Background: an optimization exercise with open tools, aiming at small area, a short achievable clock period and few clock cycles. Do not read the settings as production practice. Function was checked by simulation only, so behaviour that the tests miss may differ from the original. Not every run is shown, and edits may drop behaviour that the tests do not exercise.

==> flow/design.v <==
`default_nettype none
typedef enum {
    ADD,
    SUB,
    AND,
    OR,
    XOR,
    SLL,
    SRL,
    SRA,
    EQ,
    NE,
    LT,
    LTU,
    GE,
    GEU
} alu_op_t;
module alu(
    input alu_op_t op,
    input [31:0] lhs,
    input [31:0] rhs,
    output logic [31:0] res);
    logic [4:0] shift_amt;
    assign shift_amt = rhs[4:0];
    always_comb begin
        case (op)
            ADD: res = lhs + rhs;
            SUB: res = lhs - rhs;
            AND: res = lhs & rhs;
            OR: res = lhs | rhs;
            XOR: res = lhs ^ rhs;
            SLL: res = lhs << shift_amt;
            SRL: res = lhs >> shift_amt;
            SRA: res = $signed(lhs) >>> shift_amt;
            EQ: res = lhs == rhs ? 32'h1 : 32'h0;
            NE: res = lhs != rhs ? 32'h1 : 32'h0;
            LT: res = $signed(lhs) < $signed(rhs) ? 32'h1 : 32'h0;
            LTU: res = lhs < rhs ? 32'h1 : 32'h0;
            GE: res = $signed(lhs) >= $signed(rhs) ? 32'h1 : 32'h0;
            GEU: res = lhs >= rhs ? 32'h1 : 32'h0;
            default: res = 32'h0;
        endcase
    end
endmodule
`default_nettype none
module register_file(
    input clk,
    input reset_n,
    input [4:0] read_addr1,
    output [31:0] read_data1,
    input [4:0] read_addr2,
    output [31:0] read_data2,
    input write_enable,
    input [4:0] write_addr,
    input [31:0] write_data);
    logic [31:0] regs[0:31];
    assign read_data1 = read_addr1 == 5'h0 ? 32'h0 : regs[read_addr1];
    assign read_data2 = read_addr2 == 5'h0 ? 32'h0 : regs[read_addr2];
    always_ff @(posedge clk) begin
        if (!reset_n) begin
        end
        else begin
            if (write_enable && write_addr != 0) begin
                regs[write_addr] <= write_data;
            end
        end
    end
endmodule
`default_nettype none
module read_buffer(
    input reset_n,
    input clk,
    input clear,
    input [31:0] mem_read_data,
    input mem_read_data_valid,
    output logic [1:0][31:0] data,
    output logic [1:0] count);
    logic [1:0] count_next;
    always_comb begin
        count_next = count;
        if (clear) begin
            count_next = 2'h0;
        end
        if (mem_read_data_valid) begin
            count_next = count + 2'h1;
        end
    end
    always_ff @(posedge clk) begin
        if (!reset_n) begin
            data <= 64'h0;
            count <= 2'h0;
        end
        else begin
            if (mem_read_data_valid) begin
                data[count[0]] <= mem_read_data;
            end
            count <= count_next;
        end
    end
endmodule
`default_nettype none
module load_unit(
    input reset_n,
    input clk,
    output read_ready,
    input read_req,
    input [31:0] read_addr,
    input [3:0] read_byte_enable,
    output logic [31:0] read_data,
    output logic read_data_valid,
    input mem_ready,
    output logic [31:0] mem_addr,
    output logic [3:0] mem_byte_enable,
    output logic mem_read_req,
    input [31:0] mem_read_data,
    input mem_read_data_valid);
    logic [31:0] read_data_next;
    logic read_data_valid_next;
    logic [31:0] mem_addr_next;
    logic [3:0] mem_byte_enable_next;
    logic mem_read_req_next;
    logic [7:0] read_word_byte_enable;
    logic [7:0] read_word_byte_enable_next;
    localparam STATE_IDLE = 2'h0;
    localparam STATE_LOAD_LOW = 2'h1;
    localparam STATE_LOAD_HIGH = 2'h2;
    logic [1:0] state;
    logic [1:0] state_next;
    logic [1:0] read_addr_low;
    logic [1:0] read_addr_low_next;
    assign read_ready = state == STATE_IDLE;
    logic [1:0][31:0] read_buffer_data;
    logic [1:0] read_buffer_count;
    read_buffer read_buffer0(
        .clk(clk),
        .reset_n(reset_n),
        .clear(read_req),
        .mem_read_data(mem_read_data),
        .mem_read_data_valid(mem_read_data_valid),
        .data(read_buffer_data),
        .count(read_buffer_count));
    always_comb begin
        read_data_next = read_data;
        read_data_valid_next = read_data_valid;
        mem_addr_next = mem_addr;
        mem_byte_enable_next = mem_byte_enable;
        mem_read_req_next = mem_read_req;
        read_word_byte_enable_next = read_word_byte_enable;
        state_next = state;
        read_addr_low_next = read_addr_low;
        read_data_valid_next = 0;
        case (state)
            STATE_IDLE: begin
                if (read_req) begin
                    read_addr_low_next = read_addr[1:0];
                    read_word_byte_enable_next = {4'h0, read_byte_enable} << read_addr_low_next;
                    mem_addr_next = {read_addr[31:2], 2'h0};
                    mem_byte_enable_next = read_word_byte_enable_next[3:0];
                    mem_read_req_next = 1;
                    state_next = STATE_LOAD_LOW;
                end
            end
            STATE_LOAD_LOW: begin
                if (mem_ready) begin
                    if (read_word_byte_enable[7:4] == 4'h0) begin
                        mem_read_req_next = 0;
                        if (read_buffer_count == 2'h1) begin
                            read_data_next = {read_buffer_data[1], read_buffer_data[0]} >> {read_addr_low, 3'h0};
                            read_data_valid_next = 1;
                            state_next = STATE_IDLE;
                        end
                    end
                    else begin
                        mem_addr_next = {mem_addr[31:2] + 30'h1, 2'h0};
                        mem_byte_enable_next = read_word_byte_enable[7:4];
                        state_next = STATE_LOAD_HIGH;
                    end
                end
            end
            STATE_LOAD_HIGH: begin
                if (mem_ready) begin
                    mem_read_req_next = 0;
                end
                if (!mem_read_req_next) begin
                    if (read_buffer_count == 2'h2) begin
                        read_data_next = {read_buffer_data[1], read_buffer_data[0]} >> {read_addr_low, 3'h0};
                        read_data_valid_next = 1;
                        state_next = STATE_IDLE;
                    end
                end
            end
        endcase
    end
    always @(posedge clk) begin
        if (!reset_n) begin
            read_data <= 32'h0;
            read_data_valid <= 0;
            mem_addr <= 32'h0;
            mem_byte_enable <= 4'h0;
            mem_read_req <= 0;
            read_word_byte_enable <= 8'h0;
            state <= STATE_IDLE;
            read_addr_low <= 2'h0;
        end
        else begin
            read_data <= read_data_next;
            read_data_valid <= read_data_valid_next;
            mem_addr <= mem_addr_next;
            mem_byte_enable <= mem_byte_enable_next;
            mem_read_req <= mem_read_req_next;
            read_word_byte_enable <= read_word_byte_enable_next;
            state <= state_next;
            read_addr_low <= read_addr_low_next;
        end
    end
endmodule
`default_nettype none
module store_unit(
    input clk,
    input reset_n,
    output write_ready,
    input write_req,
    input [31:0] write_addr,
    input [31:0] write_data,
    input [3:0] write_byte_enable,
    input mem_ready,
    output logic [31:0] mem_addr,
    output logic [31:0] mem_write_data,
    output logic [3:0] mem_byte_enable,
    output logic mem_write_req);
    logic [31:0] mem_addr_next;
    logic [31:0] mem_write_data_next;
    logic [3:0] mem_byte_enable_next;
    logic mem_write_req_next;
    logic [63:0] write_word;
    logic [63:0] write_word_next;
    logic [7:0] write_word_byte_enable;
    logic [7:0] write_word_byte_enable_next;
    localparam STATE_IDLE = 2'h0;
    localparam STATE_STORE_LOW = 2'h1;
    localparam STATE_STORE_HIGH = 2'h2;
    logic [1:0] state;
    logic [1:0] state_next;
    assign write_ready = state == STATE_IDLE;
    always_comb begin
        mem_addr_next = mem_addr;
        mem_write_data_next = mem_write_data;
        mem_byte_enable_next = mem_byte_enable;
        mem_write_req_next = mem_write_req;
        write_word_next = write_word;
        write_word_byte_enable_next = write_word_byte_enable;
        state_next = state;
        case (state)
            STATE_IDLE: begin
                if (write_req) begin
                    write_word_next = {32'h0, write_data} << {write_addr[1:0], 3'h0};
                    write_word_byte_enable_next = {4'h0, write_byte_enable} << write_addr[1:0];
                    mem_addr_next = {write_addr[31:2], 2'h0};
                    mem_write_data_next = write_word_next[31:0];
                    mem_byte_enable_next = write_word_byte_enable_next[3:0];
                    mem_write_req_next = 1;
                    state_next = STATE_STORE_LOW;
                end
            end
            STATE_STORE_LOW: begin
                if (mem_ready) begin
                    if (write_word_byte_enable[7:4] == 4'h0) begin
                        mem_write_req_next = 0;
                        state_next = STATE_IDLE;
                    end
                    else begin
                        mem_addr_next = {mem_addr[31:2] + 30'h1, 2'h0};
                        mem_write_data_next = write_word_next[63:32];
                        mem_byte_enable_next = write_word_byte_enable[7:4];
                        state_next = STATE_STORE_HIGH;
                    end
                end
            end
            STATE_STORE_HIGH: begin
                if (mem_ready) begin
                    mem_write_req_next = 0;
                    state_next = STATE_IDLE;
                end
            end
        endcase
    end
    always @(posedge clk) begin
        if (!reset_n) begin
            mem_addr <= 32'h0;
            mem_write_data <= 32'h0;
            mem_byte_enable <= 4'h0;
            mem_write_req <= 0;
            write_word <= 64'h0;
            write_word_byte_enable <= 8'h0;
            state <= STATE_IDLE;
        end
        else begin
            mem_addr <= mem_addr_next;
            mem_write_data <= mem_write_data_next;
            mem_byte_enable <= mem_byte_enable_next;
            mem_write_req <= mem_write_req_next;
            write_word <= write_word_next;
            write_word_byte_enable <= write_word_byte_enable_next;
            state <= state_next;
        end
    end
endmodule
`default_nettype none
module core(
    input reset_n,
    input clk,
    input mem_ready,
    output logic [31:0] mem_addr,
    output logic [3:0] mem_byte_enable,
    output logic mem_read_req,
    input [31:0] mem_read_data,
    input mem_read_data_valid,
    input load_unit_read_ready,
    output logic load_unit_read_req,
    output logic [31:0] load_unit_read_addr,
    output logic [3:0] load_unit_read_byte_enable,
    input [31:0] load_unit_read_data,
    input load_unit_read_data_valid,
    input store_unit_write_ready,
    output logic store_unit_write_req,
    output logic [31:0] store_unit_write_addr,
    output logic [31:0] store_unit_write_data,
    output logic [3:0] store_unit_write_byte_enable);
    logic [31:0] mem_addr_next;
    logic [3:0] mem_byte_enable_next;
    logic mem_read_req_next;
    logic load_unit_read_req_next;
    logic [31:0] load_unit_read_addr_next;
    logic [3:0] load_unit_read_byte_enable_next;
    logic [31:0] load_data;
    logic [31:0] load_data_next;
    logic store_unit_write_req_next;
    logic [31:0] store_unit_write_addr_next;
    logic [31:0] store_unit_write_data_next;
    logic [3:0] store_unit_write_byte_enable_next;
    logic [31:0] pc;
    logic [31:0] pc_next;
    logic [31:0] rs1_value;
    logic [31:0] rs2_value;
    logic rd_write_enable;
    logic [31:0] rd_write_value;
    register_file register_file0(
        .clk(clk),
        .reset_n(reset_n),
        .read_addr1(rs1),
        .read_data1(rs1_value),
        .read_addr2(rs2),
        .read_data2(rs2_value),
        .write_enable(rd_write_enable),
        .write_addr(rd),
        .write_data(rd_write_value));
    logic [63:0] cycle;
    logic [63:0] cycle_next;
    logic [63:0] instret;
    logic [63:0] instret_next;
    localparam STATE_INITIAL_INSTRUCTION_FETCH_SETUP = 3'h0;
    localparam STATE_ERROR = 3'h1;
    localparam STATE_INSTRUCTION_FETCH = 3'h2;
    localparam STATE_INSTRUCTION_DECODE = 3'h3;
    localparam STATE_MEM_LOAD = 3'h4;
    localparam STATE_MEM_LOAD_WAIT = 3'h5;
    localparam STATE_MEM_STORE = 3'h6;
    localparam STATE_REG_WRITEBACK = 3'h7;
    logic [2:0] state;
    logic [2:0] state_next;
    alu_op_t alu_op;
    alu_op_t alu_op_next;
    logic [31:0] alu_lhs;
    logic [31:0] alu_lhs_next;
    logic [31:0] alu_rhs;
    logic [31:0] alu_rhs_next;
    logic [31:0] alu_res;
    logic [31:0] instruction;
    logic [31:0] instruction_next;
    logic [6:0] opcode;
    logic [4:0] rd;
    logic [4:0] rs1;
    logic [4:0] rs2;
    logic [2:0] funct3;
    logic [31:0] load_offset;
    logic [31:0] store_offset;
    logic [31:0] jump_offset;
    logic [31:0] branch_offset;
    logic [31:0] i_immediate;
    logic [31:0] u_immediate;
    logic [11:0] csr;
    assign opcode = instruction[6:0];
    assign rd = instruction[11:7];
    assign rs1 = instruction[19:15];
    assign rs2 = instruction[24:20];
    assign funct3 = instruction[14:12];
    assign load_offset = {{20{instruction[31]}}, instruction[31:20]};
    assign store_offset = {{20{instruction[31]}}, {instruction[31:25], instruction[11:7]}};
    assign jump_offset = {{11{instruction[31]}}, {instruction[31], instruction[19:12], instruction[20], instruction[30:21]}, 1'b0};
    assign branch_offset = {{19{instruction[31]}}, instruction[31], instruction[7], instruction[30:25], instruction[11:8], 1'b0};
    assign i_immediate = {{20{instruction[31]}}, instruction[31:20]};
    assign u_immediate = {instruction[31:12], 12'h0};
    assign csr = instruction[31:20];
    alu alu0(
        .op(alu_op),
        .lhs(alu_lhs),
        .rhs(alu_rhs),
        .res(alu_res));
    always_comb begin
        mem_addr_next = mem_addr;
        mem_byte_enable_next = mem_byte_enable;
        mem_read_req_next = mem_read_req;
        load_unit_read_req_next = load_unit_read_req;
        load_unit_read_addr_next = load_unit_read_addr;
        load_unit_read_byte_enable_next = load_unit_read_byte_enable;
        load_data_next = load_data;
        store_unit_write_req_next = store_unit_write_req;
        store_unit_write_addr_next = store_unit_write_addr;
        store_unit_write_data_next = store_unit_write_data;
        store_unit_write_byte_enable_next = store_unit_write_byte_enable;
        pc_next = pc;
        rd_write_enable = 0;
        rd_write_value = 32'h0;
        cycle_next = cycle;
        instret_next = instret;
        state_next = state;
        alu_op_next = alu_op;
        alu_lhs_next = alu_lhs;
        alu_rhs_next = alu_rhs;
        instruction_next = instruction;
        cycle_next = cycle + 64'h1;
        case (state)
            STATE_INITIAL_INSTRUCTION_FETCH_SETUP: begin
                mem_addr_next = pc;
                mem_byte_enable_next = 4'hf;
                mem_read_req_next = 1;
                state_next = STATE_INSTRUCTION_FETCH;
            end
            STATE_ERROR: begin
            end
            STATE_INSTRUCTION_FETCH: begin
                if (mem_ready) begin
                    mem_read_req_next = 0;
                end
                if (!mem_read_req_next && mem_read_data_valid) begin
                    instruction_next = mem_read_data;
                    state_next = STATE_INSTRUCTION_DECODE;
                end
            end
            STATE_INSTRUCTION_DECODE: begin
                state_next = STATE_REG_WRITEBACK;
                case (funct3)
                    3'b000: alu_op_next = ADD;
                    3'b001: alu_op_next = SLL;
                    3'b010: alu_op_next = LT;
                    3'b011: alu_op_next = LTU;
                    3'b100: alu_op_next = XOR;
                    3'b101: alu_op_next = SRL;
                    3'b110: alu_op_next = OR;
                    3'b111: alu_op_next = AND;
                endcase
                alu_lhs_next = rs1_value;
                alu_rhs_next = rs2_value;
                case (opcode)
                    7'b0110111: begin
                    end
                    7'b0010111: begin
                        alu_op_next = ADD;
                        alu_lhs_next = u_immediate;
                        alu_rhs_next = pc;
                    end
                    7'b1101111: begin
                        alu_op_next = ADD;
                        alu_lhs_next = jump_offset;
                        alu_rhs_next = pc;
                    end
                    7'b1100111: begin
                        alu_op_next = ADD;
                        alu_rhs_next = i_immediate;
                    end
                    7'b1100011: begin
                        case (funct3)
                            3'b000: alu_op_next = EQ;
                            3'b001: alu_op_next = NE;
                            3'b100: alu_op_next = LT;
                            3'b101: alu_op_next = GE;
                            3'b110: alu_op_next = LTU;
                            3'b111: alu_op_next = GEU;
                            default: state_next = STATE_ERROR;
                        endcase
                    end
                    7'b0000011: begin
                        state_next = STATE_MEM_LOAD;
                        alu_op_next = ADD;
                        alu_rhs_next = load_offset;
                    end
                    7'b0100011: begin
                        state_next = STATE_MEM_STORE;
                        alu_op_next = ADD;
                        alu_rhs_next = store_offset;
                    end
                    7'b0010011: begin
                        alu_rhs_next = (funct3 == 3'b001 || funct3 == 3'b101) ? {27'h0, rs2} : i_immediate;
                        if (funct3 == 3'b101 && instruction[30]) begin
                            alu_op_next = SRA;
                        end
                    end
                    7'b0110011: begin
                        if (funct3 == 3'b000 && instruction[30]) begin
                            alu_op_next = SUB;
                        end
                        else if (funct3 == 3'b101 && instruction[30]) begin
                            alu_op_next = SRA;
                        end
                    end
                    7'b0001111: begin
                    end
                    7'b1110011: begin
                        case (funct3)
                            3'b000: begin
                            end
                            3'b001, 3'b010, 3'b011, 3'b101, 3'b110, 3'b111: begin
                            end
                            default: state_next = STATE_ERROR;
                        endcase
                    end
                    default: state_next = STATE_ERROR;
                endcase
            end
            STATE_MEM_LOAD: begin
                state_next = STATE_MEM_LOAD_WAIT;
                load_unit_read_req_next = 1;
                load_unit_read_addr_next = alu_res;
                case (funct3)
                    3'b000, 3'b100: load_unit_read_byte_enable_next = 4'b0001;  
                    3'b001, 3'b101: load_unit_read_byte_enable_next = 4'b0011;  
                    3'b010: load_unit_read_byte_enable_next = 4'b1111;  
                endcase
            end
            STATE_MEM_LOAD_WAIT: begin
                if (load_unit_read_ready) begin
                    load_unit_read_req_next = 0;
                    if (load_unit_read_data_valid) begin
                        load_data_next = load_unit_read_data;
                        state_next = STATE_REG_WRITEBACK;
                    end
                end
            end
            STATE_MEM_STORE: begin
                state_next = STATE_REG_WRITEBACK;
                store_unit_write_req_next = 1;
                store_unit_write_addr_next = alu_res;
                store_unit_write_data_next = rs2_value;
                case (funct3)
                    3'b000: store_unit_write_byte_enable_next = 4'b0001;  
                    3'b001: store_unit_write_byte_enable_next = 4'b0011;  
                    3'b010: store_unit_write_byte_enable_next = 4'b1111;  
                endcase
            end
            STATE_REG_WRITEBACK: begin
                if (store_unit_write_ready) begin
                    store_unit_write_req_next = 0;
                end
                if (!store_unit_write_req_next) begin
                    state_next = STATE_INSTRUCTION_FETCH;
                    pc_next = pc + 32'h4;
                    case (opcode)
                        7'b0110111: begin
                            rd_write_enable = 1;
                            rd_write_value = u_immediate;
                        end
                        7'b0010111, 7'b0010011, 7'b0110011: begin
                            rd_write_enable = 1;
                            rd_write_value = alu_res;
                        end
                        7'b1101111: begin
                            rd_write_enable = 1;
                            rd_write_value = pc + 32'h4;
                            pc_next = alu_res;
                        end
                        7'b1100111: begin
                            rd_write_enable = 1;
                            rd_write_value = pc + 32'h4;
                            pc_next = {alu_res[31:1], 1'b0};
                        end
                        7'b1100011: begin
                            if (alu_res[0]) begin
                                pc_next = pc + branch_offset;
                            end
                        end
                        7'b0000011: begin
                            rd_write_enable = 1;
                            case (funct3)
                                3'b000: begin
                                    rd_write_value = {{24{load_data[7]}}, load_data[7:0]};
                                end
                                3'b100: begin
                                    rd_write_value = {24'b0, load_data[7:0]};
                                end
                                3'b001: begin
                                    rd_write_value = {{16{load_data[15]}}, load_data[15:0]};
                                end
                                3'b101: begin
                                    rd_write_value = {16'b0, load_data[15:0]};
                                end
                                3'b010: begin
                                    rd_write_value = load_data;
                                end
                            endcase
                        end
                        7'b1110011: begin
                            case (funct3)
                                3'b001, 3'b010, 3'b011, 3'b101, 3'b110, 3'b111: begin
                                    rd_write_enable = 1;
                                    case (csr)
                                        12'hc00, 12'hc01: rd_write_value = cycle[31:0];  
                                        12'hc02: rd_write_value = instret[31:0];  
                                        12'hc80, 12'hc81: rd_write_value = cycle[63:32];  
                                        12'hc82: rd_write_value = instret[63:32];  
                                        default: state_next = STATE_ERROR;
                                    endcase
                                end
                            endcase
                        end
                    endcase
                    if (pc_next[1:0] != 2'b0) begin
                        state_next = STATE_ERROR;
                    end
                    else begin
                        mem_addr_next = pc_next;
                        mem_byte_enable_next = 4'hf;
                        mem_read_req_next = 1;
                        instret_next = instret + 64'h1;
                    end
                end
            end
            default: state_next = STATE_ERROR;
        endcase
    end
    always_ff @(posedge clk) begin
        if (!reset_n) begin
            mem_addr <= 32'h0;
            mem_byte_enable <= 4'h0;
            mem_read_req <= 0;
            load_unit_read_req <= 0;
            load_unit_read_addr <= 32'h0;
            load_unit_read_byte_enable <= 4'h0;
            load_data <= 32'h0;
            store_unit_write_req <= 0;
            store_unit_write_addr <= 32'h0;
            store_unit_write_data <= 32'h0;
            store_unit_write_byte_enable <= 4'h0;
            pc <= 32'h10000000;
            cycle <= 64'h0;
            instret <= 64'h0;
            state <= STATE_INITIAL_INSTRUCTION_FETCH_SETUP;
            alu_op <= ADD;
            alu_lhs <= 32'h0;
            alu_rhs <= 32'h0;
            instruction <= 32'h0;
        end
        else begin
            mem_addr <= mem_addr_next;
            mem_byte_enable <= mem_byte_enable_next;
            mem_read_req <= mem_read_req_next;
            load_unit_read_req <= load_unit_read_req_next;
            load_unit_read_addr <= load_unit_read_addr_next;
            load_unit_read_byte_enable <= load_unit_read_byte_enable_next;
            load_data <= load_data_next;
            store_unit_write_req <= store_unit_write_req_next;
            store_unit_write_addr <= store_unit_write_addr_next;
            store_unit_write_data <= store_unit_write_data_next;
            store_unit_write_byte_enable <= store_unit_write_byte_enable_next;
            pc <= pc_next;
            cycle <= cycle_next;
            instret <= instret_next;
            state <= state_next;
            alu_op <= alu_op_next;
            alu_lhs <= alu_lhs_next;
            alu_rhs <= alu_rhs_next;
            instruction <= instruction_next;
        end
    end
endmodule
`default_nettype none
module cpu(
    input reset_n,
    input clk,
    input mem_ready,
    output logic [31:0] mem_addr,
    output [31:0] mem_write_data,
    output logic [3:0] mem_byte_enable,
    output logic mem_write_req,
    output logic mem_read_req,
    input [31:0] mem_read_data,
    input mem_read_data_valid);
    logic load_unit_read_ready;
    logic load_unit_read_req;
    logic [31:0] load_unit_read_addr;
    logic [3:0] load_unit_read_byte_enable;
    logic [31:0] load_unit_read_data;
    logic load_unit_read_data_valid;
    logic load_unit_mem_ready;
    logic [31:0] load_unit_mem_addr;
    logic [3:0] load_unit_mem_byte_enable;
    logic load_unit_mem_read_req;
    load_unit load_unit0(
        .reset_n(reset_n),
        .clk(clk),
        .read_ready(load_unit_read_ready),
        .read_req(load_unit_read_req),
        .read_addr(load_unit_read_addr),
        .read_byte_enable(load_unit_read_byte_enable),
        .read_data(load_unit_read_data),
        .read_data_valid(load_unit_read_data_valid),
        .mem_ready(load_unit_mem_ready),
        .mem_addr(load_unit_mem_addr),
        .mem_byte_enable(load_unit_mem_byte_enable),
        .mem_read_req(load_unit_mem_read_req),
        .mem_read_data(mem_read_data),
        .mem_read_data_valid(mem_read_data_valid));
    logic store_unit_write_req;
    logic [31:0] store_unit_write_addr;
    logic [31:0] store_unit_write_data;
    logic [3:0] store_unit_write_byte_enable;
    logic store_unit_write_ready;
    logic store_unit_mem_ready;
    logic [31:0] store_unit_mem_addr;
    logic [3:0] store_unit_mem_byte_enable;
    logic store_unit_mem_write_req;
    store_unit store_unit0(
        .clk(clk),
        .reset_n(reset_n),
        .write_ready(store_unit_write_ready),
        .write_req(store_unit_write_req),
        .write_addr(store_unit_write_addr),
        .write_data(store_unit_write_data),
        .write_byte_enable(store_unit_write_byte_enable),
        .mem_ready(store_unit_mem_ready),
        .mem_addr(store_unit_mem_addr),
        .mem_write_data(mem_write_data),
        .mem_byte_enable(store_unit_mem_byte_enable),
        .mem_write_req(store_unit_mem_write_req));
    logic core_mem_ready;
    logic [31:0] core_mem_addr;
    logic [3:0] core_mem_byte_enable;
    logic core_mem_read_req;
    core core0(
        .reset_n(reset_n),
        .clk(clk),
        .mem_ready(core_mem_ready),
        .mem_addr(core_mem_addr),
        .mem_byte_enable(core_mem_byte_enable),
        .mem_read_req(core_mem_read_req),
        .mem_read_data(mem_read_data),
        .mem_read_data_valid(mem_read_data_valid),
        .load_unit_read_ready(load_unit_read_ready),
        .load_unit_read_req(load_unit_read_req),
        .load_unit_read_addr(load_unit_read_addr),
        .load_unit_read_byte_enable(load_unit_read_byte_enable),
        .load_unit_read_data(load_unit_read_data),
        .load_unit_read_data_valid(load_unit_read_data_valid),
        .store_unit_write_ready(store_unit_write_ready),
        .store_unit_write_req(store_unit_write_req),
        .store_unit_write_addr(store_unit_write_addr),
        .store_unit_write_data(store_unit_write_data),
        .store_unit_write_byte_enable(store_unit_write_byte_enable));
    always_comb begin
        mem_addr = 32'h0;
        mem_byte_enable = 4'h0;
        mem_write_req = 0;
        mem_read_req = 0;
        load_unit_mem_ready = mem_ready;
        store_unit_mem_ready = mem_ready;
        core_mem_ready = mem_ready;
        if (load_unit_mem_read_req) begin
            mem_addr = load_unit_mem_addr;
            mem_byte_enable = load_unit_mem_byte_enable;
            mem_read_req = load_unit_mem_read_req;
            store_unit_mem_ready = 0;
            core_mem_ready = 0;
        end
        else if (store_unit_mem_write_req) begin
            mem_addr = store_unit_mem_addr;
            mem_byte_enable = store_unit_mem_byte_enable;
            mem_write_req = store_unit_mem_write_req;
            load_unit_mem_ready = 0;
            core_mem_ready = 0;
        end
        else if (core_mem_read_req) begin
            mem_addr = core_mem_addr;
            mem_byte_enable = core_mem_byte_enable;
            mem_read_req = core_mem_read_req;
            load_unit_mem_ready = 0;
            store_unit_mem_ready = 0;
        end
    end
endmodule
==> flow/run.sh <==
#!/bin/bash
# synth_recipe.tcl (not shown) runs the flow's synth.tcl, then flattens the netlist and writes it again
# the make line also repeats each setting of config.mk as NAME=value (left out here)
make -C /OpenROAD-flow-scripts/flow DESIGN_CONFIG=/design/flow/config.mk WORK_HOME=/design/flow/orfs CLKGATE_MAP_FILE= SYNTH_SCRIPT=/design/flow/synth_recipe.tcl finish
==> flow/config.mk <==
export PLATFORM = sky130hd
export DESIGN_NAME = cpu
export DESIGN_NICKNAME = cpu
export VERILOG_FILES = /design/flow/design.v
export SDC_FILE = /design/flow/constraint.sdc
export NUM_CORES = 4
export LEC_CHECK = 0
export CAP_MARGIN = 20
export CORE_MARGIN = 2
export CORE_UTILIZATION = 40
export SLEW_MARGIN = 20
==> flow/constraint.sdc <==
create_clock -name core_clock -period 8.0 [get_ports {clk}]
set_input_delay 1.6000 -clock core_clock [delete_from_list [all_inputs] [get_ports {clk}]]
set_output_delay 1.6000 -clock core_clock [all_outputs]
set_load 0.01 [all_outputs]
**Run 1: M1 wires**

Supply wires on this layer in gray.
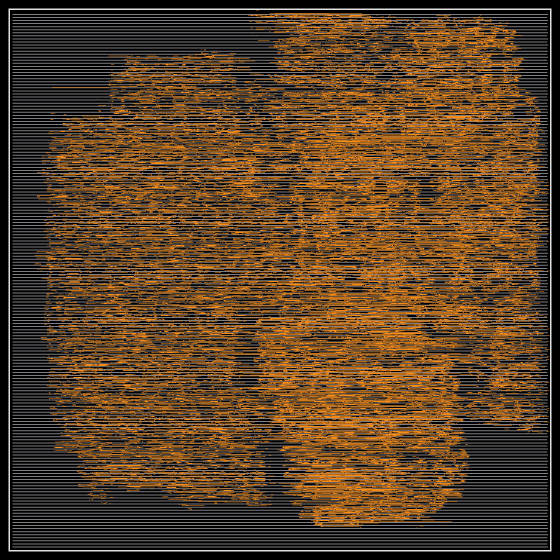
longest straight run: 115 um
share of all routed wire: 39%
main direction: horizontal
wire length on this layer: 136 mm
nets with wire on the layer: 7,541
GR Layer Usage met1: 39.4%
vias: 70,845
WL final: 350,000 um

**Run 1: met2 routing**

The bar under the picture is 100 um long.
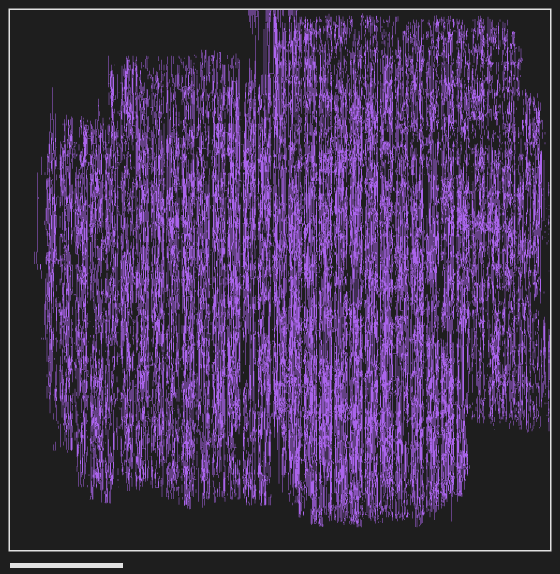
longest straight run: 128 um
nets with wire on the layer: 6,683
main direction: vertical
wire length on this layer: 158 mm
share of all routed wire: 45%
met2 Use GR: 45.6%

==> summary.txt, run 1 <==
WHS Path Cells: 2
status: complete, no violations
Final Cell Area: 102,000 sq um
Post-Syn Area per Cell: 11.5 sq um
reg-to-reg endpoint: core0.instret[38]
Commonest cells post-synth: edfxtp_1, nand2_1, nor2_1, mux4_2, dfxtp_1
Worst EP arrival: 7.49 ns
1st-iter DRT viols: 9,564
Routed met3 length: 34,300 um
Num CTS Buffers: 186
fin crit period: 6.78 ns
CTS tree: yes
Post-Synth XOR/XNOR Area: 1.21%
antenna violations before repair: 14
CP Launch Point: core0.alu_lhs[18]
Final Cycle Share: 84.7%
Slew headroom: 10.5%
Top Usage Layer GRT: met2
seq_cells: 1,700
WS Path Type: reg -> reg
Hold Path Class: reg -> reg
DR WL met2: 158,000 um
placed cell count: 10,565
count leader, synth: edfxtp_1
crit start category: flop
MaxCap Viol Count: 0
hold_sp: load_unit0.read_data[6]
fraction of registers with async set/reset: 0%
CP bufs+invs: 2
row cnt: 174
nets: 7,945
Setup crit end kind: flop
Synth Flop Type: edfxtp_1
clock buffers: 245
Worst-Margin Slew: 1.33 ns
placed cell area: 95,400 sq um
Max Clock Skew: 0.0510 ns
IO buf count: 105
met1 WL: 136,000 um
Yosys top cell by area: edfxtp_1
vias per inst: 6.49
global-route wire length before repair: 496,000 um
Cell Chain, Critical Path: inv_1 > ha_1 > or4_1 > or4_4 > o21ai_1 > a21oi_1 > or4b_1 > a31oi_2 > o311ai_4 > o31ai_4 > nand3_2 > buf_4 > o311ai_0 > o41ai_1
Crit path largest cell delay: 0.80 ns
Fin Hold WS: 0.450 ns
CP max FO: 34
Largest Register: core0.register_file0.regs
clock slew at reported path FFs: 0.07 ns
post-layout util: 45.3%
RSZ-0062 raised after global routing: false
Tapcells: 2,992
Testbench counts for the RTL of run 1, summed over its fixed seeds: cycles 398,543.
**Run 1: signal wires on met3**

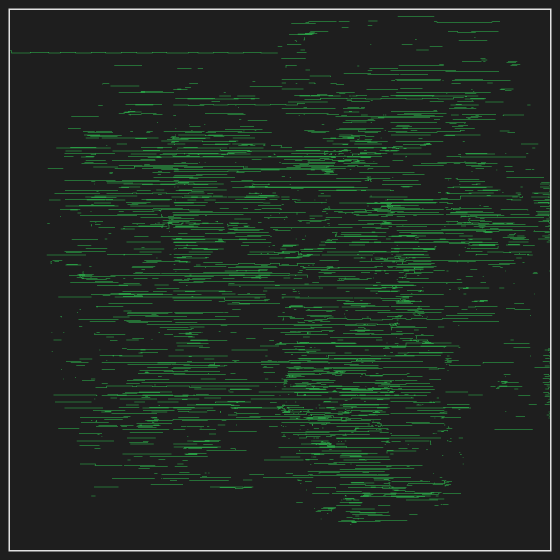
nets with wire on the layer: 1,047
share of all routed wire: 9.8%
longest straight run: 222 um
main direction: horizontal
wire length on this layer: 34.3 mm
M3 GR Usage: 6.45%

**Run 1: the worst timing path**

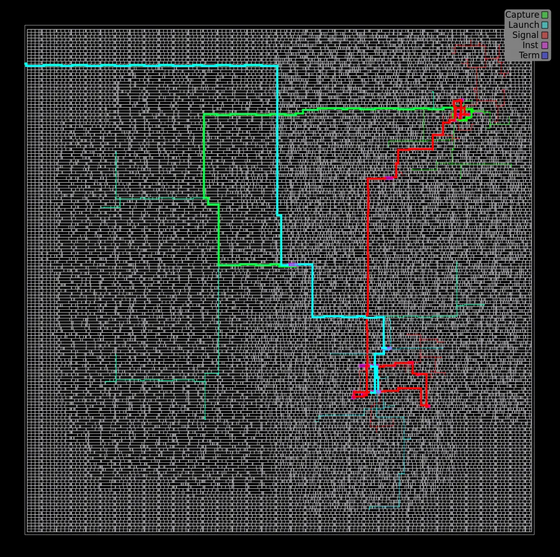

## Run 2: files that changed since run 1, shown whole
==> flow/design.v <==
`default_nettype none
module cpu(
    input reset_n,
    input clk,
    input mem_ready,
    output logic [31:0] mem_addr,
    output logic [31:0] mem_write_data,
    output logic [3:0] mem_byte_enable,
    output logic mem_write_req,
    output logic mem_read_req,
    input [31:0] mem_read_data,
    input mem_read_data_valid);
    logic halted;
    logic [31:2] pc_f;       
    logic [31:2] pc_n;       
    logic skid_v;
    logic [31:0] skid;
    logic fo;                
    logic f_after;           
    logic [1:0] disc;        
    logic [1:0] lo;          
    logic e_valid;
    logic [31:0] A;
    logic [31:0] op2;
    logic [31:0] tgt;        
    logic e_cin;
    logic [4:0] e_rd;
    logic e_wen;
    logic [2:0] e_f3;
    logic e_ill;
    logic e_br, e_jal, e_jalr, e_ld, e_st, e_brmis;
    logic e_r_sum, e_r_slt, e_r_sltu, e_r_xor, e_r_or, e_r_and, e_r_sh, e_r_tgt;
    logic e_sll, e_sra;
    logic m_hi, m_done, got_lo;
    logic [63:0] cycle;
    logic [63:0] instret;
    logic [31:0] rf[1:31];
    logic [32:0] sum33;
    logic [31:0] sum;
    logic cout, eq, ltu, lt, taken;
    assign sum33 = {1'b0, A} + {1'b0, op2} + {32'h0, e_cin};
    assign sum = sum33[31:0];
    assign cout = sum33[32];
    assign eq = &(A ^ op2);
    assign ltu = ~cout;
    assign lt = (A[31] == op2[31]) ? A[31] : ltu;
    always_comb begin
        case (e_f3)
            3'b000: taken = eq;
            3'b001: taken = ~eq;
            3'b100: taken = lt;
            3'b101: taken = ~lt;
            3'b110: taken = ltu;
            3'b111: taken = ~ltu;
            default: taken = 1'b0;
        endcase
    end
    function automatic [31:0] rev32(input [31:0] x);
        for (int i = 0; i < 32; i++) rev32[i] = x[31 - i];
    endfunction
    logic [31:0] sh_in, sh_r, sh_res;
    logic [32:0] sh_ext;
    assign sh_in = e_sll ? rev32(A) : A;
    assign sh_ext = $signed({e_sra & A[31], sh_in}) >>> op2[4:0];
    assign sh_r = sh_ext[31:0];
    assign sh_res = e_sll ? rev32(sh_r) : sh_r;
    logic [31:0] res;
    assign res = ({32{e_r_sum}} & sum)
               | {31'h0, (e_r_slt & lt) | (e_r_sltu & ltu)}
               | ({32{e_r_xor}} & (A ^ op2))
               | ({32{e_r_or}} & (A | op2))
               | ({32{e_r_and}} & (A & op2))
               | ({32{e_r_sh}} & sh_res)
               | ({32{e_r_tgt}} & tgt);
    logic [1:0] off;
    logic xw;
    assign off = sum[1:0];
    assign xw = e_f3[1] ? (off != 2'b00) : (e_f3[0] & (off == 2'b11));
    logic [31:0] rot_cur;
    always_comb begin
        case (off)
            2'b00: rot_cur = mem_read_data;
            2'b01: rot_cur = {mem_read_data[7:0], mem_read_data[31:8]};
            2'b10: rot_cur = {mem_read_data[15:0], mem_read_data[31:16]};
            default: rot_cur = {mem_read_data[23:0], mem_read_data[31:24]};
        endcase
    end
    logic [31:0] ld_raw;
    always_comb begin
        ld_raw = rot_cur;
        if (got_lo) begin
            ld_raw[7:0] = tgt[7:0];
            if (off != 2'b11) ld_raw[15:8] = tgt[15:8];
            if (off == 2'b01) ld_raw[23:16] = tgt[23:16];
        end
    end
    logic [31:0] ld_val;
    always_comb begin
        case (e_f3)
            3'b000: ld_val = {{24{ld_raw[7]}}, ld_raw[7:0]};
            3'b100: ld_val = {24'h0, ld_raw[7:0]};
            3'b001: ld_val = {{16{ld_raw[15]}}, ld_raw[15:0]};
            3'b101: ld_val = {16'h0, ld_raw[15:0]};
            default: ld_val = ld_raw;
        endcase
    end
    logic [31:0] wb_data;
    assign wb_data = e_ld ? ld_val : res;
    logic [3:0] be4;
    logic [7:0] be8;
    assign be4 = e_f3[1] ? 4'hf : (e_f3[0] ? 4'h3 : 4'h1);
    assign be8 = {4'h0, be4} << off;
    logic r_disc, r_fetch, r_load;
    assign r_disc = mem_read_data_valid && (disc != 2'd0);
    assign r_fetch = mem_read_data_valid && (disc == 2'd0) && fo && !((lo != 2'd0) && f_after);
    assign r_load = mem_read_data_valid && (disc == 2'd0) && (lo != 2'd0) && !(fo && !f_after);
    logic e_act;
    assign e_act = e_valid && !halted;
    logic e_bus;
    assign e_bus = e_act && (e_ld || e_st) && !m_done;
    logic illegal_now;
    assign illegal_now = e_act && (e_ill || (e_jalr && sum[1]) || (e_br && taken && e_brmis));
    logic e_done;
    always_comb begin
        if (e_ld) e_done = r_load && (!xw || got_lo);
        else if (e_st) e_done = mem_ready && (!xw || m_hi);
        else e_done = 1'b1;
        e_done = e_done && e_act && !illegal_now;
    end
    logic redirect;
    logic [31:2] target;
    assign redirect = e_done && (e_jal || e_jalr || (e_br && taken));
    assign target = e_jalr ? sum[31:2] : tgt[31:2];
    logic e_take;
    assign e_take = (!e_valid || (e_done && !redirect)) && (skid_v || r_fetch) && !halted;
    logic seq_req;
    assign seq_req = !halted && !e_bus && !redirect
                   && ((!fo && !skid_v) || ((fo != skid_v) && e_take));
    always_comb begin
        mem_write_data = tgt;
        case (off)
            2'b01: mem_write_data = {tgt[23:0], tgt[31:24]};
            2'b10: mem_write_data = {tgt[15:0], tgt[31:16]};
            2'b11: mem_write_data = {tgt[7:0], tgt[31:8]};
            default: ;
        endcase
        mem_byte_enable = m_hi ? be8[7:4] : be8[3:0];
        if (e_bus) begin
            mem_addr = {sum[31:2], 2'b00};
            mem_read_req = e_ld;
            mem_write_req = e_st;
        end
        else begin
            mem_addr = {redirect ? target : pc_f, 2'b00};
            mem_read_req = redirect || seq_req;
            mem_write_req = 1'b0;
        end
    end
    logic i_ld, i_mem, i_redir, i_seq;
    assign i_mem = e_bus && mem_ready;
    assign i_ld = i_mem && e_ld;
    assign i_redir = redirect && mem_ready;
    assign i_seq = !e_bus && !redirect && seq_req && mem_ready;
    logic [31:0] ni;
    assign ni = skid_v ? skid : mem_read_data;
    logic [6:0] opc;
    logic [2:0] f3;
    logic [4:0] rd, rs1, rs2;
    assign opc = ni[6:0];
    assign f3 = ni[14:12];
    assign rd = ni[11:7];
    assign rs1 = ni[19:15];
    assign rs2 = ni[24:20];
    logic is_lui, is_auipc, is_jal, is_jalr, is_br, is_ld, is_st, is_opi, is_op, is_fence, is_sys, is_csr, is_alu;
    assign is_lui = opc == 7'b0110111;
    assign is_auipc = opc == 7'b0010111;
    assign is_jal = opc == 7'b1101111;
    assign is_jalr = opc == 7'b1100111;
    assign is_br = opc == 7'b1100011;
    assign is_ld = opc == 7'b0000011;
    assign is_st = opc == 7'b0100011;
    assign is_opi = opc == 7'b0010011;
    assign is_op = opc == 7'b0110011;
    assign is_fence = opc == 7'b0001111;
    assign is_sys = opc == 7'b1110011;
    assign is_csr = is_sys && (f3 != 3'b000);
    assign is_alu = is_op || is_opi;
    logic [11:0] csr;
    logic csr_ok;
    assign csr = ni[31:20];
    assign csr_ok = (csr == 12'hc00) || (csr == 12'hc01) || (csr == 12'hc02)
                 || (csr == 12'hc80) || (csr == 12'hc81) || (csr == 12'hc82);
    logic ill;
    assign ill = !(is_lui || is_auipc || is_jal || is_jalr || is_br || is_ld || is_st
                   || is_opi || is_op || is_fence || is_sys)
              || (is_br && (f3[2:1] == 2'b01))
              || (is_sys && (f3 == 3'b100))
              || (is_csr && !csr_ok)
              || (is_jal && ni[21]);
    logic wen;
    assign wen = (is_lui || is_auipc || is_jal || is_jalr || is_ld || is_alu || is_csr) && (rd != 5'd0);
    logic [31:0] imm_i, imm_s, imm_b, imm_u, imm_j;
    assign imm_i = {{20{ni[31]}}, ni[31:20]};
    assign imm_s = {{20{ni[31]}}, ni[31:25], ni[11:7]};
    assign imm_b = {{19{ni[31]}}, ni[31], ni[7], ni[30:25], ni[11:8], 1'b0};
    assign imm_u = {ni[31:12], 12'h0};
    assign imm_j = {{11{ni[31]}}, ni[31], ni[19:12], ni[20], ni[30:21], 1'b0};
    logic [63:0] instret_cur;
    assign instret_cur = e_done ? instret + 64'h1 : instret;
    logic [31:0] csr_val;
    always_comb begin
        case ({csr[7], csr[1]})
            2'b00: csr_val = cycle[31:0];
            2'b01: csr_val = instret_cur[31:0];
            2'b10: csr_val = cycle[63:32];
            default: csr_val = instret_cur[63:32];
        endcase
    end
    logic [31:0] rs1_val, rs2_val;
    always_comb begin
        rs1_val = (rs1 == 5'd0) ? 32'h0 : rf[rs1];
        rs2_val = (rs2 == 5'd0) ? 32'h0 : rf[rs2];
        if (e_valid && e_wen && e_rd == rs1) rs1_val = wb_data;
        if (e_valid && e_wen && e_rd == rs2) rs2_val = wb_data;
    end
    logic sub_op, slt_op, sltu_op, inv;
    assign sub_op = is_op && (f3 == 3'b000) && ni[30];
    assign slt_op = is_alu && (f3 == 3'b010);
    assign sltu_op = is_alu && (f3 == 3'b011);
    assign inv = sub_op || slt_op || sltu_op || is_br;
    logic [31:0] op2_base, A_next, tgt_next;
    always_comb begin
        if (is_op || is_br) op2_base = rs2_val;
        else if (is_st) op2_base = imm_s;
        else if (is_lui || is_auipc) op2_base = imm_u;
        else if (is_jal) op2_base = 32'h4;
        else if (is_csr) op2_base = csr_val;
        else op2_base = imm_i;
        if (is_lui || is_csr) A_next = 32'h0;
        else if (is_auipc || is_jal) A_next = {pc_n, 2'b00};
        else A_next = rs1_val;
        if (is_st) tgt_next = rs2_val;
        else if (is_jalr) tgt_next = {pc_n + 30'h1, 2'b00};
        else tgt_next = {pc_n, 2'b00} + (is_jal ? imm_j : imm_b);
    end
    always_ff @(posedge clk) begin
        if (e_done && e_wen) rf[e_rd] <= wb_data;
    end
    always_ff @(posedge clk) begin
        if (e_take) begin
            A <= A_next;
            op2 <= inv ? ~op2_base : op2_base;
            tgt <= tgt_next;
            e_cin <= inv;
            e_rd <= rd;
            e_wen <= wen;
            e_f3 <= f3;
            e_ill <= ill;
            e_br <= is_br;
            e_jal <= is_jal;
            e_jalr <= is_jalr;
            e_ld <= is_ld;
            e_st <= is_st;
            e_brmis <= ni[8];
            e_r_sum <= is_lui || is_auipc || is_jal || is_csr || (is_alu && f3 == 3'b000);
            e_r_slt <= slt_op;
            e_r_sltu <= sltu_op;
            e_r_xor <= is_alu && f3 == 3'b100;
            e_r_or <= is_alu && f3 == 3'b110;
            e_r_and <= is_alu && f3 == 3'b111;
            e_r_sh <= is_alu && f3[1:0] == 2'b01;
            e_r_tgt <= is_jalr;
            e_sll <= f3 == 3'b001;
            e_sra <= f3 == 3'b101 && ni[30];
        end
        else begin
            if (i_mem && xw && !m_hi) op2[31:2] <= op2[31:2] + 30'h1;
            if (r_load && xw && !got_lo) tgt[23:0] <= rot_cur[23:0];
        end
        if (r_fetch && !(e_take && !skid_v)) skid <= mem_read_data;
    end
    always_ff @(posedge clk) begin
        if (!reset_n) begin
            halted <= 1'b0;
            pc_f <= 30'h04000000;
            pc_n <= 30'h04000000;
            skid_v <= 1'b0;
            fo <= 1'b0;
            f_after <= 1'b0;
            disc <= 2'd0;
            lo <= 2'd0;
            e_valid <= 1'b0;
            m_hi <= 1'b0;
            m_done <= 1'b0;
            got_lo <= 1'b0;
            cycle <= 64'h0;
            instret <= 64'h0;
        end
        else begin
            cycle <= cycle + 64'h1;
            instret <= instret_cur;
            if (illegal_now) halted <= 1'b1;
            lo <= lo + {1'b0, i_ld} - {1'b0, r_load};
            if (redirect) begin
                skid_v <= 1'b0;
                disc <= disc - {1'b0, r_disc} + {1'b0, fo && !r_fetch};
                fo <= i_redir;
                f_after <= 1'b0;
                pc_f <= i_redir ? target + 30'h1 : target;
                pc_n <= target;
            end
            else begin
                disc <= disc - {1'b0, r_disc};
                fo <= (fo && !r_fetch) || i_seq;
                if (i_seq) f_after <= (lo + {1'b0, i_ld} - {1'b0, r_load}) != 2'd0;
                if (i_ld) f_after <= 1'b0;
                if (i_seq) pc_f <= pc_f + 30'h1;
                if (e_take && skid_v) skid_v <= 1'b0;
                else if (r_fetch && !e_take) skid_v <= 1'b1;
                if (e_take) pc_n <= pc_n + 30'h1;
            end
            if (e_take) e_valid <= 1'b1;
            else if (e_done || illegal_now) e_valid <= 1'b0;
            if (e_take) begin
                m_hi <= 1'b0;
                m_done <= 1'b0;
                got_lo <= 1'b0;
            end
            else begin
                if (i_mem) begin
                    if (xw && !m_hi) m_hi <= 1'b1;
                    else if (e_ld) m_done <= 1'b1;
                end
                if (r_load && xw && !got_lo) got_lo <= 1'b1;
            end
        end
    end
endmodule
**Run 2: the worst timing path**

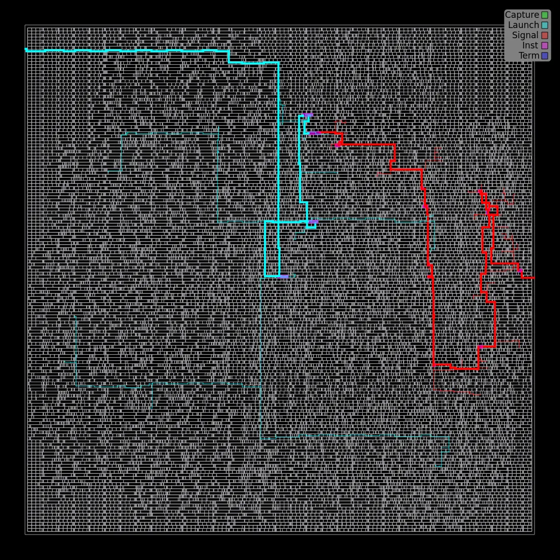
worst setup margin: 0.163 ns
Final Non-Filler Cells: 10,836
post-layout util: 45.5%
fin crit period: 7.84 ns
Setup TNS Final: 0 ns

==> run 2 against run 1 <==
Against the previous run: largest cell class is now multi-input combinational cells; cell count fell by 0.76%; via count is 2.9% higher; routed wire length increased by 11%; still clean; fmax fell by 14%.
==> summary.txt, run 2 <==
Fin Hold WS: 0.467 ns (was 0.450 ns)
cts hold-fix bufs: 0 (unchanged)
top flop regs: rf: 992 flops, cycle: 64 flops, instret: 64 flops (was core0.register_file0.regs: 1024 flops, core0.cycle: 64 flops, core0.instret: 64 flops)
RSZ-0062 raised after global routing: false (unchanged)
#MultiIn Comb: 5,932 (was 5,401)
FMAX: 128 MHz (was 148 MHz)
fraction of area in registers: 41.8% (was 43.5%)
stages on the worst setup path: 13 (was 14)
WS Path Type: reg -> out (was reg -> reg)
largest class: multi-input combinational cells (was flip-flops and latches)
Final Cycle Share: 98.0% (was 84.7%)
CTS tree: yes (unchanged)
fraction of registers with async set/reset: 0% (unchanged)
Tapcells: 2,672 (was 2,992)
Register Area: 38,400 sq um (was 44,300 sq um)
row cnt: 165 (was 174)
sequential area share after synthesis: 47.4% (was 48.9%)
hold_sp: cycle[0] (was load_unit0.read_data[6])
Max Clock Skew: 0.0636 ns (was 0.0510 ns)
CORE AREA: 202,000 sq um (was 225,000 sq um)
Synth Flop Type: edfxtp_1 (unchanged)
Setup crit end: mem_addr[25] (was core0.instret[38])
drc violations: 0 (unchanged)
DR WL met2: 169,000 um (was 158,000 um)
max reg flops: 992 (was 1,024)
number of cells upsized or downsized after cts: 0 (unchanged)
ClkCell Share: 5.50% (was 6.21%)
clock latency (worst-skew pair): 0.86 ns (was 0.88 ns)
Critical Path RT: 6.40 ns (was 8.72 ns)
WHS Path Cells: 1 (was 2)
Yosys warnings: 1 (was 7)
share of cells above drive strength 1: 13.5% (was 18.6%)
antenna violations before repair: 27 (was 14)
Synth Area in Simple Gates: 18.7% (was 11.7%)
CP bufs+invs: 2 (unchanged)
Commonest cells post-synth: nand2_1, edfxtp_1, nand3_1, nor2_1, clkbuf_1 (was edfxtp_1, nand2_1, nor2_1, mux4_2, dfxtp_1)
Worst-Margin Slew: 1.28 ns (was 1.33 ns)
Synth Area in Adders: 1.68% (was 2.03%)
status: complete, no violations (unchanged)
setup bufs post-CTS: 0 (unchanged)
Slew headroom: 13.4% (was 10.5%)
vias per inst: 6.73 (was 6.49)
1st-iter DRT viols: 11,926 (was 9,564)
number of global-route vias before repair: 67,931 (was 67,817)
Synth Instances: 8,053 (was 7,876)
Top Usage Layer GRT: met2 (unchanged)
GR Layer Usage met1: 46.4% (was 39.4%)
dpl ws: 0.772 ns (was 1.56 ns)
Yosys top cell by area: edfxtp_1 (unchanged)
inverters: 153 (was 160)
Largest Register: rf (was core0.register_file0.regs)
Total GRT Usage: 36.7% (was 29.8%)
Die Wd: 454 um (was 480 um)
Die Ht: 454 um (was 480 um)
placed cell area: 86,500 sq um (was 95,400 sq um)
First-pass DRT Iterations: 6 (was 7)
most common cell after layout, fill and taps aside: nand2_1 (was edfxtp_1)
largest net degree at the start of global routing: 128 (was 222)
Netlist Area Pre-Place: 81,000 sq um (was 90,600 sq um)
Post-Syn Area per Cell: 10.1 sq um (was 11.5 sq um)
MaxCap Viol Count: 0 (unchanged)
post-synth cell types: 97 (was 92)
global-route wire length before repair: 536,000 um (was 496,000 um)
filler cell count: 18,754 (was 20,390)
CP delay by family, top: simple AND/OR/NAND/NOR gates (unchanged)
Worst EP arrival: 6.24 ns (was 7.49 ns)
placer congestion estimate: 1.10 (was 1.06)
diode count: 11 (was 5)
CP max-delay cell: clkdlybuf4s50_1 (was o31ai_4)
Yosys reg bits: 1,345 (was 1,700)
die area: 206,000 sq um (was 230,000 sq um)
Crit path largest cell delay: 0.65 ns (was 0.80 ns)
count leader, synth: nand2_1 (was edfxtp_1)
Final Cell Area: 91,700 sq um (was 102,000 sq um)
most frequent cells in the layout: nand2_1, edfxtp_1, nand3_1, nor2_1, a21oi_1 (was edfxtp_1, nand2_1, mux4_2, nor2_1, dfxtp_1)
Max Root-Sink Buffers: 3 (unchanged)
seq_cells: 1,345 (was 1,700)
Setup crit end kind: output pin (was flop)
largest family of logic cells by synthesized area: simple AND/OR/NAND/NOR gates (was multiplexers)
Non-clk bufs: 435 (was 315)
Hold Fails Final Rpt: 0 (unchanged)
Worst R2R Setup Slack: 1.14 ns (was 1.22 ns)
Hold Path Class: reg -> reg (unchanged)
Starting Density: 40.2% (was 40.3%)
r2r startpoint: A[0] (was core0.alu_lhs[18])
M3 GR Usage: 8.81% (was 6.45%)
nets: 8,167 (was 7,945)
CP Launch Point: A[27] (was core0.alu_lhs[18])
multi-input gate share of total cell area: 43.9% (was 43.3%)
CTS H-tree lvls: 4 (unchanged)
worst hold endpoint: cycle[0] (was core0.load_data[6])
clock buffers: 193 (was 245)
multi-input logic area: 40,300 sq um (was 44,200 sq um)
crit start category: flop (unchanged)
met2 Use GR: 55.8% (was 45.6%)
share of the synthesized area in the top cell type: 42.4% (was 33.9%)
EDFF count, synth: 1,145 (was 1,024)
I/O pin count: 106 (unchanged)
clock sinks: 1,345 (was 1,700)
Post-Synth XOR/XNOR Area: 3.05% (was 1.21%)
clock slew at reported path FFs: 0.06 ns (was 0.07 ns)
Reg2Reg Depth: 14 (unchanged)
Top Metal Used: met5 (unchanged)
P&R area growth vs syn: 13.2% (was 12.6%)
ANT nets after route: 0 (unchanged)
Non-clock buffering overhead: 4.39% (was 2.71%)
reg-to-reg endpoint: A[13] (was core0.instret[38])
mux cell area share after synthesis: 11.8% (was 19.7%)
DPL Wire Length: 269,000 um (was 237,000 um)
Setup violations, final: 0 (unchanged)
Cell Chain, Critical Path: inv_1 > ha_1 > nand4_1 > nor4_2 > a21oi_1 > or3_1 > or3_1 > or3_4 > or2_2 > nand2_1 > nand2_1 > o21ai_0 > clkdlybuf4s50_1 (was inv_1 > ha_1 > or4_1 > or4_4 > o21ai_1 > a21oi_1 > or4b_1 > a31oi_2 > o311ai_4 > o31ai_4 > nand3_2 > buf_4 > o311ai_0 > o41ai_1)
met1 WL: 142,000 um (was 136,000 um)
Max Slew Vio Count: 0 (unchanged)
IO buf count: 103 (was 105)
CP max FO: 46 (was 34)
Routed met3 length: 43,800 um (was 34,300 um)
top cells by area, synth: edfxtp_1, mux4_2, nand2_1 (was edfxtp_1, mux4_2, dfxtp_1)
wire per inst: 35.7 um (was 32.1 um)
Num CTS Buffers: 157 (was 186)
Clock Root Buffer: clkbuf_16 (unchanged)
Compound-Gate Fraction of Synth Area: 13.5% (was 13.0%)
aggregate global routing overflow: 0 (unchanged)
placed cell count: 10,530 (was 10,565)
Testbench counts for the RTL of run 2, summed over its fixed seeds: cycles 112,094.
**Run 2: the metal 4 layer**

The bar under the picture is 100 um long. Supply wires on this layer in gray.
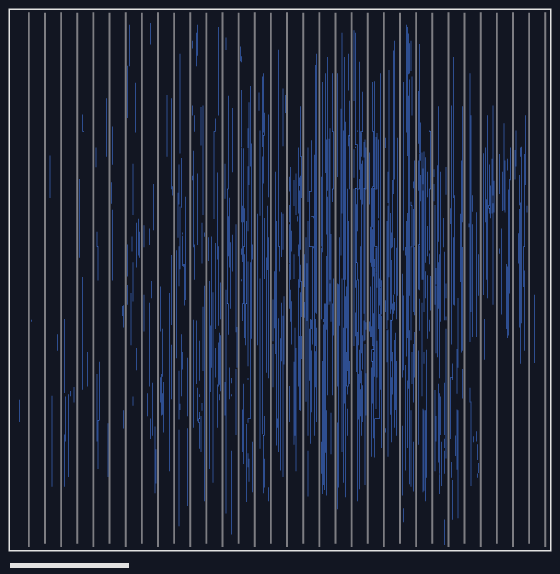
main direction: vertical
longest straight run: 291 um
nets with wire on the layer: 390
vias: 72,875
WL final: 387,000 um

**Run 2: M1 wires**

Supply wires on this layer in gray.
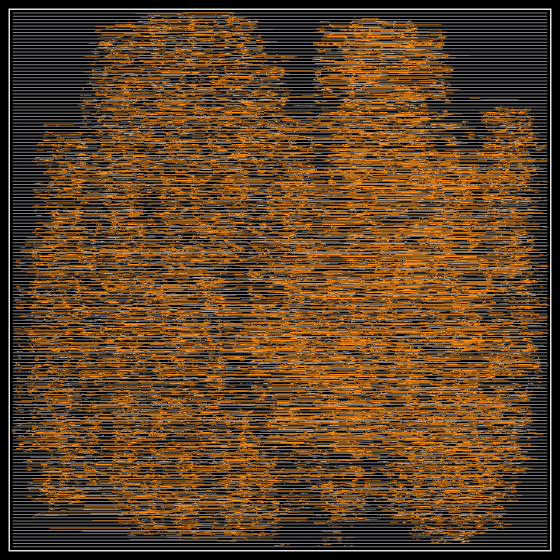

==> run 3: a larger rewrite; changed files in full <==
==> flow/design.v <==
`default_nettype none
module cpu(
    input reset_n,
    input clk,
    input mem_ready,
    output logic [31:0] mem_addr,
    output logic [31:0] mem_write_data,
    output logic [3:0] mem_byte_enable,
    output logic mem_write_req,
    output logic mem_read_req,
    input [31:0] mem_read_data,
    input mem_read_data_valid);
    logic halted;
    logic [31:2] q_addr;
    logic q_rd, q_wr;
    logic [31:0] q_wdata;
    logic [3:0] q_be;
    logic q_e;               
    logic q_hi;              
    assign mem_addr = {q_addr, 2'b00};
    assign mem_read_req = q_rd;
    assign mem_write_req = q_wr;
    assign mem_write_data = q_wdata;
    assign mem_byte_enable = q_be;
    logic [31:2] pf;         
    logic [31:2] pc_n;       
    logic pcl;               
    logic [1:0] qv;          
    logic [31:0] q0, q1, q2;
    logic [31:1] s1, s2;     
    logic [1:0] fa;          
    logic [1:0] fb;          
    logic [1:0] lo;          
    logic [1:0] disc;        
    logic e_valid;
    logic [31:0] A;
    logic [31:0] op2;
    logic e_cin;
    logic [4:0] e_rd;
    logic e_wen;
    logic [2:0] e_f3;
    logic e_ld, e_st, e_xw;
    logic [1:0] e_off;
    logic e_r_sum, e_r_slt, e_r_sltu, e_r_xor, e_r_or, e_r_and, e_r_sh;
    logic e_sll, e_sra;
    logic got_lo;
    logic [31:0] R;          
    logic e_rok;
    logic [63:0] cycle;
    logic [63:0] instret;
    logic [31:0] rf[1:31];
    logic [32:0] sum33;
    logic [31:0] sum;
    logic ltu, lt;
    assign sum33 = ksadd(A, op2 ^ {32{e_cin}}, e_cin);
    assign sum = sum33[31:0];
    assign ltu = ~sum33[32];
    assign lt = (A[31] != op2[31]) ? A[31] : ltu;
    function automatic [32:0] ksadd(input [31:0] a, input [31:0] b, input cin);
        logic [32:0] g, p;
        g = {a & b, cin};
        p = {a ^ b, 1'b0};
        for (int d = 1; d < 33; d = d * 2)
            for (int i = 32; i >= d; i--) begin
                g[i] = g[i] | (p[i] & g[i - d]);
                p[i] = p[i] & p[i - d];
            end
        ksadd = {g[32], (a ^ b) ^ g[31:0]};
    endfunction
    function automatic [31:0] rev32(input [31:0] x);
        for (int i = 0; i < 32; i++) rev32[i] = x[31 - i];
    endfunction
    logic [31:0] sh_in, sh_r, sh_res;
    logic [32:0] sh_ext;
    assign sh_in = e_sll ? rev32(A) : A;
    assign sh_ext = $signed({e_sra & A[31], sh_in}) >>> op2[4:0];
    assign sh_r = sh_ext[31:0];
    assign sh_res = e_sll ? rev32(sh_r) : sh_r;
    logic [31:0] res;
    assign res = ({32{e_r_sum}} & sum)
               | {31'h0, (e_r_slt & lt) | (e_r_sltu & ltu)}
               | ({32{e_r_xor}} & (A ^ op2))
               | ({32{e_r_or}} & (A | op2))
               | ({32{e_r_and}} & (A & op2));
    logic [31:0] rot_cur;
    always_comb begin
        case (e_off)
            2'b00: rot_cur = mem_read_data;
            2'b01: rot_cur = {mem_read_data[7:0], mem_read_data[31:8]};
            2'b10: rot_cur = {mem_read_data[15:0], mem_read_data[31:16]};
            default: rot_cur = {mem_read_data[23:0], mem_read_data[31:24]};
        endcase
    end
    logic [31:0] ld_raw;
    always_comb begin
        ld_raw = rot_cur;
        if (got_lo) begin
            ld_raw[7:0] = A[7:0];
            if (e_off != 2'b11) ld_raw[15:8] = A[15:8];
            if (e_off == 2'b01) ld_raw[23:16] = A[23:16];
        end
    end
    logic [31:0] ld_val;
    always_comb begin
        case (e_f3)
            3'b000: ld_val = {{24{ld_raw[7]}}, ld_raw[7:0]};
            3'b100: ld_val = {24'h0, ld_raw[7:0]};
            3'b001: ld_val = {{16{ld_raw[15]}}, ld_raw[15:0]};
            3'b101: ld_val = {16'h0, ld_raw[15:0]};
            default: ld_val = ld_raw;
        endcase
    end
    logic [31:0] wb_fast, wb_data;
    assign wb_fast = e_ld ? ld_val : res;
    assign wb_data = e_r_sh ? sh_res : wb_fast;
    logic r_disc, r_fetch, r_load;
    assign r_disc = mem_read_data_valid && (disc != 2'd0);
    assign r_fetch = mem_read_data_valid && (disc == 2'd0) && (fa != 2'd0);
    assign r_load = mem_read_data_valid && (disc == 2'd0) && (fa == 2'd0) && (lo != 2'd0);
    logic acc, acc_f, acc_l, acc_e;
    assign acc = mem_ready && (q_rd || q_wr);
    assign acc_e = acc && q_e;
    assign acc_f = acc && q_rd && !q_e;
    assign acc_l = acc && q_rd && q_e;
    logic e_act, e_done;
    assign e_act = e_valid && !halted;
    always_comb begin
        if (e_ld) e_done = r_load && (!e_xw || got_lo);
        else if (e_st) e_done = acc_e && (!e_xw || q_hi);
        else e_done = 1'b1;
        e_done = e_done && e_act;
    end
    logic [3:0] e_be4;
    logic [7:0] e_be8;
    assign e_be4 = e_f3[1] ? 4'hf : (e_f3[0] ? 4'h3 : 4'h1);
    assign e_be8 = {4'h0, e_be4} << e_off;
    logic [31:0] ni;
    assign ni = q0;
    logic [6:0] opc;
    logic [2:0] f3;
    logic [4:0] rd, rs1, rs2;
    assign opc = ni[6:0];
    assign f3 = ni[14:12];
    assign rd = ni[11:7];
    assign rs1 = ni[19:15];
    assign rs2 = ni[24:20];
    logic is_lui, is_auipc, is_jal, is_jalr, is_br, is_ld, is_st, is_opi, is_op, is_fence, is_sys, is_csr, is_alu;
    assign is_lui = opc == 7'b0110111;
    assign is_auipc = opc == 7'b0010111;
    assign is_jal = opc == 7'b1101111;
    assign is_jalr = opc == 7'b1100111;
    assign is_br = opc == 7'b1100011;
    assign is_ld = opc == 7'b0000011;
    assign is_st = opc == 7'b0100011;
    assign is_opi = opc == 7'b0010011;
    assign is_op = opc == 7'b0110011;
    assign is_fence = opc == 7'b0001111;
    assign is_sys = opc == 7'b1110011;
    assign is_csr = is_sys && (f3 != 3'b000);
    assign is_alu = is_op || is_opi;
    logic [11:0] csr;
    logic csr_ok;
    assign csr = ni[31:20];
    assign csr_ok = (csr == 12'hc00) || (csr == 12'hc01) || (csr == 12'hc02)
                 || (csr == 12'hc80) || (csr == 12'hc81) || (csr == 12'hc82);
    logic ill_dec;
    assign ill_dec = !(is_lui || is_auipc || is_jal || is_jalr || is_br || is_ld || is_st
                       || is_opi || is_op || is_fence || is_sys)
                  || (is_br && (f3[2:1] == 2'b01))
                  || (is_sys && (f3 == 3'b100))
                  || (is_csr && !csr_ok);
    logic wen;
    assign wen = (is_lui || is_auipc || is_jal || is_jalr || is_ld || is_alu || is_csr) && (rd != 5'd0);
    logic [31:0] imm_i, imm_s, imm_b, imm_u, imm_j;
    assign imm_i = {{20{ni[31]}}, ni[31:20]};
    assign imm_s = {{20{ni[31]}}, ni[31:25], ni[11:7]};
    assign imm_b = {{19{ni[31]}}, ni[31], ni[7], ni[30:25], ni[11:8], 1'b0};
    assign imm_u = {ni[31:12], 12'h0};
    assign imm_j = {{11{ni[31]}}, ni[31], ni[19:12], ni[20], ni[30:21], 1'b0};
    logic [63:0] instret_cur;
    assign instret_cur = e_done ? instret + 64'h1 : instret;
    logic [31:0] csr_val;
    always_comb begin
        case ({csr[7], csr[1]})
            2'b00: csr_val = cycle[31:0];
            2'b01: csr_val = instret_cur[31:0];
            2'b10: csr_val = cycle[63:32];
            default: csr_val = instret_cur[63:32];
        endcase
    end
    logic [31:0] rs1_rf, rs2_rf, rs1_val, rs2_val, rs1_e, rs2_e;
    logic dep1, dep2;
    always_comb begin
        rs1_rf = 32'h0;
        rs2_rf = 32'h0;
        for (int i = 1; i < 32; i++) begin
            rs1_rf = rs1_rf | ({32{s1[i]}} & rf[i]);
            rs2_rf = rs2_rf | ({32{s2[i]}} & rf[i]);
        end
    end
    assign dep1 = e_valid && e_wen && (e_rd == rs1);
    assign dep2 = e_valid && e_wen && (e_rd == rs2);
    assign rs1_val = dep1 ? wb_fast : rs1_rf;
    assign rs2_val = dep2 ? wb_fast : rs2_rf;
    assign rs1_e = (dep1 && e_rok) ? R : rs1_rf;
    assign rs2_e = (dep2 && e_rok) ? R : rs2_rf;
    logic stall;
    logic uses1, uses2;
    assign uses1 = !(is_lui || is_auipc || is_jal);
    assign uses2 = is_op || is_br || is_st;
    assign stall = ((is_ld || is_st || is_jalr || is_br) && dep1 && !e_rok)
                || (is_br && dep2 && !e_rok)
                || (e_r_sh && ((dep1 && uses1) || (dep2 && uses2)));
    logic [31:0] addr;
    logic [32:0] addr33;
    assign addr33 = ksadd(rs1_e, is_st ? imm_s : imm_i, 1'b0);
    assign addr = addr33[31:0];
    logic [1:0] d_off;
    logic d_xw;
    logic [3:0] be4;
    logic [7:0] be8;
    logic [31:0] wdata;
    assign d_off = addr[1:0];
    assign d_xw = f3[1] ? (d_off != 2'b00) : (f3[0] & (d_off == 2'b11));
    assign be4 = f3[1] ? 4'hf : (f3[0] ? 4'h3 : 4'h1);
    assign be8 = {4'h0, be4} << d_off;
    always_comb begin
        case (d_off)
            2'b01: wdata = {rs2_val[23:0], rs2_val[31:24]};
            2'b10: wdata = {rs2_val[15:0], rs2_val[31:16]};
            2'b11: wdata = {rs2_val[7:0], rs2_val[31:8]};
            default: wdata = rs2_val;
        endcase
    end
    logic [32:0] diff33;
    logic c_eq, c_ltu, c_lt, taken;
    assign diff33 = {1'b0, rs1_e} - {1'b0, rs2_e};
    assign c_eq = rs1_e == rs2_e;
    assign c_ltu = diff33[32];
    assign c_lt = (rs1_e[31] != rs2_e[31]) ? rs1_e[31] : c_ltu;
    always_comb begin
        case (f3)
            3'b000: taken = c_eq;
            3'b001: taken = ~c_eq;
            3'b100: taken = c_lt;
            3'b101: taken = ~c_lt;
            3'b110: taken = c_ltu;
            3'b111: taken = ~c_ltu;
            default: taken = 1'b0;
        endcase
    end
    logic [31:0] bt;
    logic [31:2] d_tgt;
    logic d_redir, misal, d_ill;
    logic [32:0] bt33;
    assign bt33 = ksadd({pc_n, 2'b00}, is_jal ? imm_j : (is_auipc ? imm_u : imm_b), 1'b0);
    assign bt = bt33[31:0];
    assign d_tgt = is_jalr ? addr[31:2] : bt[31:2];
    assign misal = is_jalr ? addr[1] : (is_jal ? ni[21] : ni[8]);
    assign d_redir = is_jal || is_jalr || (is_br && taken);
    assign d_ill = ill_dec || (d_redir && misal);
    logic avail, e_free, d_take, take_ok, take_redir, take_mem, take_ill;
    assign avail = qv != 2'd0;
    assign e_free = !e_valid || e_done;
    assign d_take = avail && e_free && !stall && !halted;
    assign take_ill = d_take && d_ill;
    logic take_ill_e;
    assign take_ill_e = d_take && ill_dec;
    assign take_ok = d_take && !d_ill;
    assign take_redir = d_take && d_redir;
    assign take_mem = d_take && (is_ld || is_st);
    logic sub_op, slt_op, sltu_op, inv;
    assign sub_op = is_op && (f3 == 3'b000) && ni[30];
    assign slt_op = is_alu && (f3 == 3'b010);
    assign sltu_op = is_alu && (f3 == 3'b011);
    assign inv = sub_op || slt_op || sltu_op;
    logic [31:0] op2_base, A_next;
    always_comb begin
        if (is_op) op2_base = rs2_rf;
        else if (is_lui || is_auipc) op2_base = imm_u;
        else if (is_jal || is_jalr) op2_base = 32'h4;
        else if (is_csr) op2_base = csr_val;
        else op2_base = imm_i;
        if (is_op && dep2) op2_base = wb_fast;
        if (is_lui || is_csr) A_next = 32'h0;
        else if (is_auipc || is_jal || is_jalr) A_next = {pc_n, 2'b00};
        else A_next = rs1_rf;
        if (!(is_lui || is_csr || is_auipc || is_jal || is_jalr) && dep1) A_next = wb_fast;
    end
    logic [1:0] lo_n, fa_t, fb_t;
    logic [2:0] vs_n;
    logic [1:0] qv_n;
    logic push, pop;
    assign lo_n = lo + {1'b0, acc_l} - {1'b0, r_load};
    assign pop = d_take;
    assign push = r_fetch;
    always_comb begin
        fa_t = fa - {1'b0, r_fetch};
        fb_t = fb;
        if (acc_f) begin
            if (lo_n != 2'd0) fb_t = fb_t + 2'd1;
            else fa_t = fa_t + 2'd1;
        end
        if (lo_n == 2'd0) begin
            fa_t = fa_t + fb_t;
            fb_t = 2'd0;
        end
        qv_n = qv - {1'b0, pop} + {1'b0, push};
        vs_n = {1'b0, fa_t} + {1'b0, fb_t} + {1'b0, qv_n};
    end
    logic s_hold, s_hi, s_addr, s_bt, s_f;
    logic [31:2] q_addr_n;
    assign s_hold = q_e && !acc;
    assign s_hi = q_e && acc && e_xw && !q_hi;
    assign s_addr = d_take && (is_ld || is_st || is_jalr);
    assign s_bt = d_take && (is_jal || (is_br && taken));
    assign s_f = !(s_hold || s_hi || s_addr || s_bt);
    assign q_addr_n = ({30{s_hold}} & q_addr)
                    | ({30{s_hi}} & (q_addr + 30'h1))
                    | ({30{s_addr}} & addr[31:2])
                    | ({30{s_bt}} & bt[31:2])
                    | ({30{s_f && q_e}} & pf)
                    | ({30{s_f && !q_e && !acc_f}} & q_addr)
                    | ({30{s_f && !q_e && acc_f}} & (q_addr + 30'h1));
    logic [31:0] q0_n;
    always_comb begin
        if (pop) q0_n = (push && qv == 2'd1) ? mem_read_data : q1;
        else q0_n = (push && qv == 2'd0) ? mem_read_data : q0;
    end
    always_ff @(posedge clk) begin
        if (e_done && e_wen) rf[e_rd] <= wb_data;
    end
    always_ff @(posedge clk) begin
        if (d_take) begin
            A <= A_next;
            op2 <= op2_base;
            e_cin <= inv;
            e_rd <= rd;
            e_wen <= wen;
            e_f3 <= f3;
            e_ld <= is_ld;
            e_st <= is_st;
            e_xw <= d_xw;
            e_off <= d_off;
            e_r_sum <= is_lui || is_auipc || is_jal || is_jalr || is_csr || (is_alu && f3 == 3'b000);
            e_r_slt <= slt_op;
            e_r_sltu <= sltu_op;
            e_r_xor <= is_alu && f3 == 3'b100;
            e_r_or <= is_alu && f3 == 3'b110;
            e_r_and <= is_alu && f3 == 3'b111;
            e_r_sh <= is_alu && f3[1:0] == 2'b01;
            e_sll <= f3 == 3'b001;
            e_sra <= f3 == 3'b101 && ni[30];
            e_rok <= is_lui || is_auipc || is_jal || is_jalr || (is_opi && f3 == 3'b000 && !(dep1 && !e_rok));
            if (is_lui) R <= imm_u;
            else if (is_auipc) R <= bt;
            else if (is_jal || is_jalr) R <= {pc_n + 30'h1, 2'b00};
            else R <= addr;
        end
        else if (r_load && e_xw && !got_lo) begin
            A[23:0] <= rot_cur[23:0];
        end
        q0 <= q0_n;
        for (int i = 1; i < 32; i++) begin
            s1[i] <= q0_n[19:15] == 5'(i);
            s2[i] <= q0_n[24:20] == 5'(i);
        end
        if (pop) begin
            q1 <= (push && qv == 2'd2) ? mem_read_data : q2;
            if (push && qv == 2'd3) q2 <= mem_read_data;
        end
        else if (push) begin
            if (qv == 2'd1) q1 <= mem_read_data;
            if (qv == 2'd2) q2 <= mem_read_data;
        end
        if (q_e && !acc) begin
        end
        else if (q_e && e_xw && !q_hi) begin
            q_be <= e_be8[7:4];
        end
        else if (take_mem) begin
            q_be <= be8[3:0];
            q_wdata <= wdata;
        end
    end
    always_ff @(posedge clk) begin
        if (!reset_n) begin
            halted <= 1'b0;
            q_addr <= 30'h04000000;
            q_rd <= 1'b1;
            q_wr <= 1'b0;
            q_e <= 1'b0;
            q_hi <= 1'b0;
            pf <= 30'h04000000;
            pc_n <= 30'h04000000;
            pcl <= 1'b0;
            qv <= 2'd0;
            fa <= 2'd0;
            fb <= 2'd0;
            lo <= 2'd0;
            disc <= 2'd0;
            e_valid <= 1'b0;
            got_lo <= 1'b0;
            cycle <= 64'h0;
            instret <= 64'h0;
        end
        else begin
            cycle <= cycle + 64'h1;
            instret <= instret_cur;
            lo <= lo_n;
            if (take_ill) halted <= 1'b1;
            q_addr <= q_addr_n;
            if (take_redir) begin
                fa <= 2'd0;
                fb <= 2'd0;
                disc <= disc - {1'b0, r_disc} + fa_t + fb_t;
                qv <= 2'd0;
            end
            else begin
                fa <= fa_t;
                fb <= fb_t;
                disc <= disc - {1'b0, r_disc};
                qv <= qv_n;
            end
            if (d_take) pc_n <= pc_n + 30'h1;
            pcl <= take_redir;
            if (pcl) pc_n <= q_addr;
            if (!q_e) pf <= acc_f ? q_addr + 30'h1 : q_addr;
            if (take_ok) e_valid <= 1'b1;
            else if (e_done || take_ill) e_valid <= 1'b0;
            if (take_ok) got_lo <= 1'b0;
            else if (r_load && e_xw && !got_lo) got_lo <= 1'b1;
            if (halted || take_ill_e) begin
                q_rd <= 1'b0;
                q_wr <= 1'b0;
                q_e <= 1'b0;
            end
            else if (q_e && !acc) begin
            end
            else if (q_e && e_xw && !q_hi) begin
                q_hi <= 1'b1;
            end
            else if (take_mem) begin
                q_rd <= is_ld;
                q_wr <= is_st;
                q_e <= 1'b1;
                q_hi <= 1'b0;
            end
            else begin
                q_rd <= take_redir || (vs_n <= 3'd2);
                q_wr <= 1'b0;
                q_e <= 1'b0;
            end
        end
    end
endmodule
==> flow/config.mk <==
export PLATFORM = sky130hd
export DESIGN_NAME = cpu
export DESIGN_NICKNAME = cpu
export VERILOG_FILES = /design/flow/design.v
export SDC_FILE = /design/flow/constraint.sdc
export NUM_CORES = 4
export LEC_CHECK = 0
export ABC_CLOCK_PERIOD_IN_PS = 5000
export CAP_MARGIN = 20
export CORE_MARGIN = 2
export CORE_UTILIZATION = 40
export SETUP_SLACK_MARGIN = 2.5
export SLEW_MARGIN = 20
export TNS_END_PERCENT = 20
**Run 3: M1 wires**

Supply wires on this layer in gray.
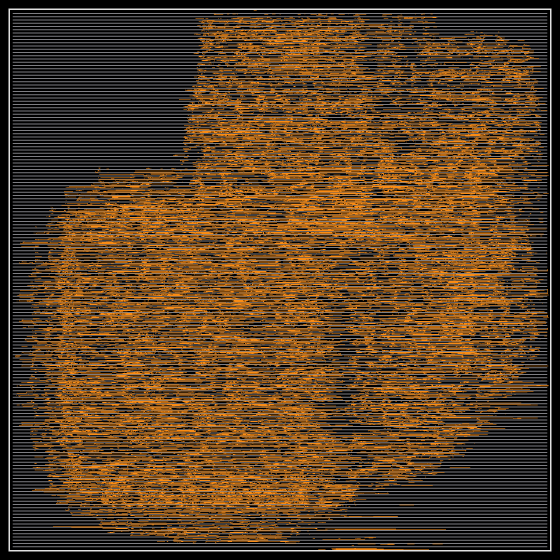
wire length on this layer: 134 mm
longest straight run: 99.4 um
share of all routed wire: 34%
main direction: horizontal
GR Layer Usage met1: 44.2%
vias: 72,745
WL final: 394,000 um

==> run 3 against run 2 <==
Against the previous run: still clean; register-to-register slack better by 1.3 ns; via count decreased by 0.18%; worst hold slack better by 0.033 ns; non-clock buffer count up 18; core utilization rose by 1.3 points; synthesized cell count is 9.2% lower; first-iteration DRC count increased by 32%; fmax grew 42%; flip-flop and latch count grew 198; critical path type is now reg -> reg; largest cell class is now flip-flops and latches; highest routed layer unchanged.
==> summary.txt, run 3 <==
hold_sp: cycle[59] (was cycle[0])
worst setup margin: 2.48 ns (was 0.163 ns)
crit start category: flop (unchanged)
Commonest cells post-synth: edfxtp_1, nor2_1, a22oi_1, nand2_1, clkbuf_1 (was nand2_1, edfxtp_1, nand3_1, nor2_1, clkbuf_1)
antenna violations before repair: 34 (was 27)
stages on the worst setup path: 19 (was 13)
Max Root-Sink Buffers: 3 (unchanged)
Non-clk bufs: 453 (was 435)
Netlist Area Pre-Place: 80,100 sq um (was 81,000 sq um)
Worst EP arrival: 6.23 ns (was 6.24 ns)
I/O pin count: 106 (unchanged)
worst hold endpoint: cycle[59] (was cycle[0])
DPL Wire Length: 252,000 um (was 269,000 um)
row cnt: 164 (was 165)
P&R area growth vs syn: 16.4% (was 13.2%)
die area: 204,000 sq um (was 206,000 sq um)
max reg flops: 992 (unchanged)
aggregate global routing overflow: 0 (unchanged)
global-route wire length before repair: 525,000 um (was 536,000 um)
CTS tree: yes (unchanged)
DR WL met2: 158,000 um (was 169,000 um)
Compound-Gate Fraction of Synth Area: 19.0% (was 13.5%)
setup bufs post-CTS: 13 (was 0)
Synth Area in Adders: 3.28% (was 1.68%)
First-pass DRT Iterations: 11 (was 6)
IO buf count: 103 (unchanged)
Post-Synth XOR/XNOR Area: 3.73% (was 3.05%)
Crit path largest cell delay: 0.63 ns (was 0.65 ns)
CTS H-tree lvls: 4 (unchanged)
CP max-delay cell: or4_1 (was clkdlybuf4s50_1)
Hold Fails Final Rpt: 0 (unchanged)
Final Cell Area: 93,300 sq um (was 91,700 sq um)
WS Path Type: reg -> reg (was reg -> out)
#MultiIn Comb: 5,148 (was 5,932)
count leader, synth: edfxtp_1 (was nand2_1)
met2 Use GR: 51.8% (was 55.8%)
Post-Syn Area per Cell: 11.0 sq um (was 10.1 sq um)
MaxCap Viol Count: 0 (unchanged)
post-layout util: 46.8% (was 45.5%)
largest net degree at the start of global routing: 76 (was 128)
Worst R2R Setup Slack: 2.48 ns (was 1.14 ns)
Setup violations, final: 0 (unchanged)
Setup TNS Final: 0 ns (unchanged)
vias per inst: 7.08 (was 6.73)
most frequent cells in the layout: edfxtp_1, nor2_1, a22oi_1, nand2_1, a21oi_1 (was nand2_1, edfxtp_1, nand3_1, nor2_1, a21oi_1)
EDFF count, synth: 1,235 (was 1,145)
Total GRT Usage: 36.5% (was 36.7%)
Routed met3 length: 62,300 um (was 43,800 um)
Clock Root Buffer: clkbuf_16 (unchanged)
Setup crit end: q_addr[28] (was mem_addr[25])
fraction of registers with async set/reset: 0% (unchanged)
Die Ht: 452 um (was 454 um)
number of global-route vias before repair: 66,176 (was 67,931)
status: complete, no violations (unchanged)
Final Non-Filler Cells: 10,281 (was 10,836)
Yosys warnings: 1 (unchanged)
cts hold-fix bufs: 0 (unchanged)
multi-input logic area: 35,700 sq um (was 40,300 sq um)
share of cells above drive strength 1: 14.0% (was 13.5%)
Synth Instances: 7,316 (was 8,053)
clock buffers: 222 (was 193)
Hold Path Class: reg -> reg (unchanged)
Reg2Reg Depth: 19 (was 14)
Register Area: 43,400 sq um (was 38,400 sq um)
ClkCell Share: 6.17% (was 5.50%)
Fin Hold WS: 0.499 ns (was 0.467 ns)
Yosys reg bits: 1,543 (was 1,345)
Testbench counts for the RTL of run 3, summed over its fixed seeds: cycles 121,575.
**Run 3: signal wires on met3**

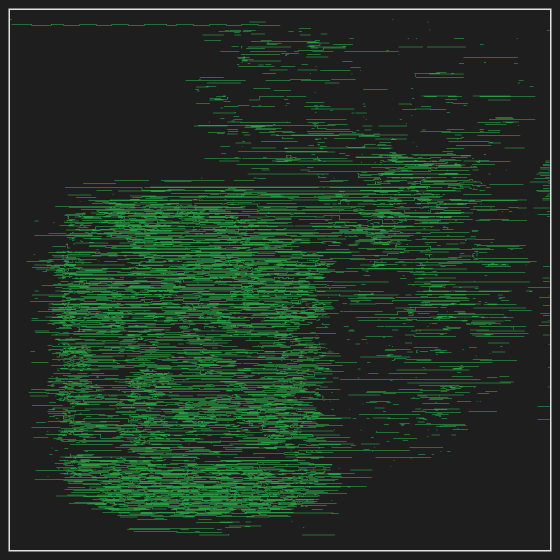
nets with wire on the layer: 1,392
main direction: horizontal
M3 GR Usage: 15.7%

**Run 3: the worst timing path**

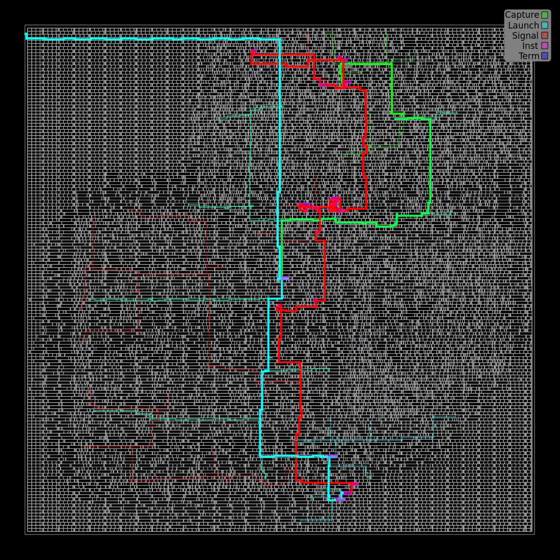

==> inputs of run 4 (changes only) <==
--- a/flow/design.v
+++ b/flow/design.v
@@ -13,14 +13,13 @@
     logic halted;
     logic [31:2] q_addr;
     logic q_rd, q_wr;
-    logic [31:0] q_wdata;
     logic [3:0] q_be;
     logic q_e;               
     logic q_hi;              
     assign mem_addr = {q_addr, 2'b00};
     assign mem_read_req = q_rd;
     assign mem_write_req = q_wr;
-    assign mem_write_data = q_wdata;
+    assign mem_write_data = op2;
     assign mem_byte_enable = q_be;
     logic [31:2] pf;         
     logic [31:2] pc_n;       
@@ -282,6 +281,7 @@
         else if (is_csr) op2_base = csr_val;
         else op2_base = imm_i;
         if (is_op && dep2) op2_base = wb_fast;
+        if (is_st) op2_base = wdata;
         if (is_lui || is_csr) A_next = 32'h0;
         else if (is_auipc || is_jal || is_jalr) A_next = {pc_n, 2'b00};
         else A_next = rs1_rf;
@@ -380,7 +380,6 @@
         end
         else if (take_mem) begin
             q_be <= be8[3:0];
-            q_wdata <= wdata;
         end
     end
     always_ff @(posedge clk) begin
--- a/flow/config.mk
+++ b/flow/config.mk
@@ -9,6 +9,6 @@
 export CAP_MARGIN = 20
 export CORE_MARGIN = 2
 export CORE_UTILIZATION = 40
-export SETUP_SLACK_MARGIN = 2.5
+export SETUP_SLACK_MARGIN = 3.5
 export SLEW_MARGIN = 20
 export TNS_END_PERCENT = 20
**Run 4: the worst timing path**

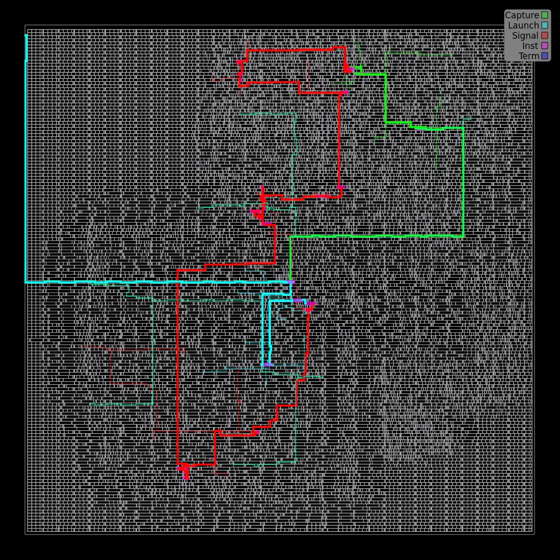
fin crit period: 5.25 ns
post-layout util: 48.7%
worst setup margin: 2.75 ns
Final Non-Filler Cells: 10,620

==> run 4 against run 3 <==
Against the previous run: still clean on timing, DRC and antenna; core utilization up 1.9 points; area after synthesis increased by 0.55%; die area grew 0.54%; fmax is 5.1% higher; first-iteration DRC count increased by 1.4%; global-route usage is 1.9 points higher; worst hold slack worse by 0.030 ns; final area is 4.5% higher; critical path type unchanged.
==> summary.txt, run 4 <==
Setup TNS Final: 0 ns (unchanged)
placer congestion estimate: 1.01 (was 1.03)
mux cell area share after synthesis: 4.55% (was 4.51%)
aggregate global routing overflow: 0 (unchanged)
Yosys warnings: 1 (unchanged)
largest family of logic cells by synthesized area: compound AO/OA/AOI/OAI gates (unchanged)
placed cell count: 9,981 (was 9,843)
dpl ws: 1.38 ns (was 1.39 ns)
Starting Density: 40.3% (was 40.2%)
setup bufs post-CTS: 229 (was 13)
seq_cells: 1,511 (was 1,543)
Worst-Margin Slew: 1.33 ns (was 1.31 ns)
Final Cycle Share: 65.6% (was 69.0%)
First-pass DRT Iterations: 14 (was 11)
hold_sp: pf[4] (was cycle[59])
multi-input logic area: 38,500 sq um (was 35,700 sq um)
stages on the worst setup path: 22 (was 19)
FMAX: 190 MHz (was 181 MHz)
Setup violations, final: 0 (unchanged)
Routed met3 length: 69,100 um (was 62,300 um)
Cell Chain, Critical Path: buf_12 > buf_4 > a22o_1 > a221oi_1 > nand3_1 > or4_4 > mux2i_4 > ha_4 > a211oi_1 > o21ai_0 > o211ai_1 > buf_4 > and2_4 > nand3_1 > o211ai_1 > a21oi_4 > o21ai_4 > buf_4 > buf_6 > inv_8 > a222oi_1 > a21oi_1 (was buf_12 > a222oi_1 > nand3_1 > or4_1 > nor2_1 > nor2_1 > ha_1 > a211o_1 > a2111oi_4 > o221ai_2 > or3_1 > nand4_1 > nor4_4 > buf_12 > a32oi_4 > nor2b_4 > a221o_1 > a211oi_2 > o221ai_1)
CP bufs+invs: 6 (was 2)
post-synth cell types: 104 (was 108)
nets: 8,063 (was 7,700)
number of global-route vias before repair: 70,017 (was 66,176)
share of the synthesized area in the top cell type: 44.8% (was 46.3%)
Worst EP arrival: 5.97 ns (was 6.23 ns)
CP max-delay cell: or4_4 (was or4_1)
Post-Syn Area per Cell: 10.8 sq um (was 11.0 sq um)
diode count: 13 (was 28)
DR WL met2: 162,000 um (was 158,000 um)
Crit path largest cell delay: 0.70 ns (was 0.63 ns)
CP max FO: 9 (was 32)
clock slew at reported path FFs: 0.07 ns (was 0.06 ns)
count leader, synth: edfxtp_1 (unchanged)
Die Ht: 453 um (was 452 um)
Slew headroom: 10.8% (was 12.3%)
CTS H-tree lvls: 4 (unchanged)
vias per inst: 7.25 (was 7.08)
clock sinks: 1,511 (was 1,543)
Setup crit end: q_addr[5] (was q_addr[28])
Tapcells: 2,656 (unchanged)
placed cell area: 85,700 sq um (was 85,400 sq um)
inverters: 150 (was 143)
sequential area share after synthesis: 52.5% (was 54.0%)
top cells by area, synth: edfxtp_1, dfxtp_1, a22oi_1 (unchanged)
MaxCap Viol Count: 0 (unchanged)
top flop regs: rf: 992 flops, cycle: 64 flops, instret: 64 flops (unchanged)
Commonest cells post-synth: edfxtp_1, a22oi_1, nor2_1, nand2_1, clkbuf_1 (was edfxtp_1, nor2_1, a22oi_1, nand2_1, clkbuf_1)
Reg2Reg Depth: 22 (was 19)
number of cells upsized or downsized after cts: 540 (was 118)
Top Metal Used: met5 (unchanged)
met2 Use GR: 53.3% (was 51.8%)
Final Cell Area: 97,400 sq um (was 93,300 sq um)
clock buffers: 212 (was 222)
multi-input gate share of total cell area: 39.5% (was 38.2%)
met1 WL: 139,000 um (was 134,000 um)
Setup crit end kind: flop (unchanged)
Synth Instances: 7,455 (was 7,316)
IO buf count: 103 (unchanged)
EDFF count, synth: 1,203 (was 1,235)
Max Clock Skew: 0.0952 ns (was 0.0888 ns)
fraction of area in registers: 43.6% (was 46.6%)
Max Root-Sink Buffers: 3 (unchanged)
Non-clk bufs: 713 (was 453)
largest net degree at the start of global routing: 75 (was 76)
I/O pin count: 106 (unchanged)
status: complete, no violations (unchanged)
Non-clock buffering overhead: 7.27% (was 4.76%)
filler cell count: 17,845 (was 18,135)
Fin Hold WS: 0.470 ns (was 0.499 ns)
CP delay by family, top: compound AO/OA/AOI/OAI gates (unchanged)
Die Wd: 453 um (was 452 um)
1st-iter DRT viols: 16,016 (was 15,800)
clock latency (worst-skew pair): 0.89 ns (was 0.90 ns)
antenna violations before repair: 32 (was 34)
M3 GR Usage: 19.0% (was 15.7%)
RSZ-0062 raised after global routing: true (unchanged)
Hold Path Class: reg -> reg (unchanged)
most frequent cells in the layout: edfxtp_1, a22oi_1, nor2_1, nand2_1, buf_4 (was edfxtp_1, nor2_1, a22oi_1, nand2_1, a21oi_1)
Register Area: 42,500 sq um (was 43,400 sq um)
Yosys top cell by area: edfxtp_1 (unchanged)
Largest Register: rf (unchanged)
Netlist Area Pre-Place: 80,600 sq um (was 80,100 sq um)
Post-Synth XOR/XNOR Area: 3.49% (was 3.73%)
crit start category: flop (unchanged)
Synth Area in Simple Gates: 12.7% (was 12.5%)
Testbench counts for the RTL of run 4, summed over its fixed seeds: cycles 121,575.
**Run 4: M1 wires**

Supply wires on this layer in gray.
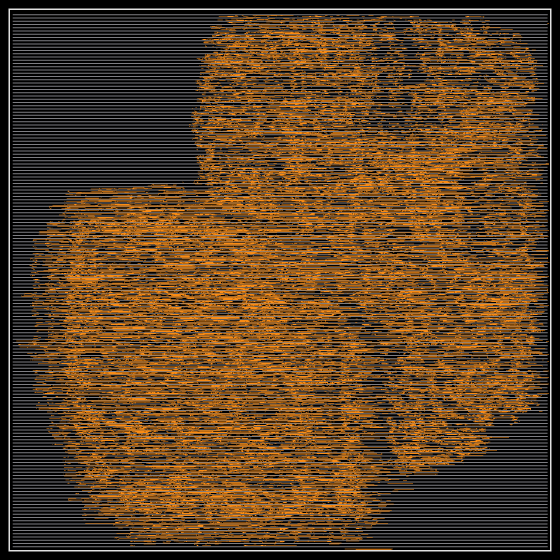
longest straight run: 114 um
share of all routed wire: 34%
GR Layer Usage met1: 45.6%
vias: 76,976
WL final: 412,000 um

**Run 4: met2 routing**

The bar under the picture is 100 um long.
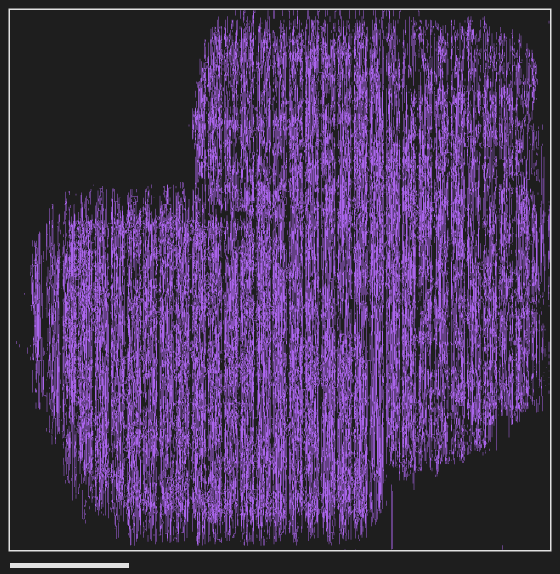

==> inputs of run 5 (changes only) <==
--- a/flow/design.v
+++ b/flow/design.v
@@ -31,6 +31,7 @@
     logic [1:0] fb;          
     logic [1:0] lo;          
     logic [1:0] disc;        
+    logic [1:0] vs;          
     logic e_valid;
     logic [31:0] A;
     logic [31:0] op2;
@@ -261,7 +262,7 @@
     logic avail, e_free, d_take, take_ok, take_redir, take_mem, take_ill;
     assign avail = qv != 2'd0;
     assign e_free = !e_valid || e_done;
-    assign d_take = avail && e_free && !stall && !halted;
+    assign d_take = avail && e_free && !stall && !halted && !pcl;
     assign take_ill = d_take && d_ill;
     logic take_ill_e;
     assign take_ill_e = d_take && ill_dec;
@@ -288,26 +289,36 @@
         if (!(is_lui || is_csr || is_auipc || is_jal || is_jalr) && dep1) A_next = wb_fast;
     end
     logic [1:0] lo_n, fa_t, fb_t;
-    logic [2:0] vs_n;
     logic [1:0] qv_n;
     logic push, pop;
     assign lo_n = lo + {1'b0, acc_l} - {1'b0, r_load};
     assign pop = d_take;
-    assign push = r_fetch;
+    assign push = r_fetch && !pcl;
+    logic [1:0] disc_n;
     always_comb begin
-        fa_t = fa - {1'b0, r_fetch};
-        fb_t = fb;
-        if (acc_f) begin
-            if (lo_n != 2'd0) fb_t = fb_t + 2'd1;
-            else fa_t = fa_t + 2'd1;
-        end
-        if (lo_n == 2'd0) begin
-            fa_t = fa_t + fb_t;
+        disc_n = disc - {1'b0, r_disc};
+        if (pcl) begin
+            disc_n = fa - {1'b0, r_fetch};
+            fa_t = {1'b0, acc_f};
             fb_t = 2'd0;
+            qv_n = 2'd0;
+        end
+        else begin
+            fa_t = fa - {1'b0, r_fetch};
+            fb_t = fb;
+            if (acc_f) begin
+                if (lo_n != 2'd0) fb_t = fb_t + 2'd1;
+                else fa_t = fa_t + 2'd1;
+            end
+            if (lo_n == 2'd0) begin
+                fa_t = fa_t + fb_t;
+                fb_t = 2'd0;
+            end
+            qv_n = qv - {1'b0, pop} + {1'b0, push};
         end
-        qv_n = qv - {1'b0, pop} + {1'b0, push};
-        vs_n = {1'b0, fa_t} + {1'b0, fb_t} + {1'b0, qv_n};
     end
+    logic [1:0] vs_nx;
+    assign vs_nx = pcl ? {1'b0, acc_f} : vs + {1'b0, acc_f} - {1'b0, pop};
     logic s_hold, s_hi, s_addr, s_bt, s_f;
     logic [31:2] q_addr_n;
     assign s_hold = q_e && !acc;
@@ -398,6 +409,7 @@
             fb <= 2'd0;
             lo <= 2'd0;
             disc <= 2'd0;
+            vs <= 2'd0;
             e_valid <= 1'b0;
             got_lo <= 1'b0;
             cycle <= 64'h0;
@@ -409,18 +421,11 @@
             lo <= lo_n;
             if (take_ill) halted <= 1'b1;
             q_addr <= q_addr_n;
-            if (take_redir) begin
-                fa <= 2'd0;
-                fb <= 2'd0;
-                disc <= disc - {1'b0, r_disc} + fa_t + fb_t;
-                qv <= 2'd0;
-            end
-            else begin
-                fa <= fa_t;
-                fb <= fb_t;
-                disc <= disc - {1'b0, r_disc};
-                qv <= qv_n;
-            end
+            fa <= fa_t;
+            fb <= fb_t;
+            disc <= disc_n;
+            vs <= vs_nx;
+            qv <= qv_n;
             if (d_take) pc_n <= pc_n + 30'h1;
             pcl <= take_redir;
             if (pcl) pc_n <= q_addr;
@@ -446,7 +451,7 @@
                 q_hi <= 1'b0;
             end
             else begin
-                q_rd <= take_redir || (vs_n <= 3'd2);
+                q_rd <= take_redir || (vs_nx != 2'd3);
                 q_wr <= 1'b0;
                 q_e <= 1'b0;
             end
**Run 5: met2 routing**

The bar under the picture is 100 um long.
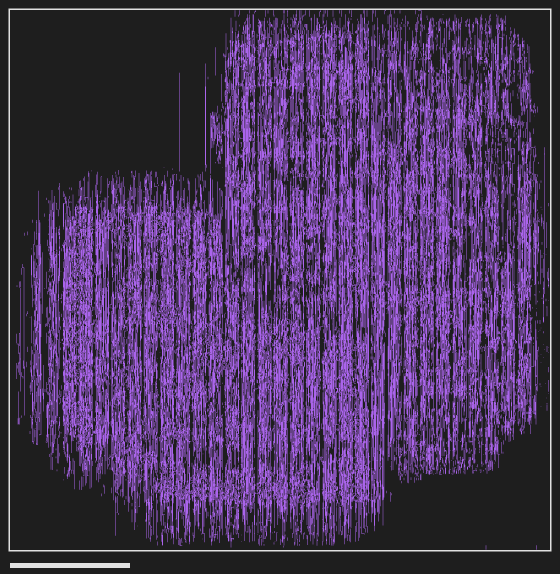
nets with wire on the layer: 6,982
longest straight run: 154 um
met2 Use GR: 54.1%
WL final: 411,000 um
vias: 76,817

**Run 5: the metal 4 layer**

The bar under the picture is 100 um long. Supply wires on this layer in gray.
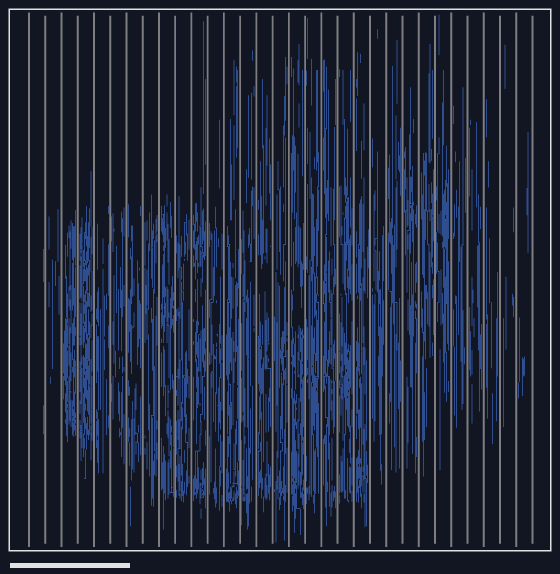
main direction: vertical
longest straight run: 196 um

==> run 5 against run 4 <==
Against the previous run: register-to-register slack worse by 0.23 ns; critical path depth decreased by 2; area after synthesis fell by 0.74%; fmax fell by 4.2%; critical endpoint is now q_addr[25].
==> summary.txt, run 5 <==
DR WL met2: 163,000 um (was 162,000 um)
clock buffers: 210 (was 212)
Hold Fails Final Rpt: 0 (unchanged)
Max Slew Vio Count: 0 (unchanged)
Synth Flop Type: edfxtp_1 (unchanged)
IO buf count: 103 (unchanged)
worst setup margin: 2.52 ns (was 2.75 ns)
FMAX: 182 MHz (was 190 MHz)
Non-clk bufs: 697 (was 713)
placed cell count: 9,970 (was 9,981)
1st-iter DRT viols: 17,000 (was 16,016)
Tapcells: 2,656 (unchanged)
setup bufs post-CTS: 223 (was 229)
Final Non-Filler Cells: 10,626 (was 10,620)
DPL Wire Length: 261,000 um (was 255,000 um)
fraction of registers with async set/reset: 0% (unchanged)
Setup crit end: q_addr[25] (was q_addr[5])
Post-Syn Area per Cell: 10.7 sq um (was 10.8 sq um)
met1 WL: 138,000 um (was 139,000 um)
row cnt: 164 (unchanged)
Final Cell Area: 97,100 sq um (was 97,400 sq um)
Setup TNS Final: 0 ns (unchanged)
Fin Hold WS: 0.476 ns (was 0.470 ns)
multi-input gate share of total cell area: 39.3% (was 39.5%)
#MultiIn Comb: 5,296 (was 5,281)
Largest Register: rf (unchanged)
worst hold endpoint: cycle[0] (was pf[4])
diode count: 21 (was 13)
Num CTS Buffers: 164 (was 163)
ANT nets after route: 0 (unchanged)
CP Launch Point: s2[31] (was s2[22])
Setup violations, final: 0 (unchanged)
CP max FO: 21 (was 9)
Synth Area in Adders: 3.21% (was 3.26%)
Clock Root Buffer: clkbuf_16 (unchanged)
CTS H-tree lvls: 4 (unchanged)
CP delay by family, top: compound AO/OA/AOI/OAI gates (unchanged)
Commonest cells post-synth: edfxtp_1, nor2_1, a22oi_1, nand2_1, clkbuf_1 (was edfxtp_1, a22oi_1, nor2_1, nand2_1, clkbuf_1)
Yosys warnings: 1 (unchanged)
Worst EP arrival: 6.20 ns (was 5.97 ns)
seq_cells: 1,513 (was 1,511)
reg-to-reg endpoint: q_addr[25] (was q_addr[5])
GR Layer Usage met1: 46.0% (was 45.6%)
fraction of area in registers: 43.8% (was 43.6%)
Top Metal Used: met5 (unchanged)
count leader, synth: edfxtp_1 (unchanged)
sequential area share after synthesis: 52.9% (was 52.5%)
First-pass DRT Iterations: 15 (was 14)
Register Area: 42,500 sq um (about the same)
Total GRT Usage: 38.4% (about the same)
multi-input logic area: 38,100 sq um (was 38,500 sq um)
EDFF count, synth: 1,203 (unchanged)
Reg2Reg Depth: 20 (was 22)
post-layout util: 48.7% (about the same)
top cells by area, synth: edfxtp_1, dfxtp_1, a22oi_1 (unchanged)
Worst-Margin Slew: 1.21 ns (was 1.33 ns)
r2r startpoint: s2[31] (was s2[22])
number of cells upsized or downsized after cts: 503 (was 540)
vias per inst: 7.23 (was 7.25)
status: complete, no violations (unchanged)
post-synth cell types: 100 (was 104)
placed cell area: 85,400 sq um (was 85,700 sq um)
most frequent cells in the layout: edfxtp_1, a22oi_1, nor2_1, nand2_1, buf_4 (unchanged)
dpl ws: 1.69 ns (was 1.38 ns)
Synth Instances: 7,443 (was 7,455)
WS Path Type: reg -> reg (unchanged)
Post-Synth XOR/XNOR Area: 3.58% (was 3.49%)
Synth Area in Simple Gates: 12.9% (was 12.7%)
Routed met3 length: 68,300 um (was 69,100 um)
aggregate global routing overflow: 0 (unchanged)
Starting Density: 40.1% (was 40.3%)
I/O pin count: 106 (unchanged)
most common cell after layout, fill and taps aside: edfxtp_1 (unchanged)
drc violations: 0 (unchanged)
max reg flops: 992 (unchanged)
global-route wire length before repair: 554,000 um (about the same)
filler cell count: 17,837 (was 17,845)
Worst R2R Setup Slack: 2.52 ns (was 2.75 ns)
CTS tree: yes (unchanged)
Netlist Area Pre-Place: 80,000 sq um (was 80,600 sq um)
wire per inst: 38.7 um (was 38.8 um)
nets: 8,051 (was 8,063)
stages on the worst setup path: 20 (was 22)
largest family of logic cells by synthesized area: compound AO/OA/AOI/OAI gates (unchanged)
Yosys top cell by area: edfxtp_1 (unchanged)
Non-clock buffering overhead: 7.22% (was 7.27%)
largest class: flip-flops and latches (unchanged)
Die Wd: 451 um (was 453 um)
fin crit period: 5.48 ns (was 5.25 ns)
Cell Chain, Critical Path: buf_4 > a22oi_1 > nand4_1 > or4_4 > mux2i_4 > ha_4 > nand4_1 > buf_4 > a2111o_1 > a31oi_4 > o2111a_1 > o31ai_4 > buf_6 > buf_6 > a211oi_4 > nor3_4 > buf_12 > and2_1 > a221o_1 > a211o_1 (was buf_12 > buf_4 > a22o_1 > a221oi_1 > nand3_1 > or4_4 > mux2i_4 > ha_4 > a211oi_1 > o21ai_0 > o211ai_1 > buf_4 > and2_4 > nand3_1 > o211ai_1 > a21oi_4 > o21ai_4 > buf_4 > buf_6 > inv_8 > a222oi_1 > a21oi_1)
Slew headroom: 19.1% (was 10.8%)
Testbench counts for the RTL of run 5, summed over its fixed seeds: cycles 121,575.
**Run 5: M1 wires**

Supply wires on this layer in gray.
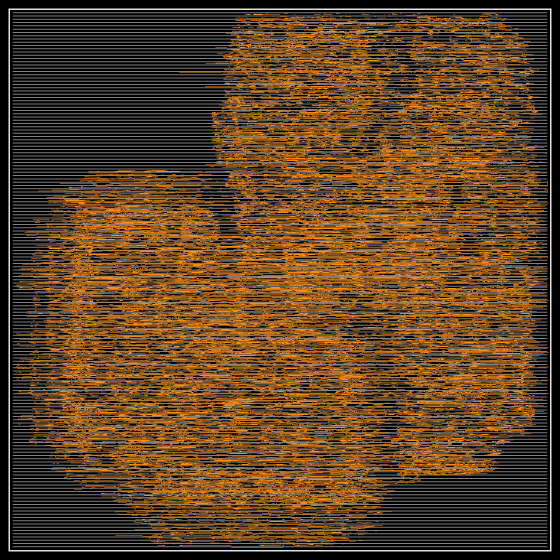

==> inputs of run 6 (changes only) <==
--- a/flow/design.v
+++ b/flow/design.v
@@ -52,7 +52,7 @@
     logic [32:0] sum33;
     logic [31:0] sum;
     logic ltu, lt;
-    assign sum33 = ksadd(A, op2 ^ {32{e_cin}}, e_cin);
+    assign sum33 = skadd(A, op2 ^ {32{e_cin}}, e_cin);
     assign sum = sum33[31:0];
     assign ltu = ~sum33[32];
     assign lt = (A[31] != op2[31]) ? A[31] : ltu;
@@ -67,6 +67,18 @@
             end
         ksadd = {g[32], (a ^ b) ^ g[31:0]};
     endfunction
+    function automatic [32:0] skadd(input [31:0] a, input [31:0] b, input cin);
+        logic [32:0] g, p;
+        g = {a & b, cin};
+        p = {a ^ b, 1'b0};
+        for (int d = 1; d < 33; d = d * 2)
+            for (int i = 32; i >= 0; i--)
+                if ((i % (2 * d)) >= d) begin
+                    g[i] = g[i] | (p[i] & g[(i / (2 * d)) * (2 * d) + d - 1]);
+                    p[i] = p[i] & p[(i / (2 * d)) * (2 * d) + d - 1];
+                end
+        skadd = {g[32], (a ^ b) ^ g[31:0]};
+    endfunction
     function automatic [31:0] rev32(input [31:0] x);
         for (int i = 0; i < 32; i++) rev32[i] = x[31 - i];
     endfunction
@@ -253,7 +265,7 @@
     logic [31:2] d_tgt;
     logic d_redir, misal, d_ill;
     logic [32:0] bt33;
-    assign bt33 = ksadd({pc_n, 2'b00}, is_jal ? imm_j : (is_auipc ? imm_u : imm_b), 1'b0);
+    assign bt33 = {1'b0, {pc_n, 2'b00}} + {1'b0, is_jal ? imm_j : (is_auipc ? imm_u : imm_b)};
     assign bt = bt33[31:0];
     assign d_tgt = is_jalr ? addr[31:2] : bt[31:2];
     assign misal = is_jalr ? addr[1] : (is_jal ? ni[21] : ni[8]);
**Run 6: M1 wires**

Supply wires on this layer in gray.
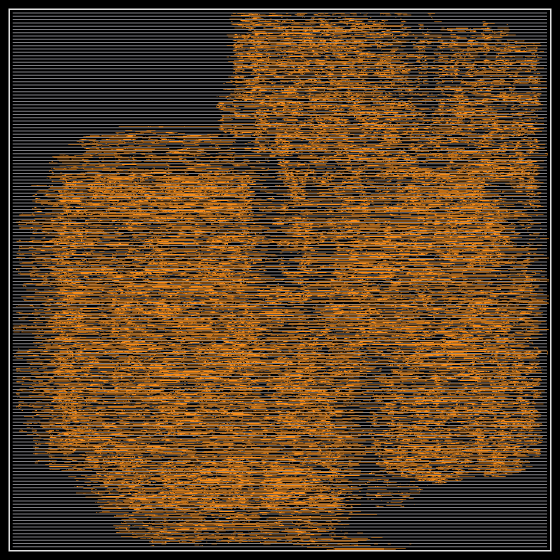
wire length on this layer: 142 mm
share of all routed wire: 34%
nets with wire on the layer: 7,496
main direction: horizontal
longest straight run: 102 um
GR Layer Usage met1: 46.3%
vias: 74,843
WL final: 420,000 um

**Run 6: signal wires on met3**

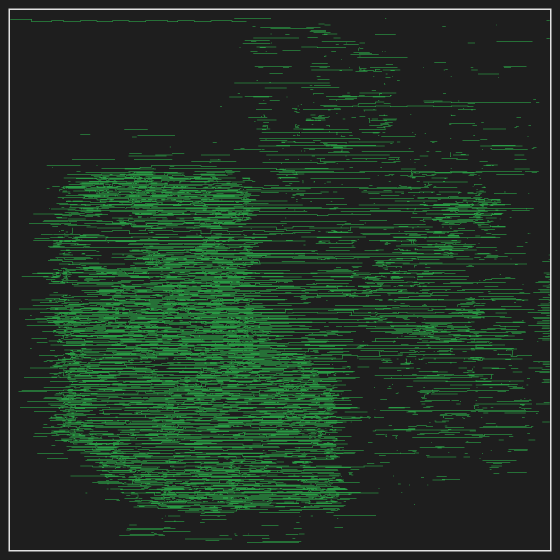
wire length on this layer: 66.3 mm
share of all routed wire: 16%
M3 GR Usage: 18.5%

==> run 6 against run 5 <==
Against the previous run: still clean; global-route usage rose by 0.98 points; worst hold slack worse by 0.016 ns; sequential share of layout area fell by 0.12 points; largest cell class unchanged.
==> summary.txt, run 6 <==
top flop regs: rf: 992 flops, cycle: 64 flops, instret: 64 flops (unchanged)
filler cell count: 17,452 (was 17,837)
count leader, synth: edfxtp_1 (unchanged)
seq_cells: 1,513 (unchanged)
worst hold endpoint: cycle[0] (unchanged)
Max Clock Skew: 0.0955 ns (was 0.0945 ns)
Top Metal Used: met5 (unchanged)
CP delay by family, top: compound AO/OA/AOI/OAI gates (unchanged)
stages on the worst setup path: 21 (was 20)
aggregate global routing overflow: 0 (unchanged)
Die Ht: 449 um (was 451 um)
max reg flops: 992 (unchanged)
Setup crit end kind: flop (unchanged)
Netlist Area Pre-Place: 79,100 sq um (was 80,000 sq um)
die area: 201,000 sq um (was 204,000 sq um)
CP Launch Point: s2[21] (was s2[31])
nets: 7,892 (was 8,051)
Hold Fails Final Rpt: 0 (unchanged)
Yosys reg bits: 1,513 (unchanged)
Starting Density: 40.2% (was 40.1%)
CTS tree: yes (unchanged)
diode count: 19 (was 21)
Crit path largest cell delay: 0.66 ns (was 0.78 ns)
DR WL met2: 169,000 um (was 163,000 um)
Yosys top cell by area: edfxtp_1 (unchanged)
CP max FO: 14 (was 21)
Max Root-Sink Buffers: 3 (unchanged)
clock buffers: 205 (was 210)
Non-clock buffering overhead: 8.26% (was 7.22%)
clock latency (worst-skew pair): 0.90 ns (was 0.88 ns)
multi-input gate share of total cell area: 38.3% (was 39.3%)
hold_sp: cycle[0] (unchanged)
Critical Path RT: 8.77 ns (was 8.72 ns)
most common cell after layout, fill and taps aside: edfxtp_1 (unchanged)
dpl ws: 1.53 ns (was 1.69 ns)
Final Cell Area: 97,300 sq um (was 97,100 sq um)
multi-input logic area: 37,200 sq um (was 38,100 sq um)
CORE AREA: 197,000 sq um (was 199,000 sq um)
mux cell area share after synthesis: 4.48% (was 4.38%)
Compound-Gate Fraction of Synth Area: 19.6% (was 20.0%)
Register Area: 42,500 sq um (about the same)
Routed met3 length: 66,300 um (was 68,300 um)
Worst R2R Setup Slack: 2.72 ns (was 2.52 ns)
cts hold-fix bufs: 0 (unchanged)
vias per inst: 7.17 (was 7.23)
drc violations: 0 (unchanged)
global-route wire length before repair: 558,000 um (was 554,000 um)
Top Usage Layer GRT: met2 (unchanged)
sequential area share after synthesis: 53.5% (was 52.9%)
clock sinks: 1,513 (unchanged)
largest family of logic cells by synthesized area: compound AO/OA/AOI/OAI gates (unchanged)
Max Slew Vio Count: 0 (unchanged)
WS Path Type: reg -> reg (unchanged)
post-layout util: 49.4% (was 48.7%)
wire per inst: 40.2 um (was 38.7 um)
CP max-delay cell: or4_4 (was dfxtp_2)
Synth Area in Simple Gates: 12.4% (was 12.9%)
row cnt: 163 (was 164)
Setup crit end: q_addr[30] (was q_addr[25])
largest net degree at the start of global routing: 104 (was 110)
Synth Area in Adders: 3.34% (was 3.21%)
Post-Synth XOR/XNOR Area: 3.67% (was 3.58%)
number of cells upsized or downsized after cts: 496 (was 503)
Synth Instances: 7,221 (was 7,443)
placed cell area: 84,200 sq um (was 85,400 sq um)
IO buf count: 103 (unchanged)
Clock Root Buffer: clkbuf_16 (unchanged)
top cells by area, synth: edfxtp_1, dfxtp_1, a22oi_1 (unchanged)
MaxCap Viol Count: 0 (unchanged)
Hold Path Class: reg -> reg (unchanged)
Total GRT Usage: 39.4% (was 38.4%)
post-synth cell types: 105 (was 100)
Tapcells: 2,640 (was 2,656)
largest class: flip-flops and latches (unchanged)
P&R area growth vs syn: 23.1% (was 21.3%)
Worst-Margin Slew: 1.27 ns (was 1.21 ns)
CTS H-tree lvls: 4 (unchanged)
I/O pin count: 106 (unchanged)
First-pass DRT Iterations: 14 (was 15)
antenna violations before repair: 23 (was 29)
Synth Flop Type: edfxtp_1 (unchanged)
Yosys warnings: 1 (unchanged)
RSZ-0062 raised after global routing: true (unchanged)
Final Cycle Share: 66.0% (was 68.5%)
r2r startpoint: s2[21] (was s2[31])
FMAX: 189 MHz (was 182 MHz)
status: complete, no violations (unchanged)
placer congestion estimate: 1.02 (was 1.05)
Cell Chain, Critical Path: buf_4 > a221oi_1 > nand3_1 > or4_4 > mux2i_1 > ha_1 > a211oi_1 > o211ai_1 > nand2_1 > o211ai_1 > a21oi_4 > xnor2_4 > a211oi_4 > buf_12 > buf_6 > a221oi_4 > buf_6 > buf_12 > buf_12 > o221ai_2 > o31a_1 (was buf_4 > a22oi_1 > nand4_1 > or4_4 > mux2i_4 > ha_4 > nand4_1 > buf_4 > a2111o_1 > a31oi_4 > o2111a_1 > o31ai_4 > buf_6 > buf_6 > a211oi_4 > nor3_4 > buf_12 > and2_1 > a221o_1 > a211o_1)
share of cells above drive strength 1: 20.4% (was 19.3%)
inverters: 139 (unchanged)
Non-clk bufs: 742 (was 697)
CP bufs+invs: 6 (was 5)
Testbench counts for the RTL of run 6, summed over its fixed seeds: cycles 121,575.

## Gallery

Signal wires on met3.
panel A
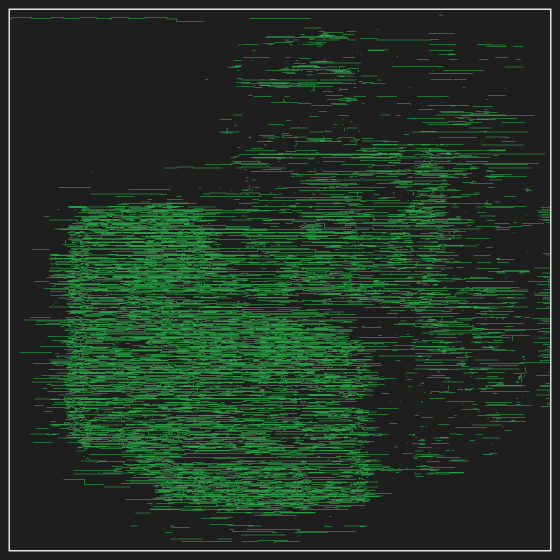
panel B
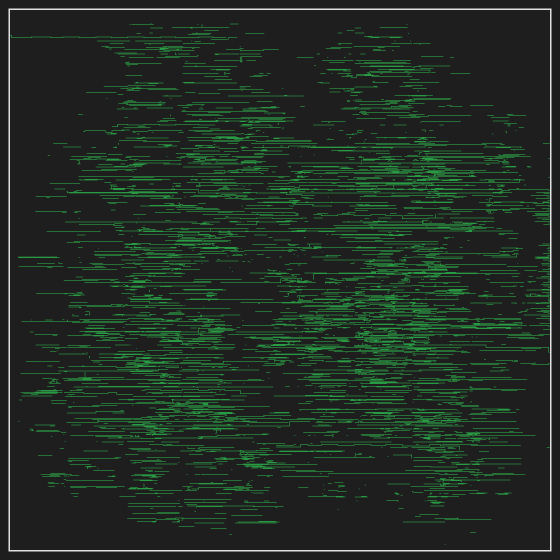
panel A -> run 5
panel B -> run 2

Key to panel A:
main direction: horizontal
longest straight run: 185 um
wire length on this layer: 68.3 mm
nets with wire on the layer: 1,773
share of all routed wire: 17%


## Gallery

The metal 4 layer.
The bar under the picture is 100 um long. Supply wires on this layer in gray.
picture 1
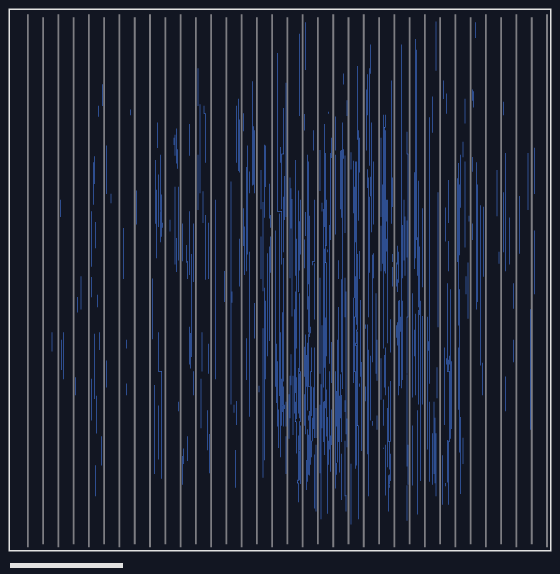
picture 2
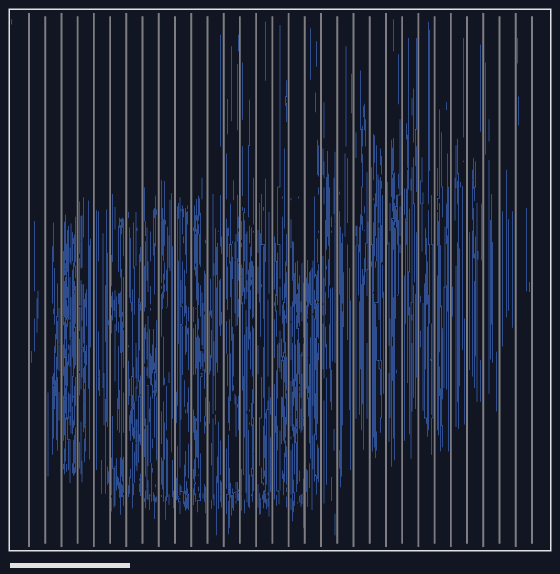
| picture | from |
|---|---|
| picture 1 | run 1 |
| picture 2 | run 3 |

==> static timing again, ports no longer ideal <==
How much do the figures lean on ideal ports? The routed layouts below were timed once more, with nothing changed but the port constraints.
Step 1: set_driving_cell puts a clkbuf_16 on clk and a buf_2 on each other input, an assumption about the parent block.
Step 2 times the ports against the registers' clock, not the clock port: input delays grow and output delays shrink by t, the midpoint of the rising clock arrivals with the driver on.
Three values: ideal ports, drivers, drivers and shift; two values: the first two.
run | t (ns) | setup WS [ns] | worst register clock-pin slew, ns | worst slew at a driven data input, ns | pins driven straight from the clock port
run 1 | 0.942 | 1.224 / 1.224 / 1.224 | 0.07 / 0.07 | 0.05 | 1
run 2 | 0.922 | 0.163 / 0.068 / 0.637 | 0.08 / 0.08 | 0.18 | 1
run 3 | 0.953 | 2.482 / 2.482 / 1.614 | 0.07 / 0.07 | 0.12 | 1
run 4 | 0.939 | 2.750 / 2.750 / 2.264 | 0.07 / 0.07 | 0.07 | 1
run 5 | 0.920 | 2.519 / 2.519 / 2.470 | 0.08 / 0.08 | 0.04 | 1
run 6 | 0.949 | 2.722 / 2.722 / 2.067 | 0.07 / 0.07 | 0.06 | 1
After both steps setup and hold are still met in every run listed. The setup slack of run 3, which loses most, moves by 0.000 ns with the drivers and by -0.868 ns with both steps.
